Background: an optimization exercise with open tools, aiming at small area, a short achievable clock period and few clock cycles. Do not read the settings as production practice. RTL that was checked went through simulation tests only; none was proved equivalent to the original. Some runs may be left out. An edit can pass the tests and still lose a function that they never use. The RTL of runs 2 to 5 and 7 to 9 was laid out without a check of its function.

`flow/design.v`:
```
module inst_decoder(
    input wire [(32-1):0] instruction_code,
    input en,
    output wire [4:0] rd, rs1, rs2,
    output wire [19:0] imm_1231,
    output reg invalid_instruction,
    output [47:0] inst_flags
);
 	reg inst_beq;
    reg inst_bge;
    reg inst_bgeu;
    reg inst_blt;
    reg inst_bltu;
    reg inst_bne;
	reg inst_jalr;
	reg inst_jal;
	reg inst_auipc;
    reg inst_addi;
    reg inst_andi;
	reg inst_ori;
    reg inst_slli;
    reg inst_slti;
    reg inst_sltiu;
    reg inst_srai;
    reg inst_srli;
    reg inst_xori;
	reg inst_add;
    reg inst_and;
	reg inst_or;
    reg inst_sll;
    reg inst_slt;
    reg inst_sltu;
    reg inst_sra;
    reg inst_srl;
    reg inst_sub;
	reg inst_xor;
	reg inst_lui;
	reg inst_lb;
    reg inst_lbu;
    reg inst_lh;
    reg inst_lhu;
    reg inst_lw;
    reg inst_sb;
    reg inst_sh;
    reg inst_sw;
    reg inst_csrrc;
    reg inst_csrrci;
    reg inst_csrrs;
    reg inst_csrrsi;
    reg inst_csrrw;
    reg inst_csrrwi;
    reg inst_ebreak;
    reg inst_ecall;
	reg inst_mret;
	reg inst_sret;
	reg inst_wfi;
    wire [4:0] opcode;
    wire [2:0] funct3;
    assign opcode = instruction_code[6:2];
    assign funct3 = instruction_code[14:12];
    assign imm_1231 = en ? instruction_code[31:12] : 20'b0;
    assign rd = en ? instruction_code[11:7] : 5'b0;
    assign rs1 = en ? instruction_code[19:15] : 5'b0;
    assign rs2 = en ? instruction_code[24:20] : 5'b0;
    assign inst_flags = {inst_wfi,inst_sret,inst_mret,inst_ecall,inst_ebreak,inst_csrrwi,inst_csrrw,inst_csrrsi,inst_csrrs,inst_csrrci,inst_csrrc,inst_sw,inst_sh,inst_sb,inst_lw,inst_lhu,inst_lh,inst_lbu,inst_lb,inst_lui,inst_xor,inst_sub,inst_srl,inst_sra,inst_sltu,inst_slt,inst_sll,inst_or,inst_and,inst_add,inst_xori,inst_srli,inst_srai,inst_sltiu,inst_slti,inst_slli,inst_ori,inst_andi,inst_addi,inst_auipc,inst_jal,inst_jalr,inst_bne,inst_bltu,inst_blt,inst_bgeu,inst_bge,inst_beq};
    task get_jmp_op;
        case (funct3)
            3'b000: inst_beq = 1'b1;  
            3'b001: inst_bne = 1'b1;  
            3'b100: inst_blt = 1'b1;  
            3'b101: inst_bge = 1'b1;  
            3'b110: inst_bltu = 1'b1;  
            3'b111: inst_bgeu = 1'b1;  
            default: begin
                invalid_instruction = 1'd1;
            end
        endcase
    endtask
    task get_alu_op;
        case (funct3)
            3'b000: begin 
                inst_add = instruction_code[30] ? 1'b0 : 1'b1;   
                inst_sub = instruction_code[30] ? 1'b1 : 1'b0;
            end
            3'b001: inst_sll = 1'b1;   
            3'b010: inst_slt = 1'b1;   
            3'b011: inst_sltu = 1'b1;   
            3'b100: inst_xor = 1'b1;   
            3'b101: begin
                inst_srl = instruction_code[30] ? 1'b0 : 1'b1;  
                inst_sra = instruction_code[30] ? 1'b1 : 1'b0;
            end
            3'b110: inst_or = 1'b1;   
            3'b111: inst_and = 1'b1;   
            default: begin
                invalid_instruction = 1'd1;
            end
        endcase
    endtask
    task get_alu1_op;
        case (funct3)
            3'b000: inst_addi = 1'b1;   
            3'b001: inst_slli = 1'b1;   
            3'b010: inst_slti = 1'b1;   
            3'b011: inst_sltiu = 1'b1;   
            3'b100: inst_xori = 1'b1;   
            3'b101: begin 
                inst_srli = instruction_code[30] ? 1'b0 : 1'b1;  
                inst_srai = instruction_code[30] ? 1'b1 : 1'b0;
            end
            3'b110: inst_ori = 1'b1;  
            3'b111: inst_andi = 1'b1;  
            default: begin
                invalid_instruction = 1'd1;
            end
        endcase
    endtask
    task get_mem_load_op;
        case (funct3)
            3'b000: inst_lb = 1'b1;  
            3'b001: inst_lh = 1'b1;  
            3'b010: inst_lw = 1'b1;  
            3'b100: inst_lbu = 1'b1;  
            3'b101: inst_lhu = 1'b1;  
            default: begin
                invalid_instruction = (instruction_code == 32'd0) ? 1'd0 : 1'd1;
            end
        endcase
    endtask
    task get_mem_store_op;
        case (funct3)
            3'b000: inst_sb = 1'b1;  
            3'b001: inst_sh = 1'b1;  
            3'b010: inst_sw = 1'b1;  
            default: begin
                invalid_instruction = 1'd1;
            end
        endcase
    endtask
    task get_csr_op;
        case (funct3)
            3'b001: inst_csrrw = 1'b1;  
            3'b010: inst_csrrs = 1'b1;  
            3'b011: inst_csrrc = 1'b1;  
            3'b101: inst_csrrwi = 1'b1;  
            3'b110: inst_csrrsi = 1'b1;  
            3'b111: inst_csrrci = 1'b1;  
            default: begin
                invalid_instruction = 1'd1;
            end
        endcase
    endtask
    task get_mechine_op;
        case (instruction_code)
            32'h10200073: inst_sret = 1'b1;  
            32'h10500073: inst_wfi = 1'b1;  
            32'h30200073: inst_mret = 1'b1;  
            32'h100073: inst_ebreak = 1'b1;  
            32'h73: inst_ecall = 1'b1;  
            default: begin
                invalid_instruction = 1'd1;
            end
        endcase
    endtask
    always @(*) begin
        if (en) begin
    invalid_instruction = 1'b0; 
    inst_beq = 1'b0; 
    inst_bge = 1'b0; 
    inst_bgeu = 1'b0; 
    inst_blt = 1'b0; 
    inst_bltu = 1'b0; 
    inst_bne = 1'b0; 
    inst_addi = 1'b0; 
    inst_andi = 1'b0; 
    inst_csrrc = 1'b0; 
    inst_csrrci = 1'b0; 
    inst_csrrs = 1'b0; 
    inst_csrrsi = 1'b0; 
    inst_csrrw = 1'b0; 
    inst_csrrwi = 1'b0; 
    inst_ebreak = 1'b0; 
    inst_ecall = 1'b0; 
    inst_jalr = 1'b0; 
    inst_lb = 1'b0; 
    inst_lbu = 1'b0; 
    inst_lh = 1'b0; 
    inst_lhu = 1'b0; 
    inst_lw = 1'b0; 
    inst_ori = 1'b0; 
    inst_slli = 1'b0; 
    inst_slti = 1'b0; 
    inst_sltiu = 1'b0; 
    inst_srai = 1'b0; 
    inst_srli = 1'b0; 
    inst_xori = 1'b0; 
    inst_jal = 1'b0; 
    inst_add = 1'b0; 
    inst_and = 1'b0; 
    inst_mret = 1'b0; 
    inst_or = 1'b0; 
    inst_sll = 1'b0; 
    inst_slt = 1'b0; 
    inst_sltu = 1'b0; 
    inst_sra = 1'b0; 
    inst_sret = 1'b0; 
    inst_srl = 1'b0; 
    inst_sub = 1'b0; 
    inst_wfi = 1'b0; 
    inst_xor = 1'b0; 
    inst_sb = 1'b0; 
    inst_sh = 1'b0; 
    inst_sw = 1'b0; 
    inst_auipc = 1'b0; 
    inst_lui = 1'b0;;
            if(instruction_code[1:0] != 2'b11) begin
                invalid_instruction = (instruction_code == 32'd0) ? 1'd0 : 1'd1;
            end
            else begin
                case (opcode)
                    5'b11000: begin
                        get_jmp_op();
                    end
                    5'b11001: begin
                        if (funct3 == 3'b000) begin  
                            inst_jalr = 1'b1;
                        end
                    end
                    5'b11011: begin  
                        inst_jal = 1'b1;
                    end
                    5'b00101: begin
                        inst_auipc = 1'b1;  
                    end
                    5'b00100: begin
                        get_alu1_op();
                    end
                    5'b01100: begin
                        get_alu_op();
                    end
                    5'b01101: begin
                        inst_lui = 1'b1;  
                    end
                    5'b00000: begin
                        get_mem_load_op();
                    end
                    5'b01000: begin
                        get_mem_store_op();
                    end
                    5'b11100: begin
                        if (funct3 == 3'b000) begin
                            get_mechine_op();
                        end
                        else begin
                            get_csr_op();
                        end
                    end
                    default: begin
                        invalid_instruction = (instruction_code == 32'd0) ? 1'd0 : 1'd1;
                    end
                endcase
            end
        end
        else begin
    invalid_instruction = 1'b0; 
    inst_beq = 1'b0; 
    inst_bge = 1'b0; 
    inst_bgeu = 1'b0; 
    inst_blt = 1'b0; 
    inst_bltu = 1'b0; 
    inst_bne = 1'b0; 
    inst_addi = 1'b0; 
    inst_andi = 1'b0; 
    inst_csrrc = 1'b0; 
    inst_csrrci = 1'b0; 
    inst_csrrs = 1'b0; 
    inst_csrrsi = 1'b0; 
    inst_csrrw = 1'b0; 
    inst_csrrwi = 1'b0; 
    inst_ebreak = 1'b0; 
    inst_ecall = 1'b0; 
    inst_jalr = 1'b0; 
    inst_lb = 1'b0; 
    inst_lbu = 1'b0; 
    inst_lh = 1'b0; 
    inst_lhu = 1'b0; 
    inst_lw = 1'b0; 
    inst_ori = 1'b0; 
    inst_slli = 1'b0; 
    inst_slti = 1'b0; 
    inst_sltiu = 1'b0; 
    inst_srai = 1'b0; 
    inst_srli = 1'b0; 
    inst_xori = 1'b0; 
    inst_jal = 1'b0; 
    inst_add = 1'b0; 
    inst_and = 1'b0; 
    inst_mret = 1'b0; 
    inst_or = 1'b0; 
    inst_sll = 1'b0; 
    inst_slt = 1'b0; 
    inst_sltu = 1'b0; 
    inst_sra = 1'b0; 
    inst_sret = 1'b0; 
    inst_srl = 1'b0; 
    inst_sub = 1'b0; 
    inst_wfi = 1'b0; 
    inst_xor = 1'b0; 
    inst_sb = 1'b0; 
    inst_sh = 1'b0; 
    inst_sw = 1'b0; 
    inst_auipc = 1'b0; 
    inst_lui = 1'b0;;
        end
    end
endmodule
module ex_alu(
    input rst_n,
    input [4:0] rd, 
    input [(32-1):0] rs1_data, rs2_data,
    input [19:0] imm_1231,
    input [47:0] inst_flags,
    output reg [4:0] rd_out,
    output reg out_en,
    output reg [(32-1):0] rd_data
);
wire inst_addi;
wire inst_andi;
wire inst_ori;
wire inst_slli;
wire inst_slti;
wire inst_sltiu;
wire inst_srai;
wire inst_srli;
wire inst_xori;
wire inst_add;
wire inst_and;
wire inst_or;
wire inst_sll;
wire inst_slt;
wire inst_sltu;
wire inst_sra;
wire inst_srl;
wire inst_sub;
wire inst_xor;
wire inst_lui;
wire [11:0] imm_2031;
assign imm_2031 = imm_1231[19:8];
assign inst_addi = inst_flags[9];
assign inst_andi = inst_flags[10];
assign inst_ori = inst_flags[11];
assign inst_slli = inst_flags[12];
assign inst_slti = inst_flags[13];
assign inst_sltiu = inst_flags[14];
assign inst_srai = inst_flags[15];
assign inst_srli = inst_flags[16];
assign inst_xori = inst_flags[17];
assign inst_add = inst_flags[18];
assign inst_and = inst_flags[19];
assign inst_or = inst_flags[20];
assign inst_sll = inst_flags[21];
assign inst_slt = inst_flags[22];
assign inst_sltu = inst_flags[23];
assign inst_sra = inst_flags[24];
assign inst_srl = inst_flags[25];
assign inst_sub = inst_flags[26];
assign inst_xor = inst_flags[27];
assign inst_lui = inst_flags[28];
always @(*) begin
    if (rst_n) begin
        rd_out = rd;
        if (inst_addi) begin
            rd_data = rs1_data + {{20{imm_2031[11]}}, imm_2031};
            out_en = 1'b1;
        end
        else if (inst_add) begin
            rd_data = rs1_data + rs2_data;
            out_en = 1'b1;
        end
        else if (inst_sub) begin
            rd_data = rs1_data - rs2_data;
            out_en = 1'b1;
        end
        else if (inst_andi) begin
            rd_data = rs1_data & {{20{imm_2031[11]}}, imm_2031};
            out_en = 1'b1;
        end
        else if (inst_and) begin
            rd_data = rs1_data & rs2_data;
            out_en = 1'b1;
        end
        else if (inst_ori) begin
            rd_data = rs1_data | {{20{imm_2031[11]}}, imm_2031};
            out_en = 1'b1;
        end
        else if (inst_or) begin
            rd_data = rs1_data | rs2_data;
            out_en = 1'b1;
        end
        else if (inst_xor) begin
            rd_data = rs1_data ^ rs2_data;
            out_en = 1'b1;
        end
        else if (inst_xori) begin
            rd_data = rs1_data ^ {{20{imm_2031[11]}}, imm_2031};
            out_en = 1'b1;
        end
        else if (inst_slli) begin
            rd_data = rs1_data << {imm_2031[4:0]};
            out_en = 1'b1;
        end
        else if (inst_sll) begin
            rd_data = rs1_data << {rs2_data[4:0]};
            out_en = 1'b1;
        end
        else if (inst_slti) begin
            rd_data = ($signed(rs1_data) < $signed({{20{imm_2031[11]}}, imm_2031})) ? 32'd1 : 32'b0;
            out_en = 1'b1;
        end
        else if (inst_sltiu) begin
            rd_data = (rs1_data < {{20{imm_2031[11]}}, imm_2031}) ? 32'd1 : 32'b0;
            out_en = 1'b1;
        end
        else if (inst_srai) begin
            rd_data = $signed(rs1_data) >>> imm_2031[4:0];
            out_en = 1'b1;
        end
        else if (inst_sra)  begin
            rd_data = $signed(rs1_data) >>> rs2_data[4:0];
            out_en = 1'b1;
        end
        else if (inst_srli) begin
            rd_data = rs1_data >> imm_2031[4:0];
            out_en = 1'b1;
        end
        else if (inst_srl) begin
            rd_data = rs1_data >> rs2_data[4:0];
            out_en = 1'b1;
        end
        else if (inst_slt) begin
            rd_data = ($signed(rs1_data) < $signed(rs2_data)) ? 32'd1 : 32'b0;
            out_en = 1'b1;
        end
        else if (inst_sltu) begin
            rd_data = (rs1_data < rs2_data) ? 32'd1 : 32'b0;
            out_en = 1'b1;
        end
        else if (inst_lui) begin
            rd_data = {imm_1231, 12'b0};
            out_en = 1'b1;
        end
        else begin
            out_en = 1'b0;
            rd_out = 0;
            rd_data = 0;
        end
    end
    else begin
        out_en = 0;
        rd_out = 0;
        rd_data = 0;
    end
end
endmodule
module ex_branch(
    input rst_n,
    input [(32-1):0] pc_cur,pc_next,
    input [4:0] rd,
    input [(32-1):0] rs1_data, rs2_data,
    input [19:0] imm_1231,
    input [47:0] inst_flags,
    input branch_hazard,  
    output reg [(32-1):0] pc_next_out,
    output reg jmp_en,
    output reg [4:0] rd_out,
    output reg [(32-1):0] rd_data_out,
    output reg b_n_jmp,  
    output reg rd_out_en
);
    wire [6:0] imm_2531;
    wire inst_beq;
    wire inst_bge;
    wire inst_bgeu;
    wire inst_blt;
    wire inst_bltu;
    wire inst_bne;
	wire inst_jalr;
	wire inst_jal;
	wire inst_auipc;
    assign imm_2531 = imm_1231[19:13];
    assign inst_beq = inst_flags[0];
    assign inst_bge = inst_flags[1];
    assign inst_bgeu = inst_flags[2];
    assign inst_blt = inst_flags[3];
    assign inst_bltu = inst_flags[4];
    assign inst_bne = inst_flags[5];
	assign inst_jalr = inst_flags[6];
	assign inst_jal = inst_flags[7];
	assign inst_auipc = inst_flags[8];
    wire [(32-1):0] b_target;
    assign b_target = pc_cur + {{20{imm_2531[6]}}, rd[0], imm_2531[5:0], rd[4:1], 1'b0};
    always @(*) begin
        pc_next_out = 0;
        jmp_en = 1'b0;
        rd_out_en = 1'b0;
        b_n_jmp = 1'b0;
        rd_out = 5'b0;
        rd_data_out = 0;
        if (rst_n) begin
            if (inst_beq) begin
                pc_next_out = b_target;
                jmp_en = (rs1_data == rs2_data) ? 1'b1 : 1'b0;
                b_n_jmp = branch_hazard ? 1'b0 : (~jmp_en);
            end
            else if (inst_bge) begin
                pc_next_out = b_target;
                jmp_en = ($signed(rs1_data) >= $signed(rs2_data)) ? 1'b1 : 1'b0;
                b_n_jmp = branch_hazard ? 1'b0 : ~jmp_en;
            end
            else if (inst_bgeu) begin
                pc_next_out = b_target;
                jmp_en = (rs1_data >= rs2_data) ? 1'b1 : 1'b0;
                b_n_jmp = branch_hazard ? 1'b0 : ~jmp_en;
            end
            else if (inst_blt) begin
                pc_next_out = b_target;
                jmp_en = ($signed(rs1_data) < $signed(rs2_data)) ? 1'b1 : 1'b0;
                b_n_jmp = branch_hazard ? 1'b0 : ~jmp_en;
            end
            else if (inst_bltu) begin
                pc_next_out = b_target;
                jmp_en = (rs1_data < rs2_data) ? 1'b1 : 1'b0;
                b_n_jmp = branch_hazard ? 1'b0 : ~jmp_en;
            end
            else if (inst_bne) begin
                pc_next_out = b_target;
                jmp_en = (rs1_data != rs2_data) ? 1'b1 : 1'b0;
                b_n_jmp = branch_hazard ? 1'b0 : ~jmp_en;
            end
            else if (inst_jalr) begin
                pc_next_out = (rs1_data + {{20{imm_1231[19]}}, imm_1231[19:8]});
                pc_next_out[0] = 1'b0;
                jmp_en = 1'b1;
                rd_out = rd;
                rd_data_out = pc_next;
                rd_out_en = 1'b1;
            end
            else if (inst_jal) begin
                pc_next_out = (pc_cur + {{12{imm_1231[19]}}, imm_1231[7:0], imm_1231[8], imm_1231[18:9], 1'b0});
                jmp_en = 1'b1;
                rd_out = rd;
                rd_data_out = pc_next;
                rd_out_en = 1'b1;
            end
            else if (inst_auipc) begin
                rd_data_out = pc_cur + ({{12{imm_1231[19]}}, imm_1231[19:0]} << 12);
                rd_out_en = 1'b1;
                rd_out = rd;
            end
        end
    end
endmodule
module ex_mem(
    input clk, rst_n,
    input valid,
    input [4:0] rd,
    input [(32-1):0] rs1_data, rs2_data,
    input [11:0] imm_2031,
    input [(32-1):0] mem_data_in,
    input mem_ready,
    input [47:0] inst_flags,
    output wire [4:0] rd_out,
    output wire rd_en,
    output reg [(32-1):0] rd_data,
    output reg [1:0] byte_size,  
    output reg [(32-1):0] mem_data,
    output reg [(32-1):0] mem_addr,
    output wire busy_flag,
    output wire mem_req,
    output reg mem_write_en
);
    reg state;
    reg load_signed;
    wire inst_lb;
    wire inst_lbu;
    wire inst_lh;
    wire inst_lhu;
    wire inst_lw;
    wire inst_sb;
    wire inst_sh;
    wire inst_sw;
    wire is_load, is_store;
    assign inst_lb = inst_flags[29];
    assign inst_lbu = inst_flags[30];
    assign inst_lh = inst_flags[31];
    assign inst_lhu = inst_flags[32];
    assign inst_lw = inst_flags[33];
    assign inst_sb = inst_flags[34];
    assign inst_sh = inst_flags[35];
    assign inst_sw = inst_flags[36];
    assign is_load = valid & (inst_lb | inst_lbu | inst_lh | inst_lhu | inst_lw);
    assign is_store = valid & (inst_sb | inst_sh | inst_sw);
    assign mem_req = (state == 1'b1);
    assign busy_flag = (is_load | is_store) & ~(mem_req & mem_ready);
    assign rd_en = is_load & mem_req & mem_ready;
    assign rd_out = rd_en ? rd : 5'd0;
    always @(*) begin
        case (byte_size)
            2'd1: rd_data = load_signed ? {{24{mem_data_in[7]}}, mem_data_in[7:0]} : {24'd0, mem_data_in[7:0]};
            2'd2: rd_data = load_signed ? {{16{mem_data_in[15]}}, mem_data_in[15:0]} : {16'd0, mem_data_in[15:0]};
            default: rd_data = mem_data_in;
        endcase
        if (!rd_en) begin
            rd_data = 32'd0;
        end
    end
    always @(posedge clk or negedge rst_n) begin
        if (!rst_n) begin
            state <= 1'b0;
            byte_size <= 2'd0;
            mem_data <= 32'd0;
            mem_addr <= 32'd0;
            mem_write_en <= 1'b0;
            load_signed <= 1'b0;
        end
        else begin
            case (state)
                1'b0: begin
                    if (is_load) begin
                        state <= 1'b1;
                        mem_addr <= rs1_data + {{20{imm_2031[11]}},imm_2031};
                        byte_size <= (inst_lb | inst_lbu) ? 2'd1 : (inst_lh | inst_lhu) ? 2'd2 : 2'd0;
                        load_signed <= inst_lb | inst_lh;
                        mem_write_en <= 1'b0;
                    end
                    else if (is_store) begin
                        state <= 1'b1;
                        mem_addr <= rs1_data + {{20{imm_2031[11]}},imm_2031[11:5],rd};
                        mem_data <= inst_sb ? {24'd0, rs2_data[7:0]} : inst_sh ? {16'd0, rs2_data[15:0]} : rs2_data;
                        byte_size <= inst_sb ? 2'd1 : inst_sh ? 2'd2 : 2'd0;
                        mem_write_en <= 1'b1;
                    end
                end
                1'b1: begin
                    if (mem_ready) begin
                        state <= 1'b0;
                        mem_write_en <= 1'b0;
                    end
                end
            endcase
        end
    end
endmodule
 module registers(
    input wire clk,
    input wire rst_n,
    input wire [4:0] rs1_addr,
    input wire [4:0] rs2_addr,
    input wire [4:0] rd_addr,
    input wire [(32-1):0] rd_data,
    input wire rd_en,
    output wire [(32-1):0] rs1_out,
    output wire [(32-1):0] rs2_out
    );
    reg [(32-1):0] reg_file[(32-1):0];
    integer i;
    wire [(32-1):0] x1_out;
    wire [(32-1):0] x2_out;
    assign rs1_out = (rs1_addr == 5'd0) ? 32'd0 : reg_file[rs1_addr];
    assign rs2_out = (rs2_addr == 5'd0) ? 32'd0 : reg_file[rs2_addr];
    assign x1_out = reg_file[1];
    assign x2_out = reg_file[2];
    always @(posedge clk or negedge rst_n) begin
        if (!rst_n) begin
            for (i = 0; i < 32; i = i + 1) begin
                reg_file[i] <= 32'h00000000;
            end
        end
        else begin 
            if (rd_en & (rd_addr != 5'd0)) begin
                reg_file[rd_addr] <= rd_data;
            end
        end
    end
endmodule
 module inst_fetch(
    input clk,
    input rst_n,
    input [(32-1):0] jmp_pc,
    input jmp_en,
    input next_en,
    input [(32-1):0]inst_data,
    input inst_mem_ready,
    output wire inst_mem_read_en,
    output reg [(32-1):0] cur_inst_addr,
    output wire [(32-1):0] next_inst_addr,
    output wire [(32-1):0] inst_code,
    output wire inst_ready
 );
    assign next_inst_addr = cur_inst_addr + 4;
    assign inst_mem_read_en = next_en;
    assign inst_ready = inst_mem_read_en & inst_mem_ready & ~jmp_en;
    assign inst_code = inst_data;
    always @(posedge clk or negedge rst_n) begin
        if (!rst_n) begin
            cur_inst_addr <= 32'h0000_0000;
        end
        else begin
            if (jmp_en) begin
                cur_inst_addr <= jmp_pc;
            end
            else if (inst_ready) begin
                cur_inst_addr <= next_inst_addr;
            end
        end
    end
 endmodule
module cpu_pipeline(
    input wire clk,
    input wire rst_n,
    output wire ibus_req,
    output wire [(32-1):0] ibus_addr,
    input wire [(32-1):0] ibus_rdata,
    input wire ibus_ready,
    output wire dbus_req,
    output wire dbus_we,
    output wire [(32-1):0] dbus_addr,
    output wire [(32-1):0] dbus_wdata,
    output wire [1:0] dbus_size,
    input wire [(32-1):0] dbus_rdata,
    input wire dbus_ready
);
    wire [(32-1):0] inst_code;
    wire inst_ready;
    wire [(32-1):0] cur_inst_addr;
    wire [(32-1):0] next_inst_addr;
    wire fetch_en;
    reg jmp_en;
    reg [(32-1):0] jmp_pc;
    wire [(32-1):0] branch_pc_next_out;
    wire branch_jmp_en;
    wire [4:0] branch_rd_out;
    wire [(32-1):0] branch_rd_data_out;
    wire branch_rd_out_en;
    wire [47:0] inst_decode_out;
    wire inst_mem_busy;
    reg if_id_valid;
    reg [(32-1):0] if_id_pc_cur;
    reg [(32-1):0] if_id_inst_code;
    reg id_ex_valid;
    reg [47:0] id_ex_inst_flags;
    reg [4:0] id_ex_rd;
    reg [(32-1):0] id_ex_rs1_data;
    reg [(32-1):0] id_ex_rs2_data;
    reg [19:0] id_ex_imm_1231;
    reg [(32-1):0] id_ex_pc_cur;
    inst_fetch inst_fetch(
        .clk(clk),
        .rst_n(rst_n),
        .jmp_pc(jmp_pc),
        .jmp_en(jmp_en),
        .next_en(fetch_en),
        .inst_data(ibus_rdata),
        .inst_mem_ready(ibus_ready),
        .inst_mem_read_en(ibus_req),
        .cur_inst_addr(cur_inst_addr),
        .next_inst_addr(next_inst_addr),
        .inst_code(inst_code),
        .inst_ready(inst_ready)
    );
    assign ibus_addr = cur_inst_addr;
    wire [4:0] rd, rs1, rs2;
    wire [19:0] imm_1231;
    wire invalid_instruction;
    inst_decoder inst_decoder(
        .instruction_code(if_id_valid ? if_id_inst_code : 32'd0),
        .en(1'd1),
        .rd(rd),
        .rs1(rs1),
        .rs2(rs2),
        .imm_1231(imm_1231),
        .invalid_instruction(invalid_instruction),
        .inst_flags(inst_decode_out)
    );
    wire [4:0] alu_rd_out;
    wire alu_rd_out_en;
    wire [(32-1):0] alu_rd_data;
    ex_alu alu(
        .rst_n(rst_n),
        .rd(id_ex_rd),
        .rs1_data(id_ex_rs1_data),
        .rs2_data(id_ex_rs2_data),
        .imm_1231(id_ex_imm_1231),
        .inst_flags(id_ex_inst_flags),
        .rd_out(alu_rd_out),
        .out_en(alu_rd_out_en),
        .rd_data(alu_rd_data)
    );
    ex_branch ex_branch(
        .rst_n(rst_n),
        .pc_cur(id_ex_pc_cur),
        .pc_next(id_ex_pc_cur + 32'd4),
        .rd(id_ex_rd),
        .rs1_data(id_ex_rs1_data),
        .rs2_data(id_ex_rs2_data),
        .imm_1231(id_ex_imm_1231),
        .inst_flags(id_ex_inst_flags),
        .branch_hazard(1'b1),
        .rd_out(branch_rd_out),
        .rd_out_en(branch_rd_out_en),
        .rd_data_out(branch_rd_data_out),
        .b_n_jmp(),
        .pc_next_out(branch_pc_next_out),
        .jmp_en(branch_jmp_en)
    );
    wire [4:0] mem_rd_out;
    wire mem_rd_en;
    wire [(32-1):0] mem_rd_data;
    ex_mem ex_mem(
        .clk(clk),
        .rst_n(rst_n),
        .valid(id_ex_valid),
        .rd(id_ex_rd),
        .rs1_data(id_ex_rs1_data),
        .rs2_data(id_ex_rs2_data),
        .imm_2031(id_ex_imm_1231[19:8]),
        .inst_flags(id_ex_inst_flags),
        .mem_data_in(dbus_rdata),
        .mem_ready(dbus_ready),
        .busy_flag(inst_mem_busy),
        .rd_out(mem_rd_out),
        .rd_en(mem_rd_en),
        .rd_data(mem_rd_data),
        .byte_size(dbus_size),
        .mem_data(dbus_wdata),
        .mem_addr(dbus_addr),
        .mem_req(dbus_req),
        .mem_write_en(dbus_we)
    );
    wire [(32-1):0] rs1_out;
    wire [(32-1):0] rs2_out;
    reg ex_stop;
    reg fowrard_wb_rd_en;
    reg [4:0] fowrard_wb_rd;
    reg [(32-1):0] fowrard_wb_rd_data;
    reg rs1_forward, rs2_forward;
    wire pipe_flush;
    registers registers(
        .clk(clk),
        .rst_n(rst_n),
        .rd_addr(fowrard_wb_rd),
        .rs1_addr(rs1),
        .rs2_addr(rs2),
        .rd_data(fowrard_wb_rd_data),
        .rd_en(fowrard_wb_rd_en),
        .rs1_out(rs1_out),
        .rs2_out(rs2_out)
    );
    always @(*) begin
        ex_stop = inst_mem_busy;
    end
    always @(*) begin
        fowrard_wb_rd_en = 1'b0;
        fowrard_wb_rd = 0;
        fowrard_wb_rd_data = 0;
        if (mem_rd_en) begin
            fowrard_wb_rd_en = 1'b1;
            fowrard_wb_rd = mem_rd_out;
            fowrard_wb_rd_data = mem_rd_data;
        end
        else if (branch_rd_out_en && id_ex_valid) begin
            fowrard_wb_rd = branch_rd_out;
            fowrard_wb_rd_data = branch_rd_data_out;
            fowrard_wb_rd_en = 1'b1;
        end
        else if (alu_rd_out_en && id_ex_valid) begin
            fowrard_wb_rd = alu_rd_out;
            fowrard_wb_rd_data = alu_rd_data;
            fowrard_wb_rd_en = 1'b1;
        end
        rs1_forward = (rs1 != 5'd0 && rs1 == fowrard_wb_rd && fowrard_wb_rd_en);
        rs2_forward = (rs2 != 5'd0 && rs2 == fowrard_wb_rd && fowrard_wb_rd_en);
    end
    always @(*) begin
        jmp_en = branch_jmp_en & id_ex_valid;
        jmp_pc = branch_pc_next_out;
    end
    assign pipe_flush = jmp_en;
    assign fetch_en = ~ex_stop;
    always @(posedge clk or negedge rst_n) begin
        if (!rst_n) begin
            if_id_valid <= 1'b0;
            if_id_pc_cur <= 32'd0;
            if_id_inst_code <= 32'd0;
        end
        else if (!ex_stop) begin
            if_id_valid <= ~pipe_flush & inst_ready;
            if_id_pc_cur <= cur_inst_addr;
            if_id_inst_code <= inst_code;
        end
    end
    always @(posedge clk or negedge rst_n) begin
        if (!rst_n) begin
            id_ex_valid <= 1'b0;
            id_ex_pc_cur <= 32'd0;
            id_ex_inst_flags <= 48'd0;
            id_ex_rd <= 5'd0;
            id_ex_rs1_data <= 32'd0;
            id_ex_rs2_data <= 32'd0;
            id_ex_imm_1231 <= 20'd0;
        end
        else if (!ex_stop) begin
            if (pipe_flush) begin
                id_ex_valid <= 1'b0;
                id_ex_inst_flags <= 48'd0;
            end
            else begin
                id_ex_valid <= if_id_valid;
                id_ex_inst_flags <= inst_decode_out;
            end
            id_ex_pc_cur <= if_id_pc_cur;
            id_ex_rd <= rd;
            id_ex_imm_1231 <= imm_1231;
            id_ex_rs1_data <= rs1_forward ? fowrard_wb_rd_data : rs1_out;
            id_ex_rs2_data <= rs2_forward ? fowrard_wb_rd_data : rs2_out;
        end
    end
endmodule
```
`flow/run.sh`:
```
#!/bin/bash
# synth_recipe.tcl (not shown) runs the flow's synth.tcl, then flattens the netlist and writes it again
# the make line also repeats each setting of config.mk as NAME=value (left out here)
make -C /OpenROAD-flow-scripts/flow DESIGN_CONFIG=/design/flow/config.mk WORK_HOME=/design/flow/orfs CLKGATE_MAP_FILE= SYNTH_SCRIPT=/design/flow/synth_recipe.tcl finish
```
`flow/config.mk`:
```
export PLATFORM = sky130hd
export DESIGN_NAME = cpu_pipeline
export DESIGN_NICKNAME = cpu_pipeline
export VERILOG_FILES = /design/flow/design.v
export SDC_FILE = /design/flow/constraint.sdc
export NUM_CORES = 8
export LEC_CHECK = 0
export CAP_MARGIN = 30
export CORE_MARGIN = 2
export CORE_UTILIZATION = 40
export SLEW_MARGIN = 20
```
`flow/constraint.sdc`:
```
create_clock -name core_clock -period 8.0 [get_ports {clk}]
set_input_delay 1.6000 -clock core_clock [delete_from_list [all_inputs] [get_ports {clk}]]
set_output_delay 1.6000 -clock core_clock [all_outputs]
set_load 0.01 [all_outputs]
```
**Run 1: cell classes on the final placement**

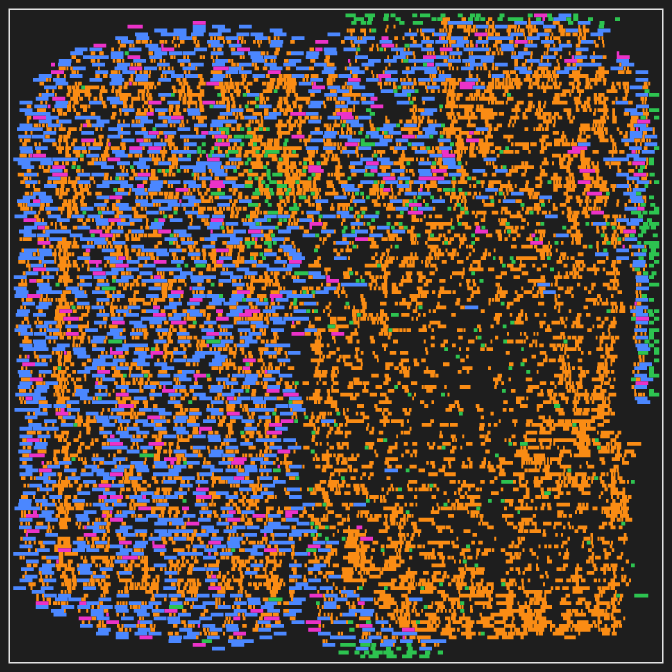
Blue marks sequential cells, cells 1317, share of their area 35%. Green marks remaining buffers and delay cells, cells 546, share of their area 5.3%. Orange marks combinational and other logic, cells 7883, share of their area 54%. Magenta marks clock drivers and dummy loads, cells 278, share of their area 5.8%.

**Run 1: wire density map**

Scale bar: 100 µm. 23 x 23 tiles, from black (low) to pale yellow (high), scaled to the fullest tile. Values are wire area over tile area, all layers added.
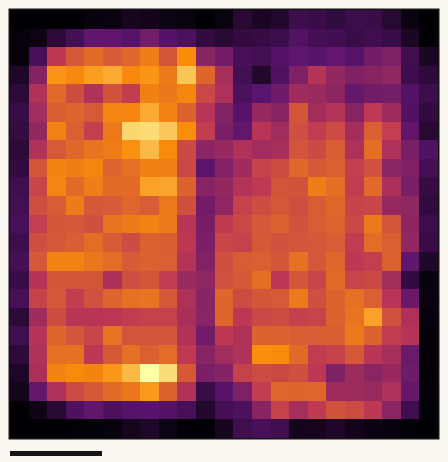
4.7% of the tiles are nearly empty. The fullest tile reaches 1.0. 50% of the tiles are over half the peak. The mean over all tiles is 0.44. The emptiest ninth of the die: upper right.

==> results.sh, run 1 <==
export IMPL_outcome="finished clean"
export IMPL_core_um2=214000
export IMPL_routed_via_count=93900
export IMPL_finalSetupViolations=0
export IMPL_fin_worst_skew_ns=0.0692
export IMPL_cts_resized=0
export IMPL_startpoint_type="register"
export IMPL_grtUsageTotal=0.463
export IMPL_nClkBuffers=210
export IMPL_dr_first_iter_drc_count=17500
export IMPL_final_max_slew_viol_count=0
export IMPL_clkSlewWorstSetupHoldPaths_ns=0.06
export IMPL_hold_viol_final=0
export IMPL_regMostFlops="registers.reg_file"
export IMPL_hold_path_class="reg -> reg"
export IMPL_synth_largest_area_cell="dfrtp_1"
export IMPL_synth_xor_area_frac=0.0198
export IMPL_clock_cell_area_share=0.0556
export IMPL_fin_cells=12900
export IMPL_path_delay_family="compound AO/OA/AOI/OAI gates"
export IMPL_dpl_instance_area_um2=91100
export IMPL_slew_headroom=0.177
export IMPL_ys_ff_latch=1317
export IMPL_dieArea_um2=219000
export IMPL_synth_edff_count=0
export IMPL_die_y_um=468
export IMPL_path_class="reg -> reg"
export IMPL_area_delta_synth_final_pct=12.6
export IMPL_reg2reg_from="id_ex_rs2_data[1]"
export IMPL_placedCellCount=12600
export IMPL_post_route_util=0.452
export IMPL_yosysTopAreaCellShare=0.383
export IMPL_synth_fa_ha_area_frac=0.0390
export IMPL_biggestCellCategory="multi-input combinational cells"
export IMPL_drt_pass1_iterations=13
export IMPL_crit_required_ns=8.50
export IMPL_avgSynthCellArea_um2=8.48
export IMPL_preCtsSetupSlack_ns=2.15
export IMPL_synth_simple_gate_area_share=0.167
export IMPL_io_pins=169
export IMPL_final_nets=10200
export IMPL_hpwl_um=343000
export IMPL_final_common_cell="nand2_1"
export IMPL_nWellTaps=2838
export IMPL_nonClockBufferCount=546
export IMPL_path_buf_inv=4
export IMPL_yosysSeqAreaShare=0.383
export IMPL_post_route_min_period_ns=5.91
export IMPL_layout_common_cells="nand2_1, dfrtp_1, o21ai_0"
export IMPL_num_antenna_cells=35
Testbench counts for the RTL of run 1, summed over its fixed seeds: cycles 117,740.
**Run 1: signal wires by layer**

Scale bar: 100 µm. Two of the layers only.
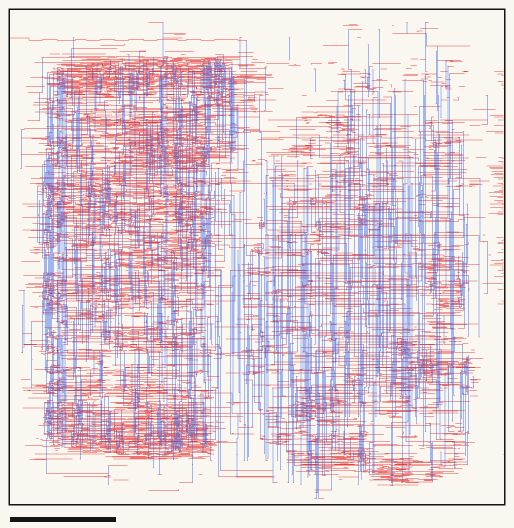
Red marks metal 3, wire length 71.5 mm. Blue marks metal 4, wire length 53.0 mm.

**Run 1: clock wires, drivers and flops**

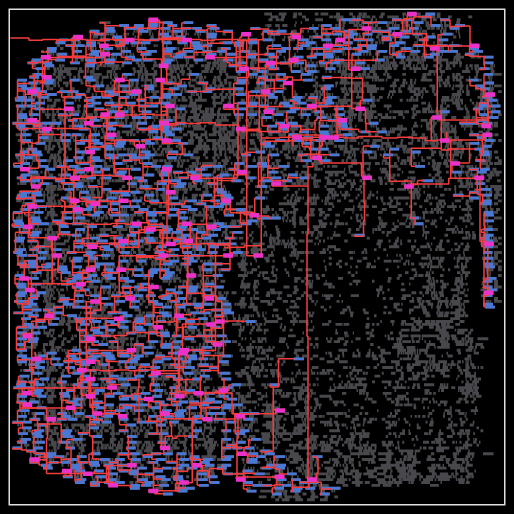
Blue marks flip-flops, count 1317. Magenta marks clock drivers, count 150. Red marks clock wires, length 18900 µm.
Position of the flops: all over the die. There are 151 routed clock nets.

run 1: cells by family after synthesis:
group                      count (synthesis)
muxes                                    299
xor gates and xnor gates                 194
adders and majority gates                264
buffers and inverters                   1120
and+or+nand+nor                         3291
AOI/OAI and AO/OA                       3652
DFF                                     1317
run 1: per-layer routing:
metal  vias up  wire [µm]  global-route usage
met2      8612     209000               0.645
li1      37000          -                   -
met3      2764      71500               0.179
met5         -        501             0.00856
met1     45400     187000               0.567
met4        42      53000               0.370
run 1: final timing paths:
check / endpoint / slack, ns / cells after the start
max reg2reg: id_ex_rs2_data[2] / 2.09 / 11
min reg2reg: if_id_pc_cur[24] / 0.47 / 2
min: if_id_pc_cur[24] / 0.47 / 2
min in group asynchronous: ex_mem.mem_data[15] / 0.67 / 1
max: id_ex_rs2_data[2] / 2.09 / 11
max in group asynchronous: registers.reg_file[13][14] / 3.75 / 7
run 1: worst min-delay path: stages (launching register included):
cell and delay (ns):
dfrtp_1 0.34, nand2_1 0.05, nand2_1 0.05
==> run 2: a larger rewrite; changed files in full <==
==> flow/design.v <==
module ex_alu(
    input wire [(32-1):0] a,
    input wire [(32-1):0] b,
    input wire [2:0] funct3,
    input wire sub,           
    input wire arith,         
    output wire [(32-1):0] result,
    output wire lt_s,         
    output wire lt_u,         
    output wire eq
);
    wire [32:0] sum = {1'b0, a} + {1'b0, b} + {32'd0, sub};
    assign lt_u = ~sum[32];
    assign lt_s = (a[31] ^ b[31]) ? sum[31] : a[31];
    wire [31:0] x = a ^ b;
    assign eq = &x;           
    wire left = (funct3 == 3'b001);
    reg [31:0] a_rev;
    integer i;
    always @(*) begin
        for (i = 0; i < 32; i = i + 1) a_rev[i] = a[31 - i];
    end
    wire [31:0] sh_in = left ? a_rev : a;
    wire [32:0] sh_ext = {arith & ~left & a[31], sh_in};
    wire [32:0] sh_out = $signed(sh_ext) >>> b[4:0];
    reg [31:0] sh_rev;
    always @(*) begin
        for (i = 0; i < 32; i = i + 1) sh_rev[i] = sh_out[31 - i];
    end
    reg [31:0] r;
    always @(*) begin
        case (funct3)
            3'b000: r = sum[31:0];
            3'b001: r = sh_rev;
            3'b010: r = {31'd0, lt_s};
            3'b011: r = {31'd0, lt_u};
            3'b100: r = x;
            3'b101: r = sh_out[31:0];
            3'b110: r = a | b;
            default: r = a & b;
        endcase
    end
    assign result = r;
endmodule
module registers(
    input wire clk,
    input wire [4:0] rs1_addr,
    input wire [4:0] rs2_addr,
    input wire [4:0] rd_addr,
    input wire [(32-1):0] rd_data,
    input wire rd_en,
    output wire [(32-1):0] rs1_out,
    output wire [(32-1):0] rs2_out
);
    reg [(32-1):0] reg_file[1:31];
    assign rs1_out = (rs1_addr == 5'd0) ? 32'd0 : reg_file[rs1_addr];
    assign rs2_out = (rs2_addr == 5'd0) ? 32'd0 : reg_file[rs2_addr];
    always @(posedge clk) begin
        if (rd_en && rd_addr != 5'd0)
            reg_file[rd_addr] <= rd_data;
    end
endmodule
module cpu_pipeline(
    input wire clk,
    input wire rst_n,
    output wire ibus_req,
    output wire [(32-1):0] ibus_addr,
    input wire [(32-1):0] ibus_rdata,
    input wire ibus_ready,
    output wire dbus_req,
    output wire dbus_we,
    output wire [(32-1):0] dbus_addr,
    output wire [(32-1):0] dbus_wdata,
    output wire [1:0] dbus_size,
    input wire [(32-1):0] dbus_rdata,
    input wire dbus_ready
);
    reg ex_valid;
    reg [31:0] ex_rs1, ex_b, ex_imm;
    reg ex_sub;         
    reg [4:0] ex_rd;
    reg [2:0] ex_f3;
    reg ex_f7;           
    reg ex_wr;           
    reg ex_lui, ex_auipc, ex_jal, ex_jalr, ex_br, ex_ld, ex_st, ex_opimm, ex_op;
    reg [31:2] fetch_q;
    reg fetch_inc;
    wire [31:2] seq_pc = fetch_q + {29'd0, fetch_inc};
    wire redirect;
    wire [31:0] agu;
    wire [31:0] wb_data;
    wire ex_mem = ex_ld | ex_st;
    wire stall = ex_valid & ex_mem & ~dbus_ready;
    wire accept = ibus_ready & ~stall;
    wire [31:2] fetch_pc = redirect ? agu[31:2] : seq_pc;
    assign ibus_addr = {fetch_pc, 2'b00};
    assign ibus_req = ~stall;
    always @(posedge clk or negedge rst_n) begin
        if (!rst_n) begin
            fetch_q <= 30'd0;
            fetch_inc <= 1'b0;
        end
        else begin
            fetch_q <= fetch_pc;
            fetch_inc <= accept;
        end
    end
    wire [31:0] inst = ibus_rdata;
    wire [6:0] opc = inst[6:0];
    wire d_lui   = (opc == 7'b0110111);
    wire d_auipc = (opc == 7'b0010111);
    wire d_jal   = (opc == 7'b1101111);
    wire d_jalr  = (opc == 7'b1100111);
    wire d_br    = (opc == 7'b1100011);
    wire d_ld    = (opc == 7'b0000011);
    wire d_st    = (opc == 7'b0100011);
    wire d_opimm = (opc == 7'b0010011);
    wire d_op    = (opc == 7'b0110011);
    wire d_wr = (d_lui | d_auipc | d_jal | d_jalr | d_ld | d_opimm | d_op) & (inst[11:7] != 5'd0);
    wire [31:0] imm_i = {{20{inst[31]}}, inst[31:20]};
    wire [31:0] imm_s = {{20{inst[31]}}, inst[31:25], inst[11:7]};
    wire [31:0] imm_b = {{19{inst[31]}}, inst[31], inst[7], inst[30:25], inst[11:8], 1'b0};
    wire [31:0] imm_j = {{11{inst[31]}}, inst[31], inst[19:12], inst[20], inst[30:21], 1'b0};
    wire [31:0] imm_u = {inst[31:12], 12'd0};
    wire [31:0] imm_raw = d_st ? imm_s :
                          d_br ? imm_b :
                          d_jal ? imm_j :
                          (d_lui | d_auipc) ? imm_u : imm_i;
    wire d_sub = d_br | ((d_op | d_opimm) & (inst[14:13] == 2'b01)) |
                 (d_op & inst[30] & (inst[14:12] == 3'b000));
    wire [4:0] rs1 = inst[19:15];
    wire [4:0] rs2 = inst[24:20];
    wire [31:0] rf_rs1, rf_rs2;
    wire wb_en = ex_valid & ex_wr;
    registers registers(
        .clk(clk),
        .rs1_addr(rs1),
        .rs2_addr(rs2),
        .rd_addr(ex_rd),
        .rd_data(wb_data),
        .rd_en(wb_en & ~stall),
        .rs1_out(rf_rs1),
        .rs2_out(rf_rs2)
    );
    wire fwd1 = wb_en & (ex_rd == rs1);
    wire fwd2 = wb_en & (ex_rd == rs2);
    always @(posedge clk or negedge rst_n) begin
        if (!rst_n)
            ex_valid <= 1'b0;
        else if (!stall)
            ex_valid <= ibus_ready;
    end
    always @(posedge clk) begin
        if (!stall) begin
            ex_rs1 <= fwd1 ? wb_data : rf_rs1;
            ex_b <= {32{d_sub}} ^ (d_opimm ? imm_i : (fwd2 ? wb_data : rf_rs2));
            ex_sub <= d_sub;
            ex_imm <= imm_raw;
            ex_rd <= inst[11:7];
            ex_f3 <= inst[14:12];
            ex_f7 <= inst[30];
            ex_wr <= d_wr;
            ex_lui <= d_lui;
            ex_auipc <= d_auipc;
            ex_jal <= d_jal;
            ex_jalr <= d_jalr;
            ex_br <= d_br;
            ex_ld <= d_ld;
            ex_st <= d_st;
            ex_opimm <= d_opimm;
            ex_op <= d_op;
        end
    end
    wire [31:0] alu_out;
    wire lt_s, lt_u, eq;
    ex_alu alu(
        .a(ex_rs1),
        .b(ex_b),
        .funct3(ex_br ? 3'b000 : ex_f3),
        .sub(ex_sub),
        .arith(ex_f7),
        .result(alu_out),
        .lt_s(lt_s),
        .lt_u(lt_u),
        .eq(eq)
    );
    wire br_cond = (ex_f3[2] ? (ex_f3[1] ? lt_u : lt_s) : eq) ^ ex_f3[0];
    assign redirect = ex_valid & (ex_jal | ex_jalr | (ex_br & br_cond));
    wire base_pc = ex_br | ex_jal | ex_auipc;
    wire base_rs1 = ex_ld | ex_st | ex_jalr;
    wire [31:0] base = ({32{base_pc}} & {fetch_q, 2'b00}) | ({32{base_rs1}} & ex_rs1);
    assign agu = base + ex_imm;
    wire [31:0] ld_data;
    assign ld_data[7:0] = dbus_rdata[7:0];
    assign ld_data[15:8] = (ex_f3 == 3'b000) ? {8{dbus_rdata[7]}} : dbus_rdata[15:8];
    assign ld_data[31:16] = (ex_f3 == 3'b000) ? {16{dbus_rdata[7]}} :
                            (ex_f3 == 3'b001) ? {16{dbus_rdata[15]}} : dbus_rdata[31:16];
    assign wb_data = ex_ld ? ld_data :
                     (ex_jal | ex_jalr) ? {seq_pc, 2'b00} :
                     (ex_lui | ex_auipc) ? agu : alu_out;
    assign dbus_req = ex_valid & ex_mem;
    assign dbus_we = ex_st;
    assign dbus_addr = agu;
    assign dbus_wdata = ex_b;
    assign dbus_size = {~ex_f3[1] & ex_f3[0], ~ex_f3[1] & ~ex_f3[0]};
endmodule
**Run 2: cell classes on the final placement**

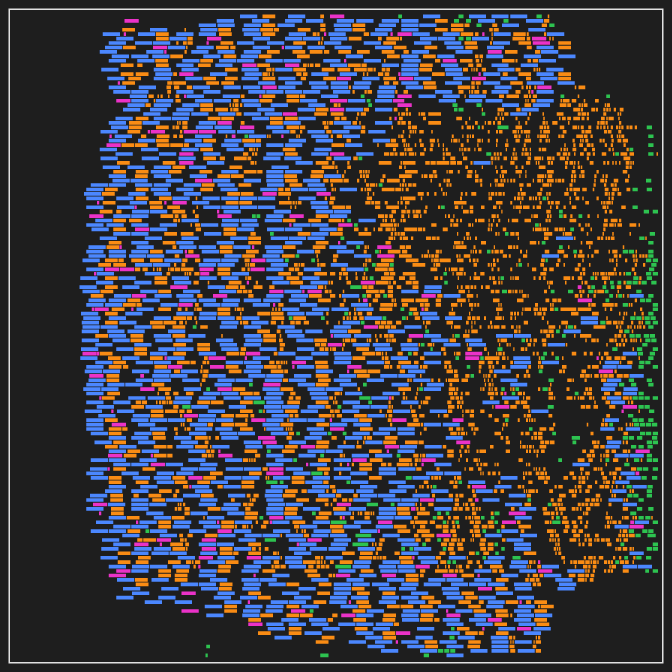
Orange marks combinational and other logic, cells 2913, share of their area 40%. Blue marks sequential cells, cells 1138, share of their area 50%. Green marks remaining buffers and delay cells, cells 327, share of their area 4.5%. Magenta marks clock drivers and dummy loads, cells 217, share of their area 5.6%.

**Run 2: clock wires, drivers and flops**

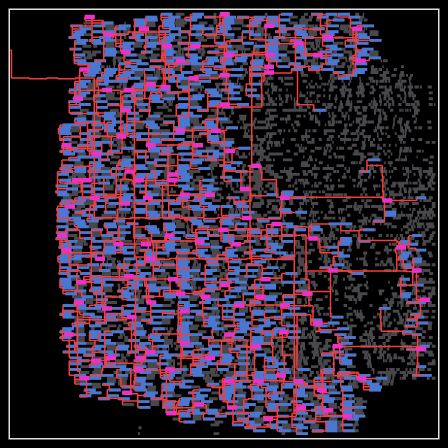
Worst-Skew Late Latency: 0.77 ns
Worst Skew: 0.0600 ns

**Run 2: wire density map**

Scale bar: 100 µm. 40 x 40 tiles, from black (low) to pale yellow (high), scaled to the fullest tile. Values are wire area over tile area, all layers added.
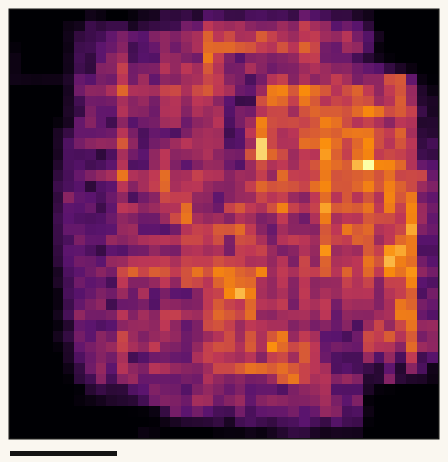
22% of the tiles are over half the peak. The mean over all tiles is 0.27. 17% of the tiles are nearly empty. The densest ninth of the die: middle right. The emptiest ninth of the die: lower left. The fullest tile reaches 0.83.

==> results.sh, run 2 <==
export IMPL_area_delta_synth_final_pct=13.7
export IMPL_core_um2=156000
export IMPL_grt_util_met1=0.412
export IMPL_hold_viol_final=0
export IMPL_layout_common_cells="edfxtp_1, mux4_2, nor2_1"
export IMPL_path_class="reg -> out"
export IMPL_grtUsageTotal=0.307
export IMPL_hold_depth=2
export IMPL_io_pins=169
export IMPL_wl_met3_um=26400
export IMPL_slew_headroom=0.147
export IMPL_regMostFlops="registers.reg_file"
export IMPL_nWellTaps=2058
export IMPL_path_buf_inv=2
export IMPL_avgSynthCellArea_um2=14.3
export IMPL_wl_met1_um=95700
export IMPL_outcome="finished clean"
export IMPL_final_max_slew_viol_count=0
export IMPL_final_nets=4663
export IMPL_biggestCellCategory="flip-flops and latches"
export IMPL_synth_largest_area_cell="edfxtp_1"
export IMPL_preCtsSetupSlack_ns=1.28
export IMPL_hold_path_class="reg -> reg"
run 2: cell count changes after synthesis, sizes merged, moves of 138 or more:
cell    before   now
nand2     1905   211
dfrtp     1317    32
o21ai     1310   179
edfxtp       0  1106
a22oi      619    56
clkbuf     751   236
mux4       138   515
nor2       508   321
a21oi      458   288
mux2i      101   267
ha         257    97
nand3      200    45
nand4      179    26
a221oi     172    34
run 2: path summary, 6_finish.rpt:
kind / end / slack [ns]
worst max-delay path: ibus_addr[24] / 0.39
min in group asynchronous: fetch_q[30] / 1.23
worst max register to register: registers.reg_file[18][12] / 1.57
max in group asynchronous: fetch_q[15] / 6.39
worst min register to register: fetch_q[27] / 0.78
worst min-delay path: fetch_q[27] / 0.78
run 2: kinds of logic after synthesis:
family	share of synthesized area
simple gates	0.0571
other cells	0.0000599
compound gates	0.103
mux	0.231
fa+ha+maj	0.0203
xor+xnor	0.0161
buf+inv	0.0285
flops	0.543
run 2: metrics by stage:
stage                     instances  area (µm²)
after floorplan                4385       62600
after global placement         6422       67100
after detailed placement       6433       67300
after CTS                      6650       71200
after global routing           6653       71200
final                          6657       71200
--- run 3 (changed files replaced; the others as in run 2) ---
==> flow/design.v <==
module ex_alu(
    input wire [(32-1):0] a,
    input wire [(32-1):0] b,
    input wire [2:0] funct3,
    input wire sub,           
    input wire arith,         
    output wire [(32-1):0] result,
    output wire lt_s,         
    output wire lt_u          
);
    wire [32:0] sum = {1'b0, a} + {1'b0, b} + {32'd0, sub};
    assign lt_u = ~sum[32];
    assign lt_s = (a[31] ^ b[31]) ? sum[31] : a[31];
    wire [31:0] x = a ^ b;
    wire left = (funct3 == 3'b001);
    reg [31:0] a_rev;
    integer i;
    always @(*) begin
        for (i = 0; i < 32; i = i + 1) a_rev[i] = a[31 - i];
    end
    wire [31:0] sh_in = left ? a_rev : a;
    wire [32:0] sh_ext = {arith & ~left & a[31], sh_in};
    wire [32:0] sh_out = $signed(sh_ext) >>> b[4:0];
    reg [31:0] sh_rev;
    always @(*) begin
        for (i = 0; i < 32; i = i + 1) sh_rev[i] = sh_out[31 - i];
    end
    reg [31:0] r;
    always @(*) begin
        case (funct3)
            3'b000: r = sum[31:0];
            3'b001: r = sh_rev;
            3'b010: r = {31'd0, lt_s};
            3'b011: r = {31'd0, lt_u};
            3'b100: r = x;
            3'b101: r = sh_out[31:0];
            3'b110: r = a | b;
            default: r = a & b;
        endcase
    end
    assign result = r;
endmodule
module ex_branch(
    input wire [(32-1):0] a,
    input wire [(32-1):0] b,
    input wire [2:0] funct3,
    output wire taken
);
    wire eq = (a == b);
    wire lt_u = (a < b);
    wire lt_s = (a[31] ^ b[31]) ? a[31] : lt_u;
    assign taken = (funct3[2] ? (funct3[1] ? lt_u : lt_s) : eq) ^ funct3[0];
endmodule
module rf_aoi222(input wire a1, a2, b1, b2, c1, c2, output wire y);
    assign y = ~((a1 & a2) | (b1 & b2) | (c1 & c2));
endmodule
module rf_nand2(input wire a, b, output wire y);
    assign y = ~(a & b);
endmodule
module rf_or11n(input wire [10:0] a, output wire y);
    assign y = ~&a;
endmodule
module rf_wmux(input wire s, sn, a, b, output wire y);
    assign y = (s & a) | (sn & b);
endmodule
module rf_read(input wire [31:1] sel, input wire [32*31-1:0] q, output wire [31:0] y);
    genvar b, g;
    generate for (b = 0; b < 32; b = b + 1) begin : bit_
        wire [10:0] t;
        for (g = 0; g < 10; g = g + 1) begin : grp
            rf_aoi222 u(.a1(sel[3*g+1]), .a2(q[32*(3*g+0) + b]),
                        .b1(sel[3*g+2]), .b2(q[32*(3*g+1) + b]),
                        .c1(sel[3*g+3]), .c2(q[32*(3*g+2) + b]),
                        .y(t[g]));
        end
        rf_nand2 u31(.a(sel[31]), .b(q[32*30 + b]), .y(t[10]));
        rf_or11n o(.a(t), .y(y[b]));
    end endgenerate
endmodule
module registers(
    input wire clk,
    input wire [4:0] rs1_addr,
    input wire [4:0] rs2_addr,
    input wire [4:0] rd_addr,
    input wire [(32-1):0] rd_data,
    input wire rd_en,
    output wire [(32-1):0] rs1_out,
    output wire [(32-1):0] rs2_out
);
    reg [32*31-1:0] q;      
    wire [32*31-1:0] d;
    wire [31:1] sel1, sel2, we;
    genvar i, b;
    generate for (i = 1; i < 32; i = i + 1) begin : reg_
        assign sel1[i] = (rs1_addr == i);
        assign sel2[i] = (rs2_addr == i);
        assign we[i] = rd_en & (rd_addr == i);
        for (b = 0; b < 32; b = b + 1) begin : bit_
            rf_wmux m(.s(we[i]), .sn(~we[i]), .a(rd_data[b]), .b(q[32*(i-1) + b]), .y(d[32*(i-1) + b]));
        end
    end endgenerate
    always @(posedge clk)
        q <= d;
    rf_read p1(.sel(sel1), .q(q), .y(rs1_out));
    rf_read p2(.sel(sel2), .q(q), .y(rs2_out));
endmodule
module cpu_pipeline(
    input wire clk,
    input wire rst_n,
    output wire ibus_req,
    output wire [(32-1):0] ibus_addr,
    input wire [(32-1):0] ibus_rdata,
    input wire ibus_ready,
    output wire dbus_req,
    output wire dbus_we,
    output wire [(32-1):0] dbus_addr,
    output wire [(32-1):0] dbus_wdata,
    output wire [1:0] dbus_size,
    input wire [(32-1):0] dbus_rdata,
    input wire dbus_ready
);
    reg ex_valid;
    reg ex_redirect;     
    reg [31:0] ex_rs1;
    reg [31:0] ex_b;     
    reg ex_sub;
    reg [31:0] ex_addr;  
    reg [4:0] ex_rd;
    reg [2:0] ex_f3;
    reg ex_f7;           
    reg ex_wr;           
    reg ex_link;         
    reg ex_upper;        
    reg ex_ld, ex_st;
    reg [31:2] fetch_q;
    reg fetch_inc;
    wire [31:2] seq_pc = fetch_q + {29'd0, fetch_inc};
    wire [31:0] wb_data;
    wire ex_mem = ex_ld | ex_st;
    wire replay = ex_valid & ex_mem & ~dbus_ready;
    wire accept = ibus_ready & ~replay;
    wire [31:2] fetch_pc = ex_redirect ? ex_addr[31:2] : seq_pc;
    assign ibus_addr = {fetch_pc, 2'b00};
    assign ibus_req = ~replay;
    always @(posedge clk or negedge rst_n) begin
        if (!rst_n) begin
            fetch_q <= 30'd0;
            fetch_inc <= 1'b0;
        end
        else begin
            if (!replay)
                fetch_q <= fetch_pc;
            fetch_inc <= accept;
        end
    end
    wire [31:0] inst = ibus_rdata;
    wire [6:0] opc = inst[6:0];
    wire d_lui   = (opc == 7'b0110111);
    wire d_auipc = (opc == 7'b0010111);
    wire d_jal   = (opc == 7'b1101111);
    wire d_jalr  = (opc == 7'b1100111);
    wire d_br    = (opc == 7'b1100011);
    wire d_ld    = (opc == 7'b0000011);
    wire d_st    = (opc == 7'b0100011);
    wire d_opimm = (opc == 7'b0010011);
    wire d_op    = (opc == 7'b0110011);
    wire d_wr = (d_lui | d_auipc | d_jal | d_jalr | d_ld | d_opimm | d_op) & (inst[11:7] != 5'd0);
    wire d_sub = ((d_op | d_opimm) & (inst[14:13] == 2'b01)) |
                 (d_op & inst[30] & (inst[14:12] == 3'b000));
    wire [31:0] imm_i = {{20{inst[31]}}, inst[31:20]};
    wire [31:0] imm_s = {{20{inst[31]}}, inst[31:25], inst[11:7]};
    wire [31:0] imm_b = {{19{inst[31]}}, inst[31], inst[7], inst[30:25], inst[11:8], 1'b0};
    wire [31:0] imm_j = {{11{inst[31]}}, inst[31], inst[19:12], inst[20], inst[30:21], 1'b0};
    wire [31:0] imm_u = {inst[31:12], 12'd0};
    wire [31:0] imm = d_st ? imm_s :
                      d_br ? imm_b :
                      d_jal ? imm_j :
                      (d_lui | d_auipc) ? imm_u : imm_i;
    wire [4:0] rs1 = inst[19:15];
    wire [4:0] rs2 = inst[24:20];
    wire [31:0] rf_rs1, rf_rs2;
    wire wb_en = ex_valid & ex_wr;
    registers registers(
        .clk(clk),
        .rs1_addr(rs1),
        .rs2_addr(rs2),
        .rd_addr(ex_rd),
        .rd_data(wb_data),
        .rd_en(wb_en & ~replay),
        .rs1_out(rf_rs1),
        .rs2_out(rf_rs2)
    );
    wire fwd1 = wb_en & (ex_rd == rs1);
    wire fwd2 = wb_en & (ex_rd == rs2);
    wire [31:0] rs1v = fwd1 ? wb_data : rf_rs1;
    wire [31:0] rs2v = fwd2 ? wb_data : rf_rs2;
    wire base_pc = d_br | d_jal | d_auipc;
    wire base_rs1 = d_ld | d_st | d_jalr;
    wire [31:0] base = ({32{base_pc}} & {fetch_pc, 2'b00}) | ({32{base_rs1}} & rs1v);
    wire [31:0] addr = base + imm;
    wire br_taken;
    ex_branch ex_branch(
        .a(rs1v),
        .b(rs2v),
        .funct3(inst[14:12]),
        .taken(br_taken)
    );
    always @(posedge clk or negedge rst_n) begin
        if (!rst_n) begin
            ex_valid <= 1'b0;
            ex_redirect <= 1'b0;
        end
        else begin
            ex_valid <= accept;
            ex_redirect <= accept & (d_jal | d_jalr | (d_br & br_taken));
        end
    end
    always @(posedge clk) begin
        ex_rs1 <= rs1v;
        ex_b <= {32{d_sub}} ^ (d_opimm ? imm_i : rs2v);
        ex_sub <= d_sub;
        ex_addr <= addr;
        ex_rd <= inst[11:7];
        ex_f3 <= inst[14:12];
        ex_f7 <= inst[30];
        ex_wr <= d_wr;
        ex_link <= d_jal | d_jalr;
        ex_upper <= d_lui | d_auipc;
        ex_ld <= d_ld;
        ex_st <= d_st;
    end
    wire [31:0] alu_out;
    ex_alu alu(
        .a(ex_rs1),
        .b(ex_b),
        .funct3(ex_f3),
        .sub(ex_sub),
        .arith(ex_f7),
        .result(alu_out),
        .lt_s(),
        .lt_u()
    );
    wire [31:0] ld_data;
    assign ld_data[7:0] = dbus_rdata[7:0];
    assign ld_data[15:8] = (ex_f3 == 3'b000) ? {8{dbus_rdata[7]}} : dbus_rdata[15:8];
    assign ld_data[31:16] = (ex_f3 == 3'b000) ? {16{dbus_rdata[7]}} :
                            (ex_f3 == 3'b001) ? {16{dbus_rdata[15]}} : dbus_rdata[31:16];
    assign wb_data = ex_ld ? ld_data :
                     ex_link ? {seq_pc, 2'b00} :
                     ex_upper ? ex_addr : alu_out;
    assign dbus_req = ex_valid & ex_mem;
    assign dbus_we = ex_st;
    assign dbus_addr = ex_addr;
    assign dbus_wdata = ex_b;
    assign dbus_size = {~ex_f3[1] & ex_f3[0], ~ex_f3[1] & ~ex_f3[0]};
endmodule
==> flow/config.mk <==
export PLATFORM = sky130hd
export DESIGN_NAME = cpu_pipeline
export DESIGN_NICKNAME = cpu_pipeline
export VERILOG_FILES = /design/flow/design.v
export SDC_FILE = /design/flow/constraint.sdc
export NUM_CORES = 8
export LEC_CHECK = 0
export ABC_CLOCK_PERIOD_IN_PS = 4000
export CAP_MARGIN = 30
export CORE_MARGIN = 2
export CORE_UTILIZATION = 40
export SETUP_SLACK_MARGIN = 3.5
export SLEW_MARGIN = 20
export SYNTH_HIERARCHICAL = 1
export SYNTH_MINIMUM_KEEP_SIZE = 0
export TNS_END_PERCENT = 20
**Run 3: placed standard cells**

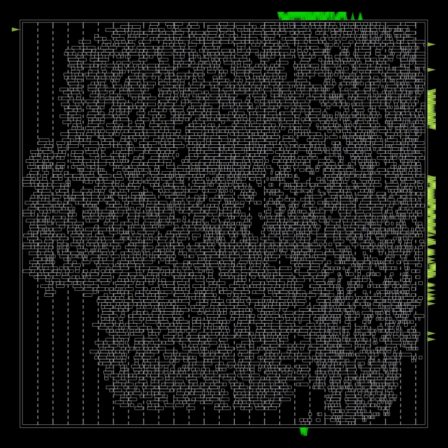
core box area: 135000 µm²
final core occ: 0.510
# Taps: 1781
fill cell count: 12100

**Run 3: cell classes on the final placement**

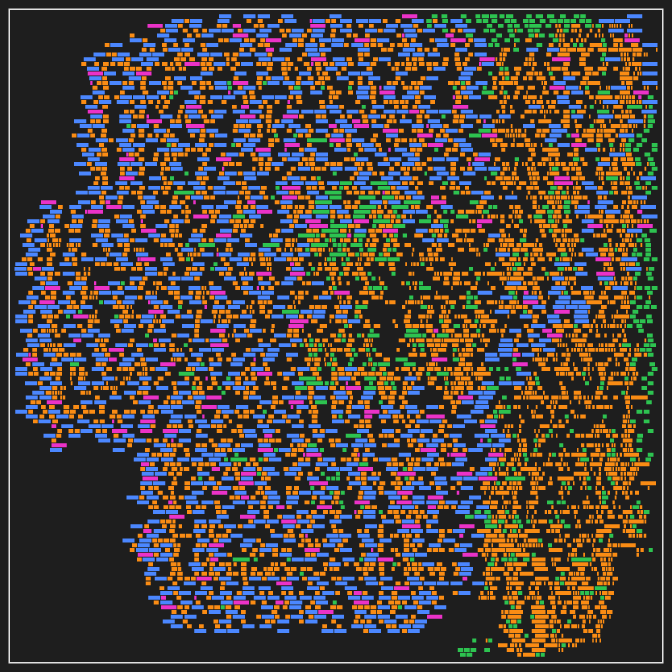
Blue marks sequential cells, cells 1135, share of their area 35%. Green marks remaining buffers and delay cells, cells 611, share of their area 9.5%. Orange marks combinational and other logic, cells 3999, share of their area 50%. Magenta marks clock drivers and dummy loads, cells 221, share of their area 6.2%.

**Run 3: the whole layout, all layers**

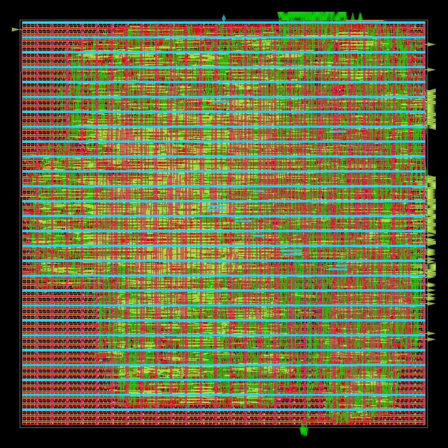
# rows: 135
Die X: 372 µm
I/O Pins: 169

==> results.sh, run 3 <==
export IMPL_outcome="finished clean"
export IMPL_area_delta_synth_final_pct=26.9
export IMPL_r2r_end="ex_addr[24]"
export IMPL_fin_cells=7755
export IMPL_dieArea_um2=139000
export IMPL_clkLatencyLatePin_ns=0.81
export IMPL_drt_pass1_iterations=14
export IMPL_crit_required_ns=8.67
export IMPL_ctsHtreeMaxLevel=3
export IMPL_largest_register_ffs=992
export IMPL_min_delay_worst_endpoint="registers.q[37]"
export IMPL_post_route_min_period_ns=6.44
export IMPL_avgSynthCellArea_um2=10.3
export IMPL_final_max_slew_viol_count=0
export IMPL_layout_common_cells="dfxtp_1, a22o_1, a222oi_1"
export IMPL_clkSlewWorstSetupHoldPaths_ns=0.06
export IMPL_hold_depth=1
export IMPL_startpoint_type="primary input"
export IMPL_remaining_drc_errors=0
export IMPL_r2r_slack_ns=1.61
export IMPL_worstPathArrival_ns=7.11
export IMPL_regMostFlops="registers.q"
export IMPL_hold_viol_final=0
export IMPL_fin_worst_skew_ns=0.106
export IMPL_final_common_cell="dfxtp_1"
export IMPL_placedCellCount=7338
export IMPL_hold_path_class="reg -> reg"
export IMPL_nClkBuffers=164
export IMPL_syn_cell_area_um2=54200
export IMPL_fin_area_um2=68800
export IMPL_clock_cell_area_share=0.0596
export IMPL_rr_worst_depth=31
export IMPL_dr_first_iter_drc_count=14000
export IMPL_path_class="in -> reg"
export IMPL_nonClockBufferCount=611
export IMPL_path_depth=24
export IMPL_grtUsageTotal=0.398
export IMPL_reg2reg_from="ex_rs1[1]"
export IMPL_biggestCellCategory="multi-input combinational cells"
export IMPL_finalSetupViolations=0
export IMPL_path_buf_inv=7
export IMPL_dpl_instance_area_um2=61000
export IMPL_final_nets=6068
## run 3: worst max path at each step
stage | from | to | slack [ns]
CTS | ex_rs1[1] | ex_redirect | 1.64
global route | ex_rs1[1] | ex_redirect | 1.45
global placement | ibus_rdata[19] | ex_redirect | 0.58
finish | ibus_rdata[18] | ex_addr[21] | 1.56
floorplan | ex_rs1[15] | ex_addr[30] | 2.16
detailed placement | ibus_rdata[16] | ex_redirect | 0.59
## run 3: stage by stage
stage	hold WS, ns	setup slack [ns]	util
2_1_floorplan	0.453	2.16	-
5_1_grt	0.509	1.45	0.510
4_1_cts	0.496	1.64	0.500
3_5_place_dp	0.477	0.593	0.452
6_report	0.496	1.56	0.510
3_3_place_gp	0.473	0.578	0.447
## run 3: timing repair
item	in CTS	in global routing
hold buffers	0	0
gates resized for setup	344	152
endpoints found under the hold margin	0	0
pin swaps	102	69
setup buffers	116	48
endpoints found under the setup margin	945	610
gates cloned	8	5
## run 3: per-layer routing
layer  wire (µm)  GRT usage  vias up
li1            -          -    23600
met1      105000      0.493    28100
met2      121000      0.586     4797
met3       37400      0.119     1077
met4       26400      0.284       22
met5         135          0        -
## Run 4: files that changed since run 3, shown whole
==> flow/design.v <==
module add_xor32(input wire [31:0] a, input wire [31:0] b, output wire [31:0] y);
    assign y = a ^ b;
endmodule
module add_and32(input wire [31:0] a, input wire [31:0] b, output wire [31:0] y);
    assign y = a & b;
endmodule
module add_carry32(
    input wire [31:0] g,
    input wire [31:0] p,
    input wire cin,
    output wire [32:0] c
);
    wire [32:0] gl [0:6];
    wire [32:0] pl [0:6];
    assign gl[0] = {g, cin};
    assign pl[0] = {p, 1'b0};
    genvar l, i;
    generate for (l = 0; l < 6; l = l + 1) begin : lv
        for (i = 0; i < 33; i = i + 1) begin : pos
            if (i >= (1 << l)) begin : m
                assign gl[l+1][i] = gl[l][i] | (pl[l][i] & gl[l][i - (1 << l)]);
                assign pl[l+1][i] = pl[l][i] & pl[l][i - (1 << l)];
            end else begin : t
                assign gl[l+1][i] = gl[l][i];
                assign pl[l+1][i] = pl[l][i];
            end
        end
    end endgenerate
    assign c = gl[6];
endmodule
module add32(
    input wire [31:0] a,
    input wire [31:0] b,
    input wire cin,
    output wire [31:0] sum,
    output wire cout
);
    wire [31:0] p, g;
    wire [32:0] c;
    add_xor32 px(.a(a), .b(b), .y(p));
    add_and32 gx(.a(a), .b(b), .y(g));
    add_carry32 cy(.g(g), .p(p), .cin(cin), .c(c));
    add_xor32 sx(.a(p), .b(c[31:0]), .y(sum));
    assign cout = c[32];
endmodule
module ex_alu(
    input wire [(32-1):0] a,
    input wire [(32-1):0] b,
    input wire [2:0] funct3,
    input wire sub,           
    input wire arith,         
    output wire [(32-1):0] result
);
    wire [31:0] sum;
    wire cout;
    add32 add(.a(a), .b(b), .cin(sub), .sum(sum), .cout(cout));
    wire lt_u = ~cout;
    wire lt_s = (a[31] ^ b[31]) ? sum[31] : a[31];
    wire left = (funct3 == 3'b001);
    reg [31:0] a_rev;
    integer i;
    always @(*) begin
        for (i = 0; i < 32; i = i + 1) a_rev[i] = a[31 - i];
    end
    wire [31:0] sh_in = left ? a_rev : a;
    wire [32:0] sh_ext = {arith & ~left & a[31], sh_in};
    wire [32:0] sh_out = $signed(sh_ext) >>> b[4:0];
    reg [31:0] sh_rev;
    always @(*) begin
        for (i = 0; i < 32; i = i + 1) sh_rev[i] = sh_out[31 - i];
    end
    reg [31:0] r;
    always @(*) begin
        case (funct3)
            3'b000: r = sum;
            3'b001: r = sh_rev;
            3'b010: r = {31'd0, lt_s};
            3'b011: r = {31'd0, lt_u};
            3'b100: r = a ^ b;
            3'b101: r = sh_out[31:0];
            3'b110: r = a | b;
            default: r = a & b;
        endcase
    end
    assign result = r;
endmodule
module br_eqv(input wire [31:0] a, input wire [31:0] b, output wire [31:0] y);
    assign y = ~(a ^ b);
endmodule
module br_tree(
    input wire [31:0] a,
    input wire [31:0] b,
    input wire [31:0] eq,      
    output wire eq_all,
    output wire lt_u,
    output wire lt_s
);
    wire [31:0] lt = ~a & b;   
    wire [30:0] l0 = lt[30:0], e0 = eq[30:0];
    wire [15:0] l1, e1;
    wire [7:0] l2, e2;
    wire [3:0] l3, e3;
    wire [1:0] l4, e4;
    genvar i;
    generate
        for (i = 0; i < 15; i = i + 1) begin : s1
            assign l1[i] = l0[2*i+1] | (e0[2*i+1] & l0[2*i]);
            assign e1[i] = e0[2*i+1] & e0[2*i];
        end
        assign l1[15] = l0[30];
        assign e1[15] = e0[30];
        for (i = 0; i < 8; i = i + 1) begin : s2
            assign l2[i] = l1[2*i+1] | (e1[2*i+1] & l1[2*i]);
            assign e2[i] = e1[2*i+1] & e1[2*i];
        end
        for (i = 0; i < 4; i = i + 1) begin : s3
            assign l3[i] = l2[2*i+1] | (e2[2*i+1] & l2[2*i]);
            assign e3[i] = e2[2*i+1] & e2[2*i];
        end
        for (i = 0; i < 2; i = i + 1) begin : s4
            assign l4[i] = l3[2*i+1] | (e3[2*i+1] & l3[2*i]);
            assign e4[i] = e3[2*i+1] & e3[2*i];
        end
    endgenerate
    wire l5 = l4[1] | (e4[1] & l4[0]);
    wire e5 = e4[1] & e4[0];
    assign eq_all = eq[31] & e5;
    assign lt_u = lt[31] | (eq[31] & l5);
    assign lt_s = (a[31] & ~b[31]) | (eq[31] & l5);
endmodule
module ex_branch(
    input wire [(32-1):0] a,
    input wire [(32-1):0] b,
    input wire [2:0] funct3,
    output wire taken
);
    wire [31:0] eqv;
    wire eq, lt_u, lt_s;
    br_eqv ev(.a(a), .b(b), .y(eqv));
    br_tree t(.a(a), .b(b), .eq(eqv), .eq_all(eq), .lt_u(lt_u), .lt_s(lt_s));
    assign taken = (funct3[2] ? (funct3[1] ? lt_u : lt_s) : eq) ^ funct3[0];
endmodule
module rf_aoi222(input wire a1, a2, b1, b2, c1, c2, output wire y);
    assign y = ~((a1 & a2) | (b1 & b2) | (c1 & c2));
endmodule
module rf_nand2(input wire a, b, output wire y);
    assign y = ~(a & b);
endmodule
module rf_or11n(input wire [10:0] a, output wire y);
    assign y = ~&a;
endmodule
module rf_wmux(input wire s, sn, a, b, output wire y);
    assign y = (s & a) | (sn & b);
endmodule
module rf_read(input wire [31:1] sel, input wire [32*31-1:0] q, output wire [31:0] y);
    genvar b, g;
    generate for (b = 0; b < 32; b = b + 1) begin : bit_
        wire [10:0] t;
        for (g = 0; g < 10; g = g + 1) begin : grp
            rf_aoi222 u(.a1(sel[3*g+1]), .a2(q[32*(3*g+0) + b]),
                        .b1(sel[3*g+2]), .b2(q[32*(3*g+1) + b]),
                        .c1(sel[3*g+3]), .c2(q[32*(3*g+2) + b]),
                        .y(t[g]));
        end
        rf_nand2 u31(.a(sel[31]), .b(q[32*30 + b]), .y(t[10]));
        rf_or11n o(.a(t), .y(y[b]));
    end endgenerate
endmodule
module registers(
    input wire clk,
    input wire [4:0] rs1_addr,
    input wire [4:0] rs2_addr,
    input wire [4:0] rd_addr,
    input wire [(32-1):0] rd_data,
    input wire rd_en,
    output wire [(32-1):0] rs1_out,
    output wire [(32-1):0] rs2_out
);
    reg [32*31-1:0] q;      
    wire [32*31-1:0] d;
    wire [31:1] sel1, sel2, we;
    genvar i, b;
    generate for (i = 1; i < 32; i = i + 1) begin : reg_
        assign sel1[i] = (rs1_addr == i);
        assign sel2[i] = (rs2_addr == i);
        assign we[i] = rd_en & (rd_addr == i);
        for (b = 0; b < 32; b = b + 1) begin : bit_
            rf_wmux m(.s(we[i]), .sn(~we[i]), .a(rd_data[b]), .b(q[32*(i-1) + b]), .y(d[32*(i-1) + b]));
        end
    end endgenerate
    always @(posedge clk)
        q <= d;
    rf_read p1(.sel(sel1), .q(q), .y(rs1_out));
    rf_read p2(.sel(sel2), .q(q), .y(rs2_out));
endmodule
module cpu_pipeline(
    input wire clk,
    input wire rst_n,
    output wire ibus_req,
    output wire [(32-1):0] ibus_addr,
    input wire [(32-1):0] ibus_rdata,
    input wire ibus_ready,
    output wire dbus_req,
    output wire dbus_we,
    output wire [(32-1):0] dbus_addr,
    output wire [(32-1):0] dbus_wdata,
    output wire [1:0] dbus_size,
    input wire [(32-1):0] dbus_rdata,
    input wire dbus_ready
);
    reg ex_valid;
    reg [31:0] ex_rs1;
    reg [31:0] ex_b;     
    reg ex_sub;
    reg [31:0] ex_imm;
    reg [4:0] ex_rd;
    reg [2:0] ex_f3;
    reg ex_f7;           
    reg ex_wr;           
    reg ex_lui, ex_auipc, ex_jal, ex_jalr, ex_br, ex_ld, ex_st;
    reg [31:2] fetch_q;
    reg fetch_inc;
    wire [31:2] seq_pc = fetch_q + {29'd0, fetch_inc};
    wire [31:0] wb_data;
    wire redirect;
    wire [31:0] target;
    wire ex_mem = ex_ld | ex_st;
    wire replay = ex_valid & ex_mem & ~dbus_ready;
    wire accept = ibus_ready & ~replay;
    wire [31:2] fetch_pc = redirect ? target[31:2] : seq_pc;
    assign ibus_addr = {fetch_pc, 2'b00};
    assign ibus_req = ~replay;
    always @(posedge clk or negedge rst_n) begin
        if (!rst_n) begin
            fetch_q <= 30'd0;
            fetch_inc <= 1'b0;
        end
        else begin
            if (!replay)
                fetch_q <= fetch_pc;
            fetch_inc <= accept;
        end
    end
    wire [31:0] inst = ibus_rdata;
    wire [6:0] opc = inst[6:0];
    wire d_lui   = (opc == 7'b0110111);
    wire d_auipc = (opc == 7'b0010111);
    wire d_jal   = (opc == 7'b1101111);
    wire d_jalr  = (opc == 7'b1100111);
    wire d_br    = (opc == 7'b1100011);
    wire d_ld    = (opc == 7'b0000011);
    wire d_st    = (opc == 7'b0100011);
    wire d_opimm = (opc == 7'b0010011);
    wire d_op    = (opc == 7'b0110011);
    wire d_wr = (d_lui | d_auipc | d_jal | d_jalr | d_ld | d_opimm | d_op) & (inst[11:7] != 5'd0);
    wire d_sub = ((d_op | d_opimm) & (inst[14:13] == 2'b01)) |
                 (d_op & inst[30] & (inst[14:12] == 3'b000));
    wire [31:0] imm_i = {{20{inst[31]}}, inst[31:20]};
    wire [31:0] imm_s = {{20{inst[31]}}, inst[31:25], inst[11:7]};
    wire [31:0] imm_b = {{19{inst[31]}}, inst[31], inst[7], inst[30:25], inst[11:8], 1'b0};
    wire [31:0] imm_j = {{11{inst[31]}}, inst[31], inst[19:12], inst[20], inst[30:21], 1'b0};
    wire [31:0] imm_u = {inst[31:12], 12'd0};
    wire [31:0] imm = d_st ? imm_s :
                      d_br ? imm_b :
                      d_jal ? imm_j :
                      (d_lui | d_auipc) ? imm_u : imm_i;
    wire [4:0] rs1 = inst[19:15];
    wire [4:0] rs2 = inst[24:20];
    wire [31:0] rf_rs1, rf_rs2;
    wire wb_en = ex_valid & ex_wr;
    registers registers(
        .clk(clk),
        .rs1_addr(rs1),
        .rs2_addr(rs2),
        .rd_addr(ex_rd),
        .rd_data(wb_data),
        .rd_en(wb_en & ~replay),
        .rs1_out(rf_rs1),
        .rs2_out(rf_rs2)
    );
    wire fwd1 = wb_en & (ex_rd == rs1);
    wire fwd2 = wb_en & (ex_rd == rs2);
    wire [31:0] rs1v = fwd1 ? wb_data : rf_rs1;
    wire [31:0] rs2v = fwd2 ? wb_data : rf_rs2;
    always @(posedge clk or negedge rst_n) begin
        if (!rst_n)
            ex_valid <= 1'b0;
        else
            ex_valid <= accept;
    end
    always @(posedge clk) begin
        ex_rs1 <= rs1v;
        ex_b <= {32{d_sub}} ^ (d_opimm ? imm_i : rs2v);
        ex_sub <= d_sub;
        ex_imm <= imm;
        ex_rd <= inst[11:7];
        ex_f3 <= inst[14:12];
        ex_f7 <= inst[30];
        ex_wr <= d_wr;
        ex_lui <= d_lui;
        ex_auipc <= d_auipc;
        ex_jal <= d_jal;
        ex_jalr <= d_jalr;
        ex_br <= d_br;
        ex_ld <= d_ld;
        ex_st <= d_st;
    end
    wire [31:0] alu_out;
    ex_alu alu(
        .a(ex_rs1),
        .b(ex_b),
        .funct3(ex_f3),
        .sub(ex_sub),
        .arith(ex_f7),
        .result(alu_out)
    );
    wire [31:0] pc_rel;
    add32 pc_add(.a({fetch_q, 2'b00}), .b(ex_imm), .cin(1'b0), .sum(pc_rel), .cout());
    wire [31:0] rs_rel;
    add32 rs_add(.a(ex_rs1), .b(ex_imm), .cin(1'b0), .sum(rs_rel), .cout());
    wire br_taken;
    ex_branch ex_branch(
        .a(ex_rs1),
        .b(ex_b),
        .funct3(ex_f3),
        .taken(br_taken)
    );
    assign redirect = ex_valid & (ex_jal | ex_jalr | (ex_br & br_taken));
    assign target = ex_jalr ? rs_rel : pc_rel;
    wire [31:0] ld_data;
    assign ld_data[7:0] = dbus_rdata[7:0];
    assign ld_data[15:8] = (ex_f3 == 3'b000) ? {8{dbus_rdata[7]}} : dbus_rdata[15:8];
    assign ld_data[31:16] = (ex_f3 == 3'b000) ? {16{dbus_rdata[7]}} :
                            (ex_f3 == 3'b001) ? {16{dbus_rdata[15]}} : dbus_rdata[31:16];
    assign wb_data = ex_ld ? ld_data :
                     (ex_jal | ex_jalr) ? {seq_pc, 2'b00} :
                     ex_lui ? ex_imm :
                     ex_auipc ? pc_rel : alu_out;
    assign dbus_req = ex_valid & ex_mem;
    assign dbus_we = ex_st;
    assign dbus_addr = rs_rel;
    assign dbus_wdata = ex_b;
    assign dbus_size = {~ex_f3[1] & ex_f3[0], ~ex_f3[1] & ~ex_f3[0]};
endmodule
==> flow/config.mk <==
export PLATFORM = sky130hd
export DESIGN_NAME = cpu_pipeline
export DESIGN_NICKNAME = cpu_pipeline
export VERILOG_FILES = /design/flow/design.v
export SDC_FILE = /design/flow/constraint.sdc
export NUM_CORES = 8
export LEC_CHECK = 0
export CAP_MARGIN = 30
export CORE_MARGIN = 2
export CORE_UTILIZATION = 40
export SLEW_MARGIN = 20
export SYNTH_HIERARCHICAL = 1
export SYNTH_MINIMUM_KEEP_SIZE = 0
**Run 4: placed standard cells**

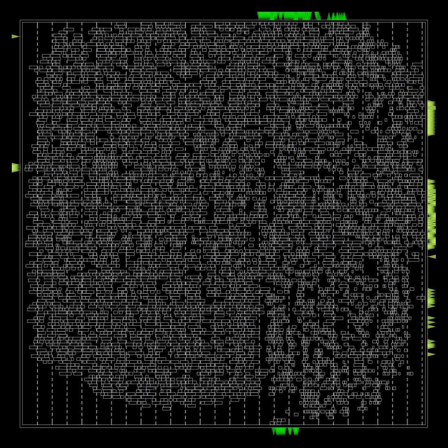
Seq/total area: 0.342
final core occ: 0.476
fill cell count: 13200
count of flip-flops and latches: 1137

**Run 4: signal wires by layer**

Scale bar: 100 µm. Two of the layers only.
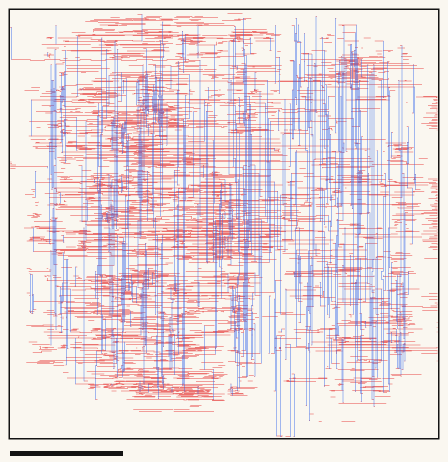
Blue marks metal 4, wire length 26.4 mm. Red marks metal 3, wire length 37.6 mm.

**Run 4: the whole layout, all layers**

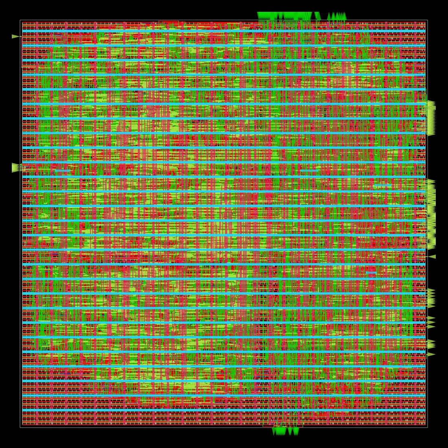
Die Y: 380 µm
# rows: 138
WL final: 307000 µm
Die X: 380 µm

==> results.sh, run 4 <==
export IMPL_final_nets=6075
export IMPL_hold_viol_final=0
export IMPL_min_delay_worst_endpoint="registers.q[521]"
export IMPL_postCtsSetupBuffers=0
export IMPL_post_route_min_period_ns=6.86
export IMPL_cp_startpoint="ex_rs1[21]"
export IMPL_path_depth=15
export IMPL_drt_pass1_iterations=14
export IMPL_path_class="reg -> out"
export IMPL_r2r_slack_ns=1.44
export IMPL_largest_register_ffs=992
export IMPL_r2r_end="registers.q[153]"
export IMPL_slew_headroom=0.229
export IMPL_fin_area_um2=67100
export IMPL_preCtsSetupSlack_ns=1.75
export IMPL_startpoint_type="register"
export IMPL_worstPathArrival_ns=5.26
export IMPL_rr_worst_depth=14
export IMPL_core_um2=141000
export IMPL_fin_worst_skew_ns=0.0451
export IMPL_cts_resized=0
export IMPL_finalSetupViolations=0
export IMPL_crit_required_ns=6.40
export IMPL_outcome="finished clean"
export IMPL_remaining_drc_errors=0
export IMPL_area_delta_synth_final_pct=18.5
export IMPL_grtUsageTotal=0.404
export IMPL_clkLatencyLatePin_ns=0.78
export IMPL_hold_depth=1
export IMPL_syn_cell_area_um2=56600
export IMPL_dieArea_um2=145000
export IMPL_dpl_instance_area_um2=62600
export IMPL_final_max_slew_viol_count=0
export IMPL_final_common_cell="dfxtp_1"
export IMPL_reg2reg_from="ex_b[4]"
export IMPL_path_buf_inv=2
export IMPL_hpwl_um=197000
export IMPL_io_pins=169
export IMPL_routed_via_count=59100
export IMPL_cts_hold_buf=0
export IMPL_hold_path_class="reg -> reg"
==> run 4: metal layers <==
layer | vias up | wire [µm] | GRT usage
met1 | 28800 | 111000 | 0.499
met4 | 8 | 26400 | 0.286
met5 | - | 48 | 0
met3 | 1030 | 37600 | 0.103
met2 | 5013 | 131000 | 0.611
li1 | 24200 | - | -
==> run 4: area by class of cell <==
cell class	instances	area, µm²
Antenna cell	7	17.5
Inverter	111	417
Multi-Input combinational cell	4159	33300
Sequential cell	1137	22900
Clock buffer	189	3850
Fill cell	13200	74000
Timing Repair Buffer	401	3570
Clock inverter	49	609
Tap cell	1890	2360
==> run 4: per-stage QoR <==
stage | instances | hold WS [ns] | util
CTS | 7933 | 0.497 | 0.475
floorplan | 5561 | 0.460 | -
global placement | 7686 | 0.473 | 0.442
detailed placement | 7695 | 0.475 | 0.444
global route | 7936 | 0.506 | 0.476
finish | 7943 | 0.495 | 0.476
## Run 5: what changed since run 4
--- a/flow/config.mk
+++ b/flow/config.mk
@@ -8,6 +8,7 @@
 export CAP_MARGIN = 30
 export CORE_MARGIN = 2
 export CORE_UTILIZATION = 40
+export SETUP_SLACK_MARGIN = 3.0
 export SLEW_MARGIN = 20
 export SYNTH_HIERARCHICAL = 1
 export SYNTH_MINIMUM_KEEP_SIZE = 0
**Run 5: cell classes on the final placement**

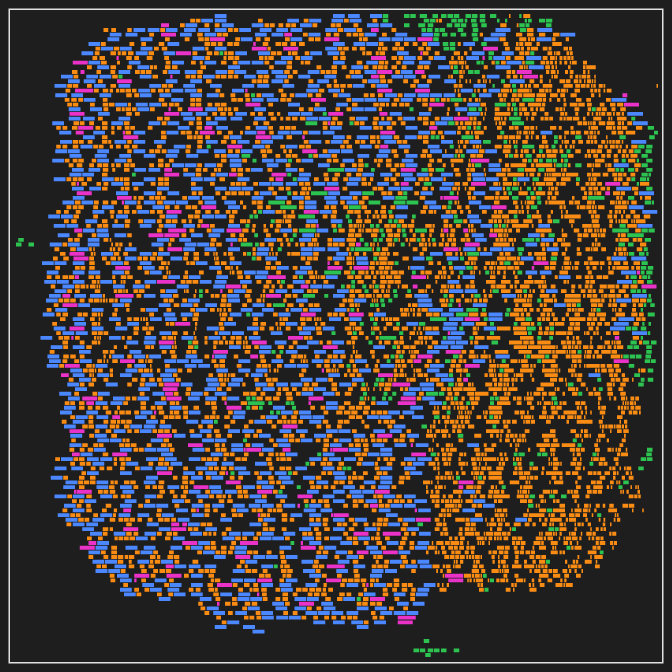
Seq/total area: 0.330
final core occ: 0.495
core box area: 141000 µm²

**Run 5: wire density map**

Scale bar: 100 µm. 38 x 38 tiles, from black (low) to pale yellow (high), scaled to the fullest tile. Values are wire area over tile area, all layers added.
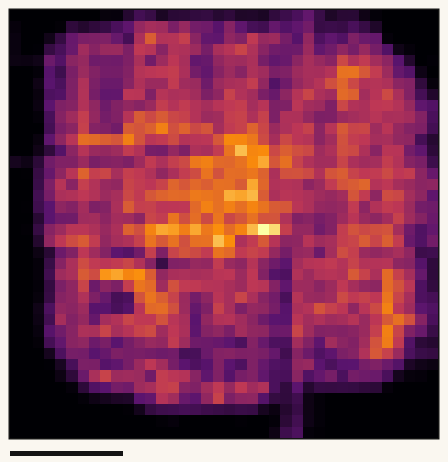
The emptiest ninth of the die: lower left. 22% of the tiles are over half the peak. 16% of the tiles are nearly empty. The densest ninth of the die: center. The mean over all tiles is 0.38. The fullest tile reaches 1.1.

**Run 5: clock wires, drivers and flops**

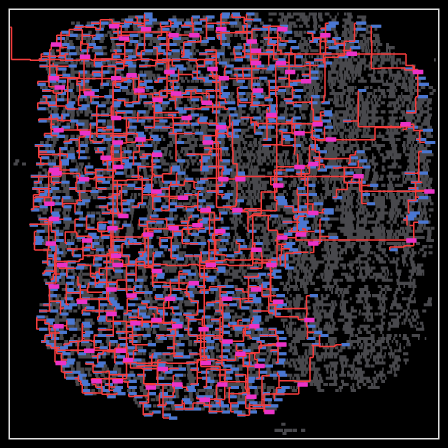
Red marks clock wires, length 14800 µm. Magenta marks clock drivers, count 119. Blue marks flip-flops, count 1137.
There are 120 routed clock nets.

==> results.sh, run 5 <==
export IMPL_fin_worst_skew_ns=0.0486
export IMPL_wl_met3_um=40400
export IMPL_outcome="finished clean"
export IMPL_dr_first_iter_drc_count=14100
export IMPL_die_w_um=380
export IMPL_routed_via_count=59900
export IMPL_grtUsageTotal=0.393
export IMPL_rows=138
export IMPL_ctsHtreeMaxLevel=3
export IMPL_routed_wl_um=301000
export IMPL_wl_met1_um=107000
export IMPL_remaining_drc_errors=0
export IMPL_hold_path_class="reg -> reg"
export IMPL_final_max_slew_viol_count=0
export IMPL_fin_cells=8039
export IMPL_die_y_um=380
export IMPL_crit_required_ns=6.40
export IMPL_worstPathArrival_ns=4.24
export IMPL_regMostFlops="registers.q"
export IMPL_grt_util_met3=0.121
export IMPL_worst_slack_ns=2.16
export IMPL_dieArea_um2=145000
export IMPL_grt_util_met1=0.478
export IMPL_clkSlewWorstSetupHoldPaths_ns=0.07
export IMPL_path_class="reg -> out"
export IMPL_met2WireLength_um=125000
export IMPL_cts_resized=447
export IMPL_slew_headroom=0.291
[run 5: final timing paths]
kind	from	to	slack, ns	depth (start not counted)
max	ex_rs1[18]	ibus_addr[4]	2.16	17
max reg2reg	ex_rs1[2]	ex_rs1[22]	2.66	21
min reg2reg	registers.q[149]	registers.q[149]	0.49	1
min in group asynchronous	rst_n	fetch_q[14]	1.24	2
min	registers.q[149]	registers.q[149]	0.49	1
max in group asynchronous	rst_n	fetch_q[18]	6.37	2
[run 5: cell type report]
| type | instances | area, µm² |
|---|---|---|
| diodes | 5 | 12.5 |
| clock buffers | 174 | 3570 |
| clock inverters | 49 | 641 |
| fillers | 12800 | 71200 |
| inverters | 111 | 428 |
| multi-input cells | 4162 | 34900 |
| flip-flops and latches | 1137 | 23100 |
| well taps | 1890 | 2360 |
| repair buffers | 511 | 4910 |
[run 5: metrics by stage]
stage               area [µm²]  hold slack (ns)
finish                   69800            0.492
global route             69800            0.510
CTS                      68800            0.496
detailed placement       62800            0.476
global placement         62300            0.472
floorplan                56700            0.460
## Run 6: what changed since run 5
--- a/flow/design.v
+++ b/flow/design.v
@@ -33,9 +33,10 @@
     input wire [31:0] b,
     input wire cin,
     output wire [31:0] sum,
-    output wire cout
+    output wire cout,
+    output wire [31:0] p,     
+    output wire [31:0] g      
 );
-    wire [31:0] p, g;
     wire [32:0] c;
     add_xor32 px(.a(a), .b(b), .y(p));
     add_and32 gx(.a(a), .b(b), .y(g));
@@ -51,9 +52,9 @@
     input wire arith,         
     output wire [(32-1):0] result
 );
-    wire [31:0] sum;
+    wire [31:0] sum, x, n;
     wire cout;
-    add32 add(.a(a), .b(b), .cin(sub), .sum(sum), .cout(cout));
+    add32 add(.a(a), .b(b), .cin(sub), .sum(sum), .cout(cout), .p(x), .g(n));
     wire lt_u = ~cout;
     wire lt_s = (a[31] ^ b[31]) ? sum[31] : a[31];
     wire left = (funct3 == 3'b001);
@@ -76,10 +77,10 @@
             3'b001: r = sh_rev;
             3'b010: r = {31'd0, lt_s};
             3'b011: r = {31'd0, lt_u};
-            3'b100: r = a ^ b;
+            3'b100: r = x;
             3'b101: r = sh_out[31:0];
-            3'b110: r = a | b;
-            default: r = a & b;
+            3'b110: r = x | n;
+            default: r = n;
         endcase
     end
     assign result = r;
@@ -219,8 +220,7 @@
     reg ex_wr;           
     reg ex_lui, ex_auipc, ex_jal, ex_jalr, ex_br, ex_ld, ex_st;
     reg [31:2] fetch_q;
-    reg fetch_inc;
-    wire [31:2] seq_pc = fetch_q + {29'd0, fetch_inc};
+    wire [31:2] seq_pc = fetch_q + {29'd0, ex_valid};
     wire [31:0] wb_data;
     wire redirect;
     wire [31:0] target;
@@ -231,15 +231,10 @@
     assign ibus_addr = {fetch_pc, 2'b00};
     assign ibus_req = ~replay;
     always @(posedge clk or negedge rst_n) begin
-        if (!rst_n) begin
+        if (!rst_n)
             fetch_q <= 30'd0;
-            fetch_inc <= 1'b0;
-        end
-        else begin
-            if (!replay)
-                fetch_q <= fetch_pc;
-            fetch_inc <= accept;
-        end
+        else if (!replay)
+            fetch_q <= fetch_pc;
     end
     wire [31:0] inst = ibus_rdata;
     wire [6:0] opc = inst[6:0];
@@ -315,9 +310,9 @@
         .result(alu_out)
     );
     wire [31:0] pc_rel;
-    add32 pc_add(.a({fetch_q, 2'b00}), .b(ex_imm), .cin(1'b0), .sum(pc_rel), .cout());
+    add32 pc_add(.a({fetch_q, 2'b00}), .b(ex_imm), .cin(1'b0), .sum(pc_rel), .cout(), .p(), .g());
     wire [31:0] rs_rel;
-    add32 rs_add(.a(ex_rs1), .b(ex_imm), .cin(1'b0), .sum(rs_rel), .cout());
+    add32 rs_add(.a(ex_rs1), .b(ex_imm), .cin(1'b0), .sum(rs_rel), .cout(), .p(), .g());
     wire br_taken;
     ex_branch ex_branch(
         .a(ex_rs1),
**Run 6: placed standard cells**

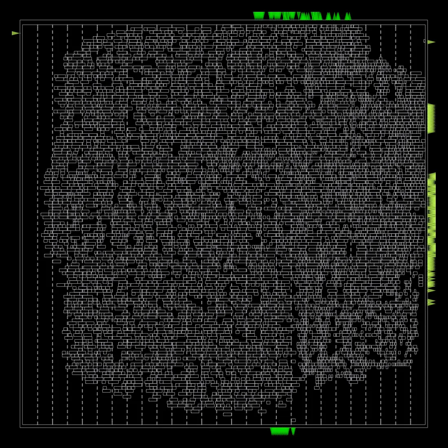
core box area: 138000 µm²
fin cells: 7908
Seq/total area: 0.331
# rows: 136

**Run 6: cell classes on the final placement**

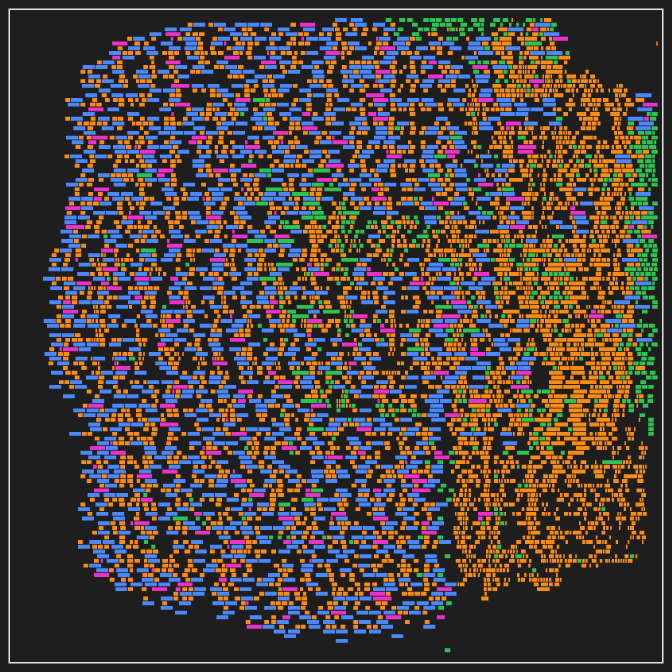
final core occ: 0.507
final std cell area, no fill: 69900 µm²

**Run 6: wire density map**

Scale bar: 100 µm. 38 x 38 tiles, from black (low) to pale yellow (high), scaled to the fullest tile. Values are wire area over tile area, all layers added.
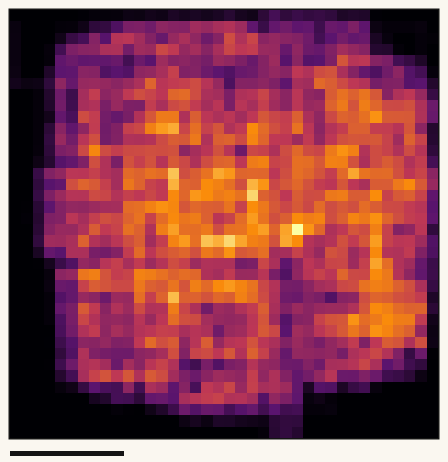
The mean over all tiles is 0.39. The densest ninth of the die: center. 17% of the tiles are nearly empty. 34% of the tiles are over half the peak.

==> results.sh, run 6 <==
export IMPL_largest_register_ffs=992
export IMPL_nClkBuffers=176
export IMPL_avgSynthCellArea_um2=10.2
export IMPL_ctsHtreeMaxLevel=3
export IMPL_grtUsageTotal=0.395
export IMPL_outcome="finished clean"
export IMPL_io_pins=169
export IMPL_clock_cell_area_share=0.0587
export IMPL_fillers=12300
export IMPL_remaining_drc_errors=0
export IMPL_final_max_slew_viol_count=0
export IMPL_multi_input_area_um2=34500
export IMPL_clkSlewWorstSetupHoldPaths_ns=0.07
export IMPL_hold_viol_final=0
export IMPL_final_nets=6070
export IMPL_slew_headroom=0.185
export IMPL_inv_count=67
export IMPL_fin_worst_skew_ns=0.0847
export IMPL_routed_via_count=60000
export IMPL_placedCellCount=7488
export IMPL_crit_required_ns=6.40
export IMPL_seq_cell_count=1137
export IMPL_cts_resized=488
export IMPL_dr_first_iter_drc_count=13400
export IMPL_path_class="reg -> out"
export IMPL_area_delta_synth_final_pct=25.6
export IMPL_worstPathArrival_ns=3.97
export IMPL_syn_cell_area_um2=55700
export IMPL_final_common_cell="dfxtp_1"
export IMPL_nWellTaps=1794
export IMPL_drt_pass1_iterations=14
export IMPL_layout_nonclk_buf_frac=0.0813
export IMPL_layout_common_cells="dfxtp_1, a22o_1, a222oi_1"
Testbench counts for the RTL of run 6, summed over its fixed seeds: cycles 77,558.
[run 6: layer usage]
metal	GRT usage	wire, µm
met1	0.469	102000
met2	0.581	123000
met4	0.343	32500
met5	0.00480	92
met3	0.119	39800
[run 6: path summary, 6_finish.rpt]
path | startpoint | to | slack (ns) | cells past startpoint
hold / removal | registers.q[630] | registers.q[630] | 0.50 | 1
setup / recovery | ex_imm[3] | ibus_addr[31] | 2.43 | 13
max in group asynchronous | rst_n | fetch_q[6] | 6.38 | 2
setup reg to reg | ex_b[27] | fetch_q[11] | 2.52 | 35
min in group asynchronous | rst_n | fetch_q[10] | 1.25 | 2
hold reg to reg | registers.q[630] | registers.q[630] | 0.50 | 1
[run 6: worst register-to-register path, delay by kind of cell (launching register included)]
kind	cells	cell delay, ns
compound gates	6	0.97
buf+inv	20	2.50
simple gates	5	0.76
mux	2	0.37
flops	1	0.38
xor+xnor	2	0.41
[run 6: stage by stage]
step	setup WS (ns)	util	cell area (µm²)
floorplan	3.03	-	55700
global placement	1.65	0.443	61000
detailed placement	1.97	0.449	61800
CTS	2.58	0.497	68400
global route	2.28	0.507	69900
finish	2.43	0.507	69900
## Run 7: what changed since run 6
--- a/flow/design.v
+++ b/flow/design.v
@@ -47,17 +47,21 @@
 module ex_alu(
     input wire [(32-1):0] a,
     input wire [(32-1):0] b,
-    input wire [2:0] funct3,
     input wire sub,           
     input wire arith,         
-    output wire [(32-1):0] result
+    input wire left,          
+    output wire [(32-1):0] sum,
+    output wire [(32-1):0] x,      
+    output wire [(32-1):0] n,      
+    output wire [(32-1):0] shl,
+    output wire [(32-1):0] shr,
+    output wire lt_s,         
+    output wire lt_u          
 );
-    wire [31:0] sum, x, n;
     wire cout;
     add32 add(.a(a), .b(b), .cin(sub), .sum(sum), .cout(cout), .p(x), .g(n));
-    wire lt_u = ~cout;
-    wire lt_s = (a[31] ^ b[31]) ? sum[31] : a[31];
-    wire left = (funct3 == 3'b001);
+    assign lt_u = ~cout;
+    assign lt_s = (a[31] ^ b[31]) ? sum[31] : a[31];
     reg [31:0] a_rev;
     integer i;
     always @(*) begin
@@ -70,20 +74,8 @@
     always @(*) begin
         for (i = 0; i < 32; i = i + 1) sh_rev[i] = sh_out[31 - i];
     end
-    reg [31:0] r;
-    always @(*) begin
-        case (funct3)
-            3'b000: r = sum;
-            3'b001: r = sh_rev;
-            3'b010: r = {31'd0, lt_s};
-            3'b011: r = {31'd0, lt_u};
-            3'b100: r = x;
-            3'b101: r = sh_out[31:0];
-            3'b110: r = x | n;
-            default: r = n;
-        endcase
-    end
-    assign result = r;
+    assign shl = sh_rev;
+    assign shr = sh_out[31:0];
 endmodule
 module br_eqv(input wire [31:0] a, input wire [31:0] b, output wire [31:0] y);
     assign y = ~(a ^ b);
@@ -132,14 +124,13 @@
 module ex_branch(
     input wire [(32-1):0] a,
     input wire [(32-1):0] b,
-    input wire [2:0] funct3,
-    output wire taken
+    output wire eq,
+    output wire lt_u,
+    output wire lt_s
 );
     wire [31:0] eqv;
-    wire eq, lt_u, lt_s;
     br_eqv ev(.a(a), .b(b), .y(eqv));
     br_tree t(.a(a), .b(b), .eq(eqv), .eq_all(eq), .lt_u(lt_u), .lt_s(lt_s));
-    assign taken = (funct3[2] ? (funct3[1] ? lt_u : lt_s) : eq) ^ funct3[0];
 endmodule
 module rf_aoi222(input wire a1, a2, b1, b2, c1, c2, output wire y);
     assign y = ~((a1 & a2) | (b1 & b2) | (c1 & c2));
@@ -218,7 +209,7 @@
     reg [2:0] ex_f3;
     reg ex_f7;           
     reg ex_wr;           
-    reg ex_lui, ex_auipc, ex_jal, ex_jalr, ex_br, ex_ld, ex_st;
+    reg ex_lui, ex_auipc, ex_jal, ex_jalr, ex_br, ex_ld, ex_st, ex_opimm, ex_op;
     reg [31:2] fetch_q;
     wire [31:2] seq_pc = fetch_q + {29'd0, ex_valid};
     wire [31:0] wb_data;
@@ -299,38 +290,73 @@
         ex_br <= d_br;
         ex_ld <= d_ld;
         ex_st <= d_st;
+        ex_opimm <= d_opimm;
+        ex_op <= d_op;
     end
-    wire [31:0] alu_out;
+    wire [31:0] sum, x, n, shl, shr;
+    wire alu_lts, alu_ltu;
     ex_alu alu(
         .a(ex_rs1),
         .b(ex_b),
-        .funct3(ex_f3),
         .sub(ex_sub),
         .arith(ex_f7),
-        .result(alu_out)
+        .left(ex_f3 == 3'b001),
+        .sum(sum),
+        .x(x),
+        .n(n),
+        .shl(shl),
+        .shr(shr),
+        .lt_s(alu_lts),
+        .lt_u(alu_ltu)
     );
     wire [31:0] pc_rel;
     add32 pc_add(.a({fetch_q, 2'b00}), .b(ex_imm), .cin(1'b0), .sum(pc_rel), .cout(), .p(), .g());
     wire [31:0] rs_rel;
     add32 rs_add(.a(ex_rs1), .b(ex_imm), .cin(1'b0), .sum(rs_rel), .cout(), .p(), .g());
-    wire br_taken;
+    wire eq, lt_u, lt_s;
     ex_branch ex_branch(
         .a(ex_rs1),
         .b(ex_b),
-        .funct3(ex_f3),
-        .taken(br_taken)
+        .eq(eq),
+        .lt_u(lt_u),
+        .lt_s(lt_s)
     );
-    assign redirect = ex_valid & (ex_jal | ex_jalr | (ex_br & br_taken));
+    wire exb = ex_valid & ex_br;
+    wire c_beq  = exb & (ex_f3 == 3'b000);
+    wire c_bne  = exb & (ex_f3 == 3'b001);
+    wire c_blt  = exb & (ex_f3 == 3'b100);
+    wire c_bge  = exb & (ex_f3 == 3'b101);
+    wire c_bltu = exb & (ex_f3 == 3'b110);
+    wire c_bgeu = exb & (ex_f3 == 3'b111);
+    assign redirect = (ex_valid & (ex_jal | ex_jalr)) |
+                      (c_beq & eq) | (c_bne & ~eq) |
+                      (c_blt & lt_s) | (c_bge & ~lt_s) |
+                      (c_bltu & lt_u) | (c_bgeu & ~lt_u);
     assign target = ex_jalr ? rs_rel : pc_rel;
     wire [31:0] ld_data;
     assign ld_data[7:0] = dbus_rdata[7:0];
     assign ld_data[15:8] = (ex_f3 == 3'b000) ? {8{dbus_rdata[7]}} : dbus_rdata[15:8];
     assign ld_data[31:16] = (ex_f3 == 3'b000) ? {16{dbus_rdata[7]}} :
                             (ex_f3 == 3'b001) ? {16{dbus_rdata[15]}} : dbus_rdata[31:16];
-    assign wb_data = ex_ld ? ld_data :
-                     (ex_jal | ex_jalr) ? {seq_pc, 2'b00} :
-                     ex_lui ? ex_imm :
-                     ex_auipc ? pc_rel : alu_out;
+    wire ex_alu_op = ex_opimm | ex_op;
+    wire s_sum  = ex_alu_op & (ex_f3 == 3'b000);
+    wire s_sll  = ex_alu_op & (ex_f3 == 3'b001);
+    wire s_slt  = ex_alu_op & (ex_f3 == 3'b010);
+    wire s_sltu = ex_alu_op & (ex_f3 == 3'b011);
+    wire s_sr   = ex_alu_op & (ex_f3 == 3'b101);
+    wire s_x    = ex_alu_op & ((ex_f3 == 3'b100) | (ex_f3 == 3'b110));   
+    wire s_n    = ex_alu_op & ((ex_f3 == 3'b110) | (ex_f3 == 3'b111));   
+    wire s_link = ex_jal | ex_jalr;
+    assign wb_data = ({32{s_sum}} & sum) |
+                     ({32{s_sll}} & shl) |
+                     ({32{s_sr}} & shr) |
+                     ({32{s_x}} & x) |
+                     ({32{s_n}} & n) |
+                     {31'd0, (s_slt & alu_lts) | (s_sltu & alu_ltu)} |
+                     ({32{ex_ld}} & ld_data) |
+                     ({32{s_link}} & {seq_pc, 2'b00}) |
+                     ({32{ex_lui}} & ex_imm) |
+                     ({32{ex_auipc}} & pc_rel);
     assign dbus_req = ex_valid & ex_mem;
     assign dbus_we = ex_st;
     assign dbus_addr = rs_rel;
**Run 7: wire density map**

Scale bar: 100 µm. 38 x 38 tiles, from black (low) to pale yellow (high), scaled to the fullest tile. Values are wire area over tile area, all layers added.
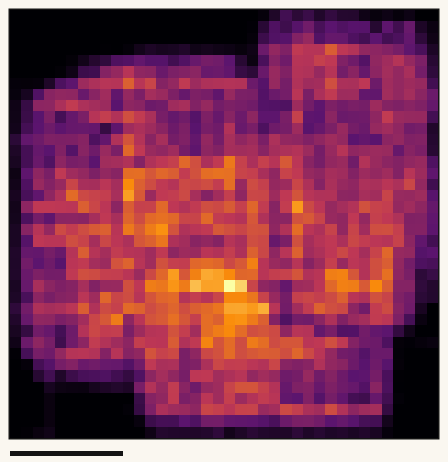
The emptiest ninth of the die: upper left. The fullest tile reaches 1.1. The mean over all tiles is 0.38.

**Run 7: placed standard cells**

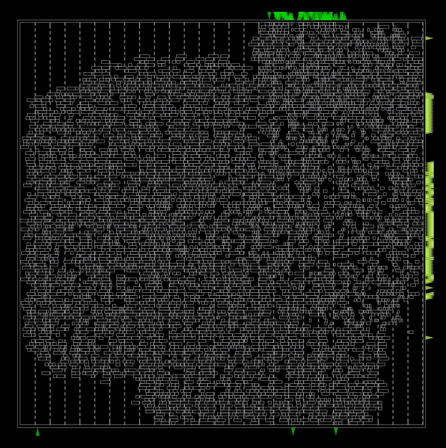
count of flip-flops and latches: 1139
fill cell count: 12700
# rows: 137

**Run 7: the whole layout, all layers**

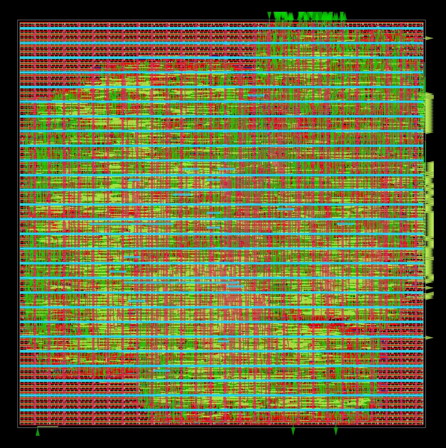
WL final: 299000 µm
final core occ: 0.494
fin cells: 7807

==> results.sh, run 7 <==
export IMPL_dr_first_iter_drc_count=13800
export IMPL_hold_path_class="reg -> reg"
export IMPL_clkLatencyLatePin_ns=0.79
export IMPL_cts_hold_buf=0
export IMPL_hold_depth=1
export IMPL_worstPathArrival_ns=3.93
export IMPL_core_um2=139000
export IMPL_die_w_um=378
export IMPL_regMostFlops="registers.q"
export IMPL_remaining_drc_errors=0
export IMPL_post_route_min_period_ns=5.53
export IMPL_outcome="finished clean"
export IMPL_grtUsageTotal=0.398
export IMPL_largest_register_ffs=992
export IMPL_die_y_um=378
export IMPL_path_buf_inv=4
export IMPL_reg2reg_from="ex_f3[1]"
export IMPL_crit_required_ns=6.40
export IMPL_r2r_slack_ns=2.91
export IMPL_routed_via_count=58400
export IMPL_ctsHtreeMaxLevel=3
export IMPL_slew_headroom=0.201
export IMPL_hold_slack_ns=0.495
export IMPL_final_nets=5880
export IMPL_hpwl_um=196000
export IMPL_finalSetupViolations=0
## run 7: routing by layer
layer	GRT usage	vias to the layer above	wire, µm
met1	0.499	28600	110000
met2	0.580	4947	124000
met5	0.00961	-	378
li1	-	23700	-
met3	0.139	1021	42100
met4	0.245	36	22400
## run 7: final cells by class
cell class,count,area (µm²),area share
Clock buffer,162,3380,0.0492
Tap cell,1876,2350,0.0342
Clock inverter,56,772,0.0112
Inverter,80,300,0.00438
Sequential cell,1139,23100,0.336
Antenna cell,23,57.6,0.000839
Timing Repair Buffer,500,4980,0.0726
Multi-Input combinational cell,3971,33700,0.491
## run 7: worst max path at each step
stage | from | slack (ns) | endpoint | depth (start not counted)
floorplan | dbus_ready | 3.09 | registers.q[623] | 8
global placement | ex_rs1[18] | 1.81 | ibus_addr[19] | 13
detailed placement | ex_rs1[18] | 1.86 | ibus_addr[19] | 13
CTS | ex_rs1[2] | 2.54 | ibus_addr[2] | 14
global route | ex_rs1[2] | 2.40 | ibus_addr[2] | 14
finish | ex_rs1[12] | 2.47 | ibus_addr[2] | 15
## run 7: timing repair
action,CTS,global route
endpoints found under the setup margin,665,391
resized for setup,433,92
gates cloned,4,1
pin swaps,46,26
setup buffers,99,19
## Run 8: what changed since run 7
--- a/flow/design.v
+++ b/flow/design.v
@@ -44,6 +44,74 @@
     add_xor32 sx(.a(p), .b(c[31:0]), .y(sum));
     assign cout = c[32];
 endmodule
+module add_carry32_bk(
+    input wire [31:0] g,
+    input wire [31:0] p,
+    input wire cin,
+    output wire [32:0] c
+);
+    wire [32:0] g0 = {g, cin};
+    wire [32:0] p0 = {p, 1'b0};
+    reg [32:0] gg, pp;
+    integer span, i;
+    always @(*) begin
+        gg = g0;
+        pp = p0;
+        for (span = 1; span < 33; span = span * 2)
+            for (i = 2 * span - 1; i < 33; i = i + 2 * span) begin
+                gg[i] = gg[i] | (pp[i] & gg[i - span]);
+                pp[i] = pp[i] & pp[i - span];
+            end
+        for (span = 16; span >= 1; span = span / 2)
+            for (i = 3 * span - 1; i < 33; i = i + 2 * span) begin
+                gg[i] = gg[i] | (pp[i] & gg[i - span]);
+                pp[i] = pp[i] & pp[i - span];
+            end
+    end
+    assign c = gg;
+endmodule
+module add32_bk(
+    input wire [31:0] a,
+    input wire [31:0] b,
+    input wire cin,
+    output wire [31:0] sum
+);
+    wire [31:0] p, g;
+    wire [32:0] c;
+    add_xor32 px(.a(a), .b(b), .y(p));
+    add_and32 gx(.a(a), .b(b), .y(g));
+    add_carry32_bk cy(.g(g), .p(p), .cin(cin), .c(c));
+    add_xor32 sx(.a(p), .b(c[31:0]), .y(sum));
+endmodule
+module sh_mux2i(input wire s, input wire a1, input wire a0, output wire y);
+    assign y = ~(s ? a1 : a0);
+endmodule
+module sh_right32(
+    input wire [31:0] a,
+    input wire left,
+    input wire fill,         
+    input wire [4:0] amt,
+    output wire [31:0] y
+);
+    wire [31:0] st [0:5];
+    genvar i, k;
+    generate
+        for (i = 0; i < 32; i = i + 1) begin : in_
+            sh_mux2i m(.s(left), .a1(a[31 - i]), .a0(a[i]), .y(st[0][i]));
+        end
+        for (k = 0; k < 5; k = k + 1) begin : stage
+            wire f = (k % 2 == 0) ? ~fill : fill;
+            for (i = 0; i < 32; i = i + 1) begin : b_
+                if (i + (1 << k) < 32) begin : m
+                    sh_mux2i m(.s(amt[k]), .a1(st[k][i + (1 << k)]), .a0(st[k][i]), .y(st[k+1][i]));
+                end else begin : e
+                    sh_mux2i m(.s(amt[k]), .a1(f), .a0(st[k][i]), .y(st[k+1][i]));
+                end
+            end
+        end
+    endgenerate
+    assign y = st[5];
+endmodule
 module ex_alu(
     input wire [(32-1):0] a,
     input wire [(32-1):0] b,
@@ -62,20 +130,15 @@
     add32 add(.a(a), .b(b), .cin(sub), .sum(sum), .cout(cout), .p(x), .g(n));
     assign lt_u = ~cout;
     assign lt_s = (a[31] ^ b[31]) ? sum[31] : a[31];
-    reg [31:0] a_rev;
-    integer i;
-    always @(*) begin
-        for (i = 0; i < 32; i = i + 1) a_rev[i] = a[31 - i];
-    end
-    wire [31:0] sh_in = left ? a_rev : a;
-    wire [32:0] sh_ext = {arith & ~left & a[31], sh_in};
-    wire [32:0] sh_out = $signed(sh_ext) >>> b[4:0];
+    wire [31:0] sh_out;
+    sh_right32 sh(.a(a), .left(left), .fill(arith & ~left & a[31]), .amt(b[4:0]), .y(sh_out));
     reg [31:0] sh_rev;
+    integer i;
     always @(*) begin
         for (i = 0; i < 32; i = i + 1) sh_rev[i] = sh_out[31 - i];
     end
     assign shl = sh_rev;
-    assign shr = sh_out[31:0];
+    assign shr = sh_out;
 endmodule
 module br_eqv(input wire [31:0] a, input wire [31:0] b, output wire [31:0] y);
     assign y = ~(a ^ b);
@@ -185,6 +248,22 @@
     rf_read p1(.sel(sel1), .q(q), .y(rs1_out));
     rf_read p2(.sel(sel2), .q(q), .y(rs2_out));
 endmodule
+module inst_fetch #(parameter W = 8) (
+    input wire jalr,           
+    input wire jal,            
+    input wire c_beq, c_bne, c_blt, c_bge, c_bltu, c_bgeu,   
+    input wire eq, lt_s, lt_u,
+    input wire [W-1:0] rs_target,
+    input wire [W-1:0] pc_target,
+    input wire [W-1:0] seq,
+    output wire [W-1:0] pc
+);
+    wire taken = jal |
+                 (eq ? c_beq : c_bne) |
+                 (lt_s ? c_blt : c_bge) |
+                 (lt_u ? c_bltu : c_bgeu);
+    assign pc = jalr ? rs_target : (taken ? pc_target : seq);
+endmodule
 module cpu_pipeline(
     input wire clk,
     input wire rst_n,
@@ -213,12 +292,10 @@
     reg [31:2] fetch_q;
     wire [31:2] seq_pc = fetch_q + {29'd0, ex_valid};
     wire [31:0] wb_data;
-    wire redirect;
-    wire [31:0] target;
+    wire [31:2] fetch_pc;
     wire ex_mem = ex_ld | ex_st;
     wire replay = ex_valid & ex_mem & ~dbus_ready;
     wire accept = ibus_ready & ~replay;
-    wire [31:2] fetch_pc = redirect ? target[31:2] : seq_pc;
     assign ibus_addr = {fetch_pc, 2'b00};
     assign ibus_req = ~replay;
     always @(posedge clk or negedge rst_n) begin
@@ -310,7 +387,7 @@
         .lt_u(alu_ltu)
     );
     wire [31:0] pc_rel;
-    add32 pc_add(.a({fetch_q, 2'b00}), .b(ex_imm), .cin(1'b0), .sum(pc_rel), .cout(), .p(), .g());
+    add32_bk pc_add(.a({fetch_q, 2'b00}), .b(ex_imm), .cin(1'b0), .sum(pc_rel));
     wire [31:0] rs_rel;
     add32 rs_add(.a(ex_rs1), .b(ex_imm), .cin(1'b0), .sum(rs_rel), .cout(), .p(), .g());
     wire eq, lt_u, lt_s;
@@ -328,11 +405,23 @@
     wire c_bge  = exb & (ex_f3 == 3'b101);
     wire c_bltu = exb & (ex_f3 == 3'b110);
     wire c_bgeu = exb & (ex_f3 == 3'b111);
-    assign redirect = (ex_valid & (ex_jal | ex_jalr)) |
-                      (c_beq & eq) | (c_bne & ~eq) |
-                      (c_blt & lt_s) | (c_bge & ~lt_s) |
-                      (c_bltu & lt_u) | (c_bgeu & ~lt_u);
-    assign target = ex_jalr ? rs_rel : pc_rel;
+    wire j_jal = ex_valid & ex_jal;
+    wire j_jalr = ex_valid & ex_jalr;
+    genvar gs;
+    generate for (gs = 0; gs < 4; gs = gs + 1) begin : fsel
+        localparam integer LO = 2 + 8 * gs;
+        localparam integer W = (gs == 3) ? 6 : 8;
+        inst_fetch #(.W(W)) f(
+            .jalr(j_jalr), .jal(j_jal),
+            .c_beq(c_beq), .c_bne(c_bne), .c_blt(c_blt), .c_bge(c_bge),
+            .c_bltu(c_bltu), .c_bgeu(c_bgeu),
+            .eq(eq), .lt_s(lt_s), .lt_u(lt_u),
+            .rs_target(rs_rel[LO+W-1:LO]),
+            .pc_target(pc_rel[LO+W-1:LO]),
+            .seq(seq_pc[LO+W-1:LO]),
+            .pc(fetch_pc[LO+W-1:LO])
+        );
+    end endgenerate
     wire [31:0] ld_data;
     assign ld_data[7:0] = dbus_rdata[7:0];
     assign ld_data[15:8] = (ex_f3 == 3'b000) ? {8{dbus_rdata[7]}} : dbus_rdata[15:8];
**Run 8: cell classes on the final placement**

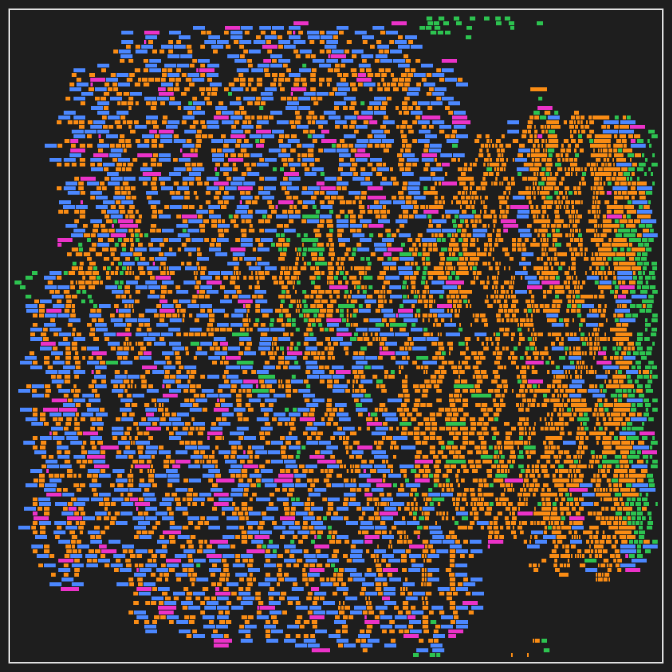
Magenta marks clock drivers and dummy loads, cells 222, share of their area 6.6%. Orange marks combinational and other logic, cells 4063, share of their area 51%. Blue marks sequential cells, cells 1139, share of their area 34%. Green marks remaining buffers and delay cells, cells 565, share of their area 7.8%.

**Run 8: signal wires by layer**

Scale bar: 100 µm. Two of the layers only.
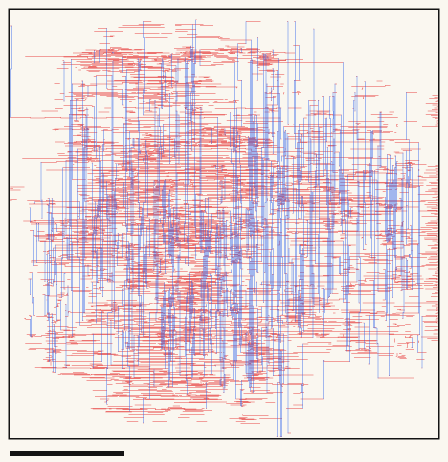
Routed wire per std cell: 37.9 µm
WL final: 296000 µm
via count: 59500
total track usage: 0.395

**Run 8: wire density map**

Scale bar: 100 µm. 38 x 38 tiles, from black (low) to pale yellow (high), scaled to the fullest tile. Values are wire area over tile area, all layers added.
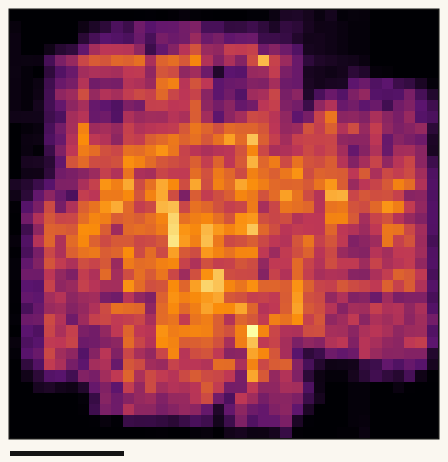

==> results.sh, run 8 <==
export IMPL_outcome="finished clean"
export IMPL_crit_required_ns=6.40
export IMPL_nClkBuffers=172
export IMPL_layout_nonclk_buf_frac=0.0755
export IMPL_dr_first_iter_drc_count=13500
export IMPL_avgSynthCellArea_um2=10.4
export IMPL_die_w_um=376
export IMPL_drt_pass1_iterations=17
export IMPL_path_buf_inv=3
export IMPL_worstPathArrival_ns=3.82
export IMPL_r2r_slack_ns=2.68
export IMPL_hold_path_class="reg -> reg"
export IMPL_multi_input_area_um2=34200
export IMPL_seq_cell_count=1139
export IMPL_r2r_end="fetch_q[6]"
export IMPL_nMultiInputCombCells=4006
export IMPL_dpl_instance_area_um2=61300
export IMPL_grt_util_met1=0.471
export IMPL_slew_headroom=0.233
export IMPL_rr_worst_depth=30
export IMPL_finalSetupViolations=0
export IMPL_fin_worst_skew_ns=0.117
export IMPL_grt_util_met3=0.142
export IMPL_worst_slack_ns=2.58
export IMPL_hold_depth=1
export IMPL_multi_input_area_share=0.492
export IMPL_rows=136
export IMPL_layout_common_cells="dfxtp_1, a22o_1, a222oi_1"
export IMPL_post_route_util=0.506
export IMPL_regMostFlops="registers.q"
export IMPL_hpwl_um=186000
export IMPL_final_max_slew_viol_count=0
export IMPL_syn_cell_area_um2=55400
export IMPL_cts_hold_buf=0
export IMPL_path_class="reg -> out"
export IMPL_min_delay_worst_endpoint="registers.q[133]"
export IMPL_nonClockBufferCount=565
export IMPL_fin_cells=7801
export IMPL_path_delay_family="compound AO/OA/AOI/OAI gates"
export IMPL_startpoint_type="register"
run 8: cell count changes in the layout (fill, tap and decap cells not counted), moves of 28 or more:
cell and change:
mux2i_1 +131, buf_4 +61, nor2b_1 +50, o21ai_0 -46
nand2_1 -43, mux4_2 -36, mux2_2 -30, a21oi_2 +28
inv_1 -28
run 8: what timing repair did:
item / CTS / global route
setup endpoints to repair: 311 / 313
buffers inserted: 121 / 55
resized for setup: 456 / 193
pin swaps: 99 / 61
gates cloned: 5 / 1
run 8: routing by layer:
layer,vias up,routed length [µm]
li1,23800,-
met1,28700,103000
met2,5420,122000
met3,1515,42300
met4,34,28000
met5,-,214
run 8: how the worst max path moves through the flow:
stage / from / end / slack (ns) / depth (start not counted)
2_1_floorplan: ex_f3[2] / ex_rs1[22] / 2.93 / 16
3_3_place_gp: ex_rs1[3] / ibus_addr[31] / 2.20 / 11
3_5_place_dp: ex_rs1[3] / ibus_addr[31] / 2.16 / 11
4_1_cts: ex_rs1[1] / ibus_addr[31] / 2.69 / 12
5_1_grt: ex_rs1[1] / ibus_addr[19] / 2.54 / 13
6_report: ex_rs1[1] / ibus_addr[19] / 2.58 / 13
## Run 9: what changed since run 8
--- a/flow/config.mk
+++ b/flow/config.mk
@@ -8,7 +8,7 @@
 export CAP_MARGIN = 30
 export CORE_MARGIN = 2
 export CORE_UTILIZATION = 40
-export SETUP_SLACK_MARGIN = 3.0
+export SETUP_SLACK_MARGIN = 3.6
 export SLEW_MARGIN = 20
 export SYNTH_HIERARCHICAL = 1
 export SYNTH_MINIMUM_KEEP_SIZE = 0
**Run 9: placed standard cells**

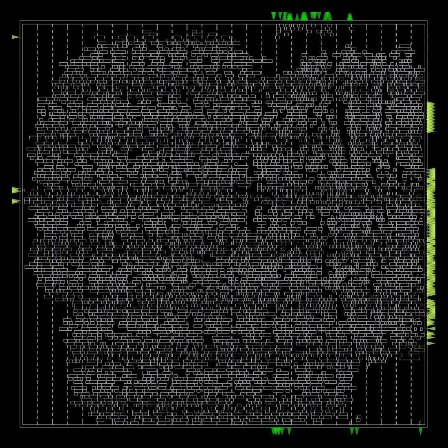
fin cells: 7828
final core occ: 0.510
# Taps: 1794
# rows: 136
fill cell count: 12200

**Run 9: the whole layout, all layers**

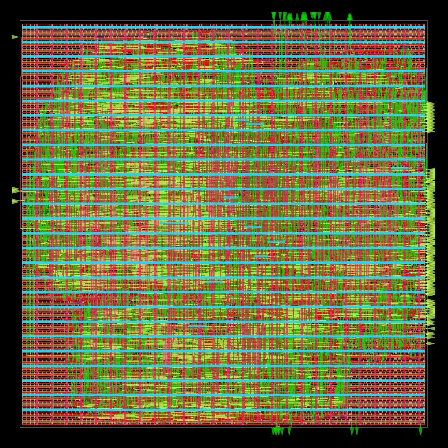
Die X: 376 µm
Die Y: 376 µm
DIE AREA: 141000 µm²
final std cell area, no fill: 70100 µm²
WL final: 304000 µm

**Run 9: wire density map**

Scale bar: 100 µm. 38 x 38 tiles, from black (low) to pale yellow (high), scaled to the fullest tile. Values are wire area over tile area, all layers added.
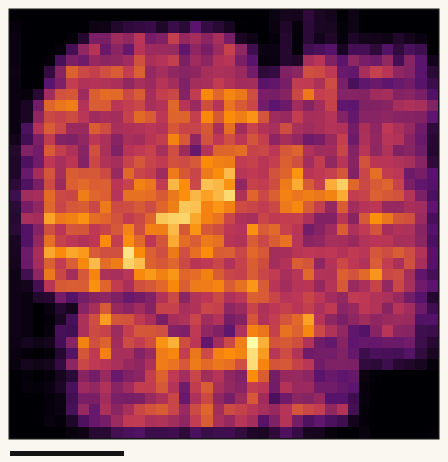
Routed wire per std cell: 38.8 µm
total track usage: 0.401
via count: 59400

==> results.sh, run 9 <==
export IMPL_outcome="finished clean"
export IMPL_hold_path_class="reg -> reg"
export IMPL_clkSlewWorstSetupHoldPaths_ns=0.06
export IMPL_wl_met3_um=41700
export IMPL_remaining_drc_errors=0
export IMPL_cts_resized=555
export IMPL_fin_worst_skew_ns=0.0957
export IMPL_r2r_end="fetch_q[13]"
export IMPL_wl_met1_um=108000
export IMPL_hold_depth=1
export IMPL_drt_pass1_iterations=14
export IMPL_path_depth=15
export IMPL_grt_util_met3=0.117
export IMPL_path_class="reg -> out"
export IMPL_regMostFlops="registers.q"
export IMPL_grt_busiest_layer="met2"
export IMPL_post_route_min_period_ns=5.54
export IMPL_cts_hold_buf=0
export IMPL_hold_viol_final=0
export IMPL_largest_register_ffs=992
export IMPL_avgSynthCellArea_um2=10.4
export IMPL_reg2reg_from="ex_rs1[27]"
export IMPL_final_nets=5991
export IMPL_cp_startpoint="ex_rs1[27]"
export IMPL_use_met2=0.596
export IMPL_rr_worst_depth=31
export IMPL_dr_first_iter_drc_count=13600
export IMPL_setup_worst_path_end="ibus_addr[25]"
export IMPL_ctsHtreeMaxLevel=3
export IMPL_layout_common_cells="dfxtp_1, a22o_1, a222oi_1"
export IMPL_postCtsSetupBuffers=142
export IMPL_grt_util_met1=0.495
export IMPL_worstPathArrival_ns=3.94
export IMPL_slew_headroom=0.187
export IMPL_min_delay_worst_endpoint="registers.q[255]"
export IMPL_core_um2=137000
export IMPL_io_pins=169
export IMPL_syn_cell_area_um2=55400
export IMPL_final_max_slew_viol_count=0
export IMPL_placedCellCount=7352
export IMPL_hold_start="registers.q[255]"
-- run 9: changes by cell type in the layout (fill, tap and decap cells not counted), sizes merged, moves of 2 or more --
cell	previous run	this run
buf	437	474
clkbuf	173	194
clkdlybuf4s50	111	95
bufinv	21	11
diode	18	10
bufbuf	4	0
clkinv	22	26
dlymetal6s2s	8	4
clkdlybuf4s15	0	2
nor2	185	187
-- run 9: cell type report --
cell class              count  area [µm²]  share of cell area
clock inverters            45         666             0.00950
well taps                1794        2240              0.0320
inverters                  56         221             0.00316
flip-flops and latches   1139       23100               0.330
repair buffers            592        5640              0.0805
diodes                     10        25.0            0.000357
repair inverters            1        5.00           0.0000714
clock buffers             181        3590              0.0512
multi-input cells        4010       34600               0.493
-- run 9: stage by stage --
| step | hold slack, ns | setup slack [ns] | cell area, µm² |
|---|---|---|---|
| 2_1_floorplan | 0.460 | 3.54 | 55500 |
| 3_3_place_gp | 0.472 | 1.97 | 60700 |
| 3_5_place_dp | 0.477 | 1.99 | 61200 |
| 4_1_cts | 0.497 | 2.61 | 68300 |
| 5_1_grt | 0.506 | 2.30 | 70000 |
| 6_report | 0.498 | 2.46 | 70100 |

[re-timing with driven ports]
The results above use ideal ports. As a check the final layouts listed here were re-extracted and re-timed, cells and wires unchanged.
Step 1, drivers: a clkbuf_16 drives clk and a buf_2 each remaining input, both assumed.
Step 2, shift: input delay + t, output delay - t, t = (earliest + latest rising clock arrival at the registers) / 2. This alone moves slack from input paths to output paths.
Three values: ideal, step 1, step 2; two values: the first two.
run	t (ns)	setup slack, ns	worst setup path at the end	cell pins on the clock port's net
run 1	0.948	2.086 / 2.086 / 2.045	input to register	1
run 2	0.826	0.389 / 0.307 / 1.132	register to output	1
run 3	0.834	1.557 / 1.530 / 0.696	input to register	1
run 4	0.845	1.140 / 1.052 / 1.436	register to register	1
run 5	0.851	2.165 / 2.076 / 2.021	input to register	1
run 6	0.861	2.430 / 2.347 / 1.949	input to register	1
run 7	0.847	2.471 / 2.385 / 2.096	input to register	1
run 8	0.875	2.582 / 2.501 / 2.082	input to register	1
run 9	0.863	2.460 / 2.379 / 2.490	register to register	1
After both steps every run listed still meets setup and hold. The setup slack of run 3, which loses most, moves by -0.027 ns with the drivers and by -0.861 ns with both steps.
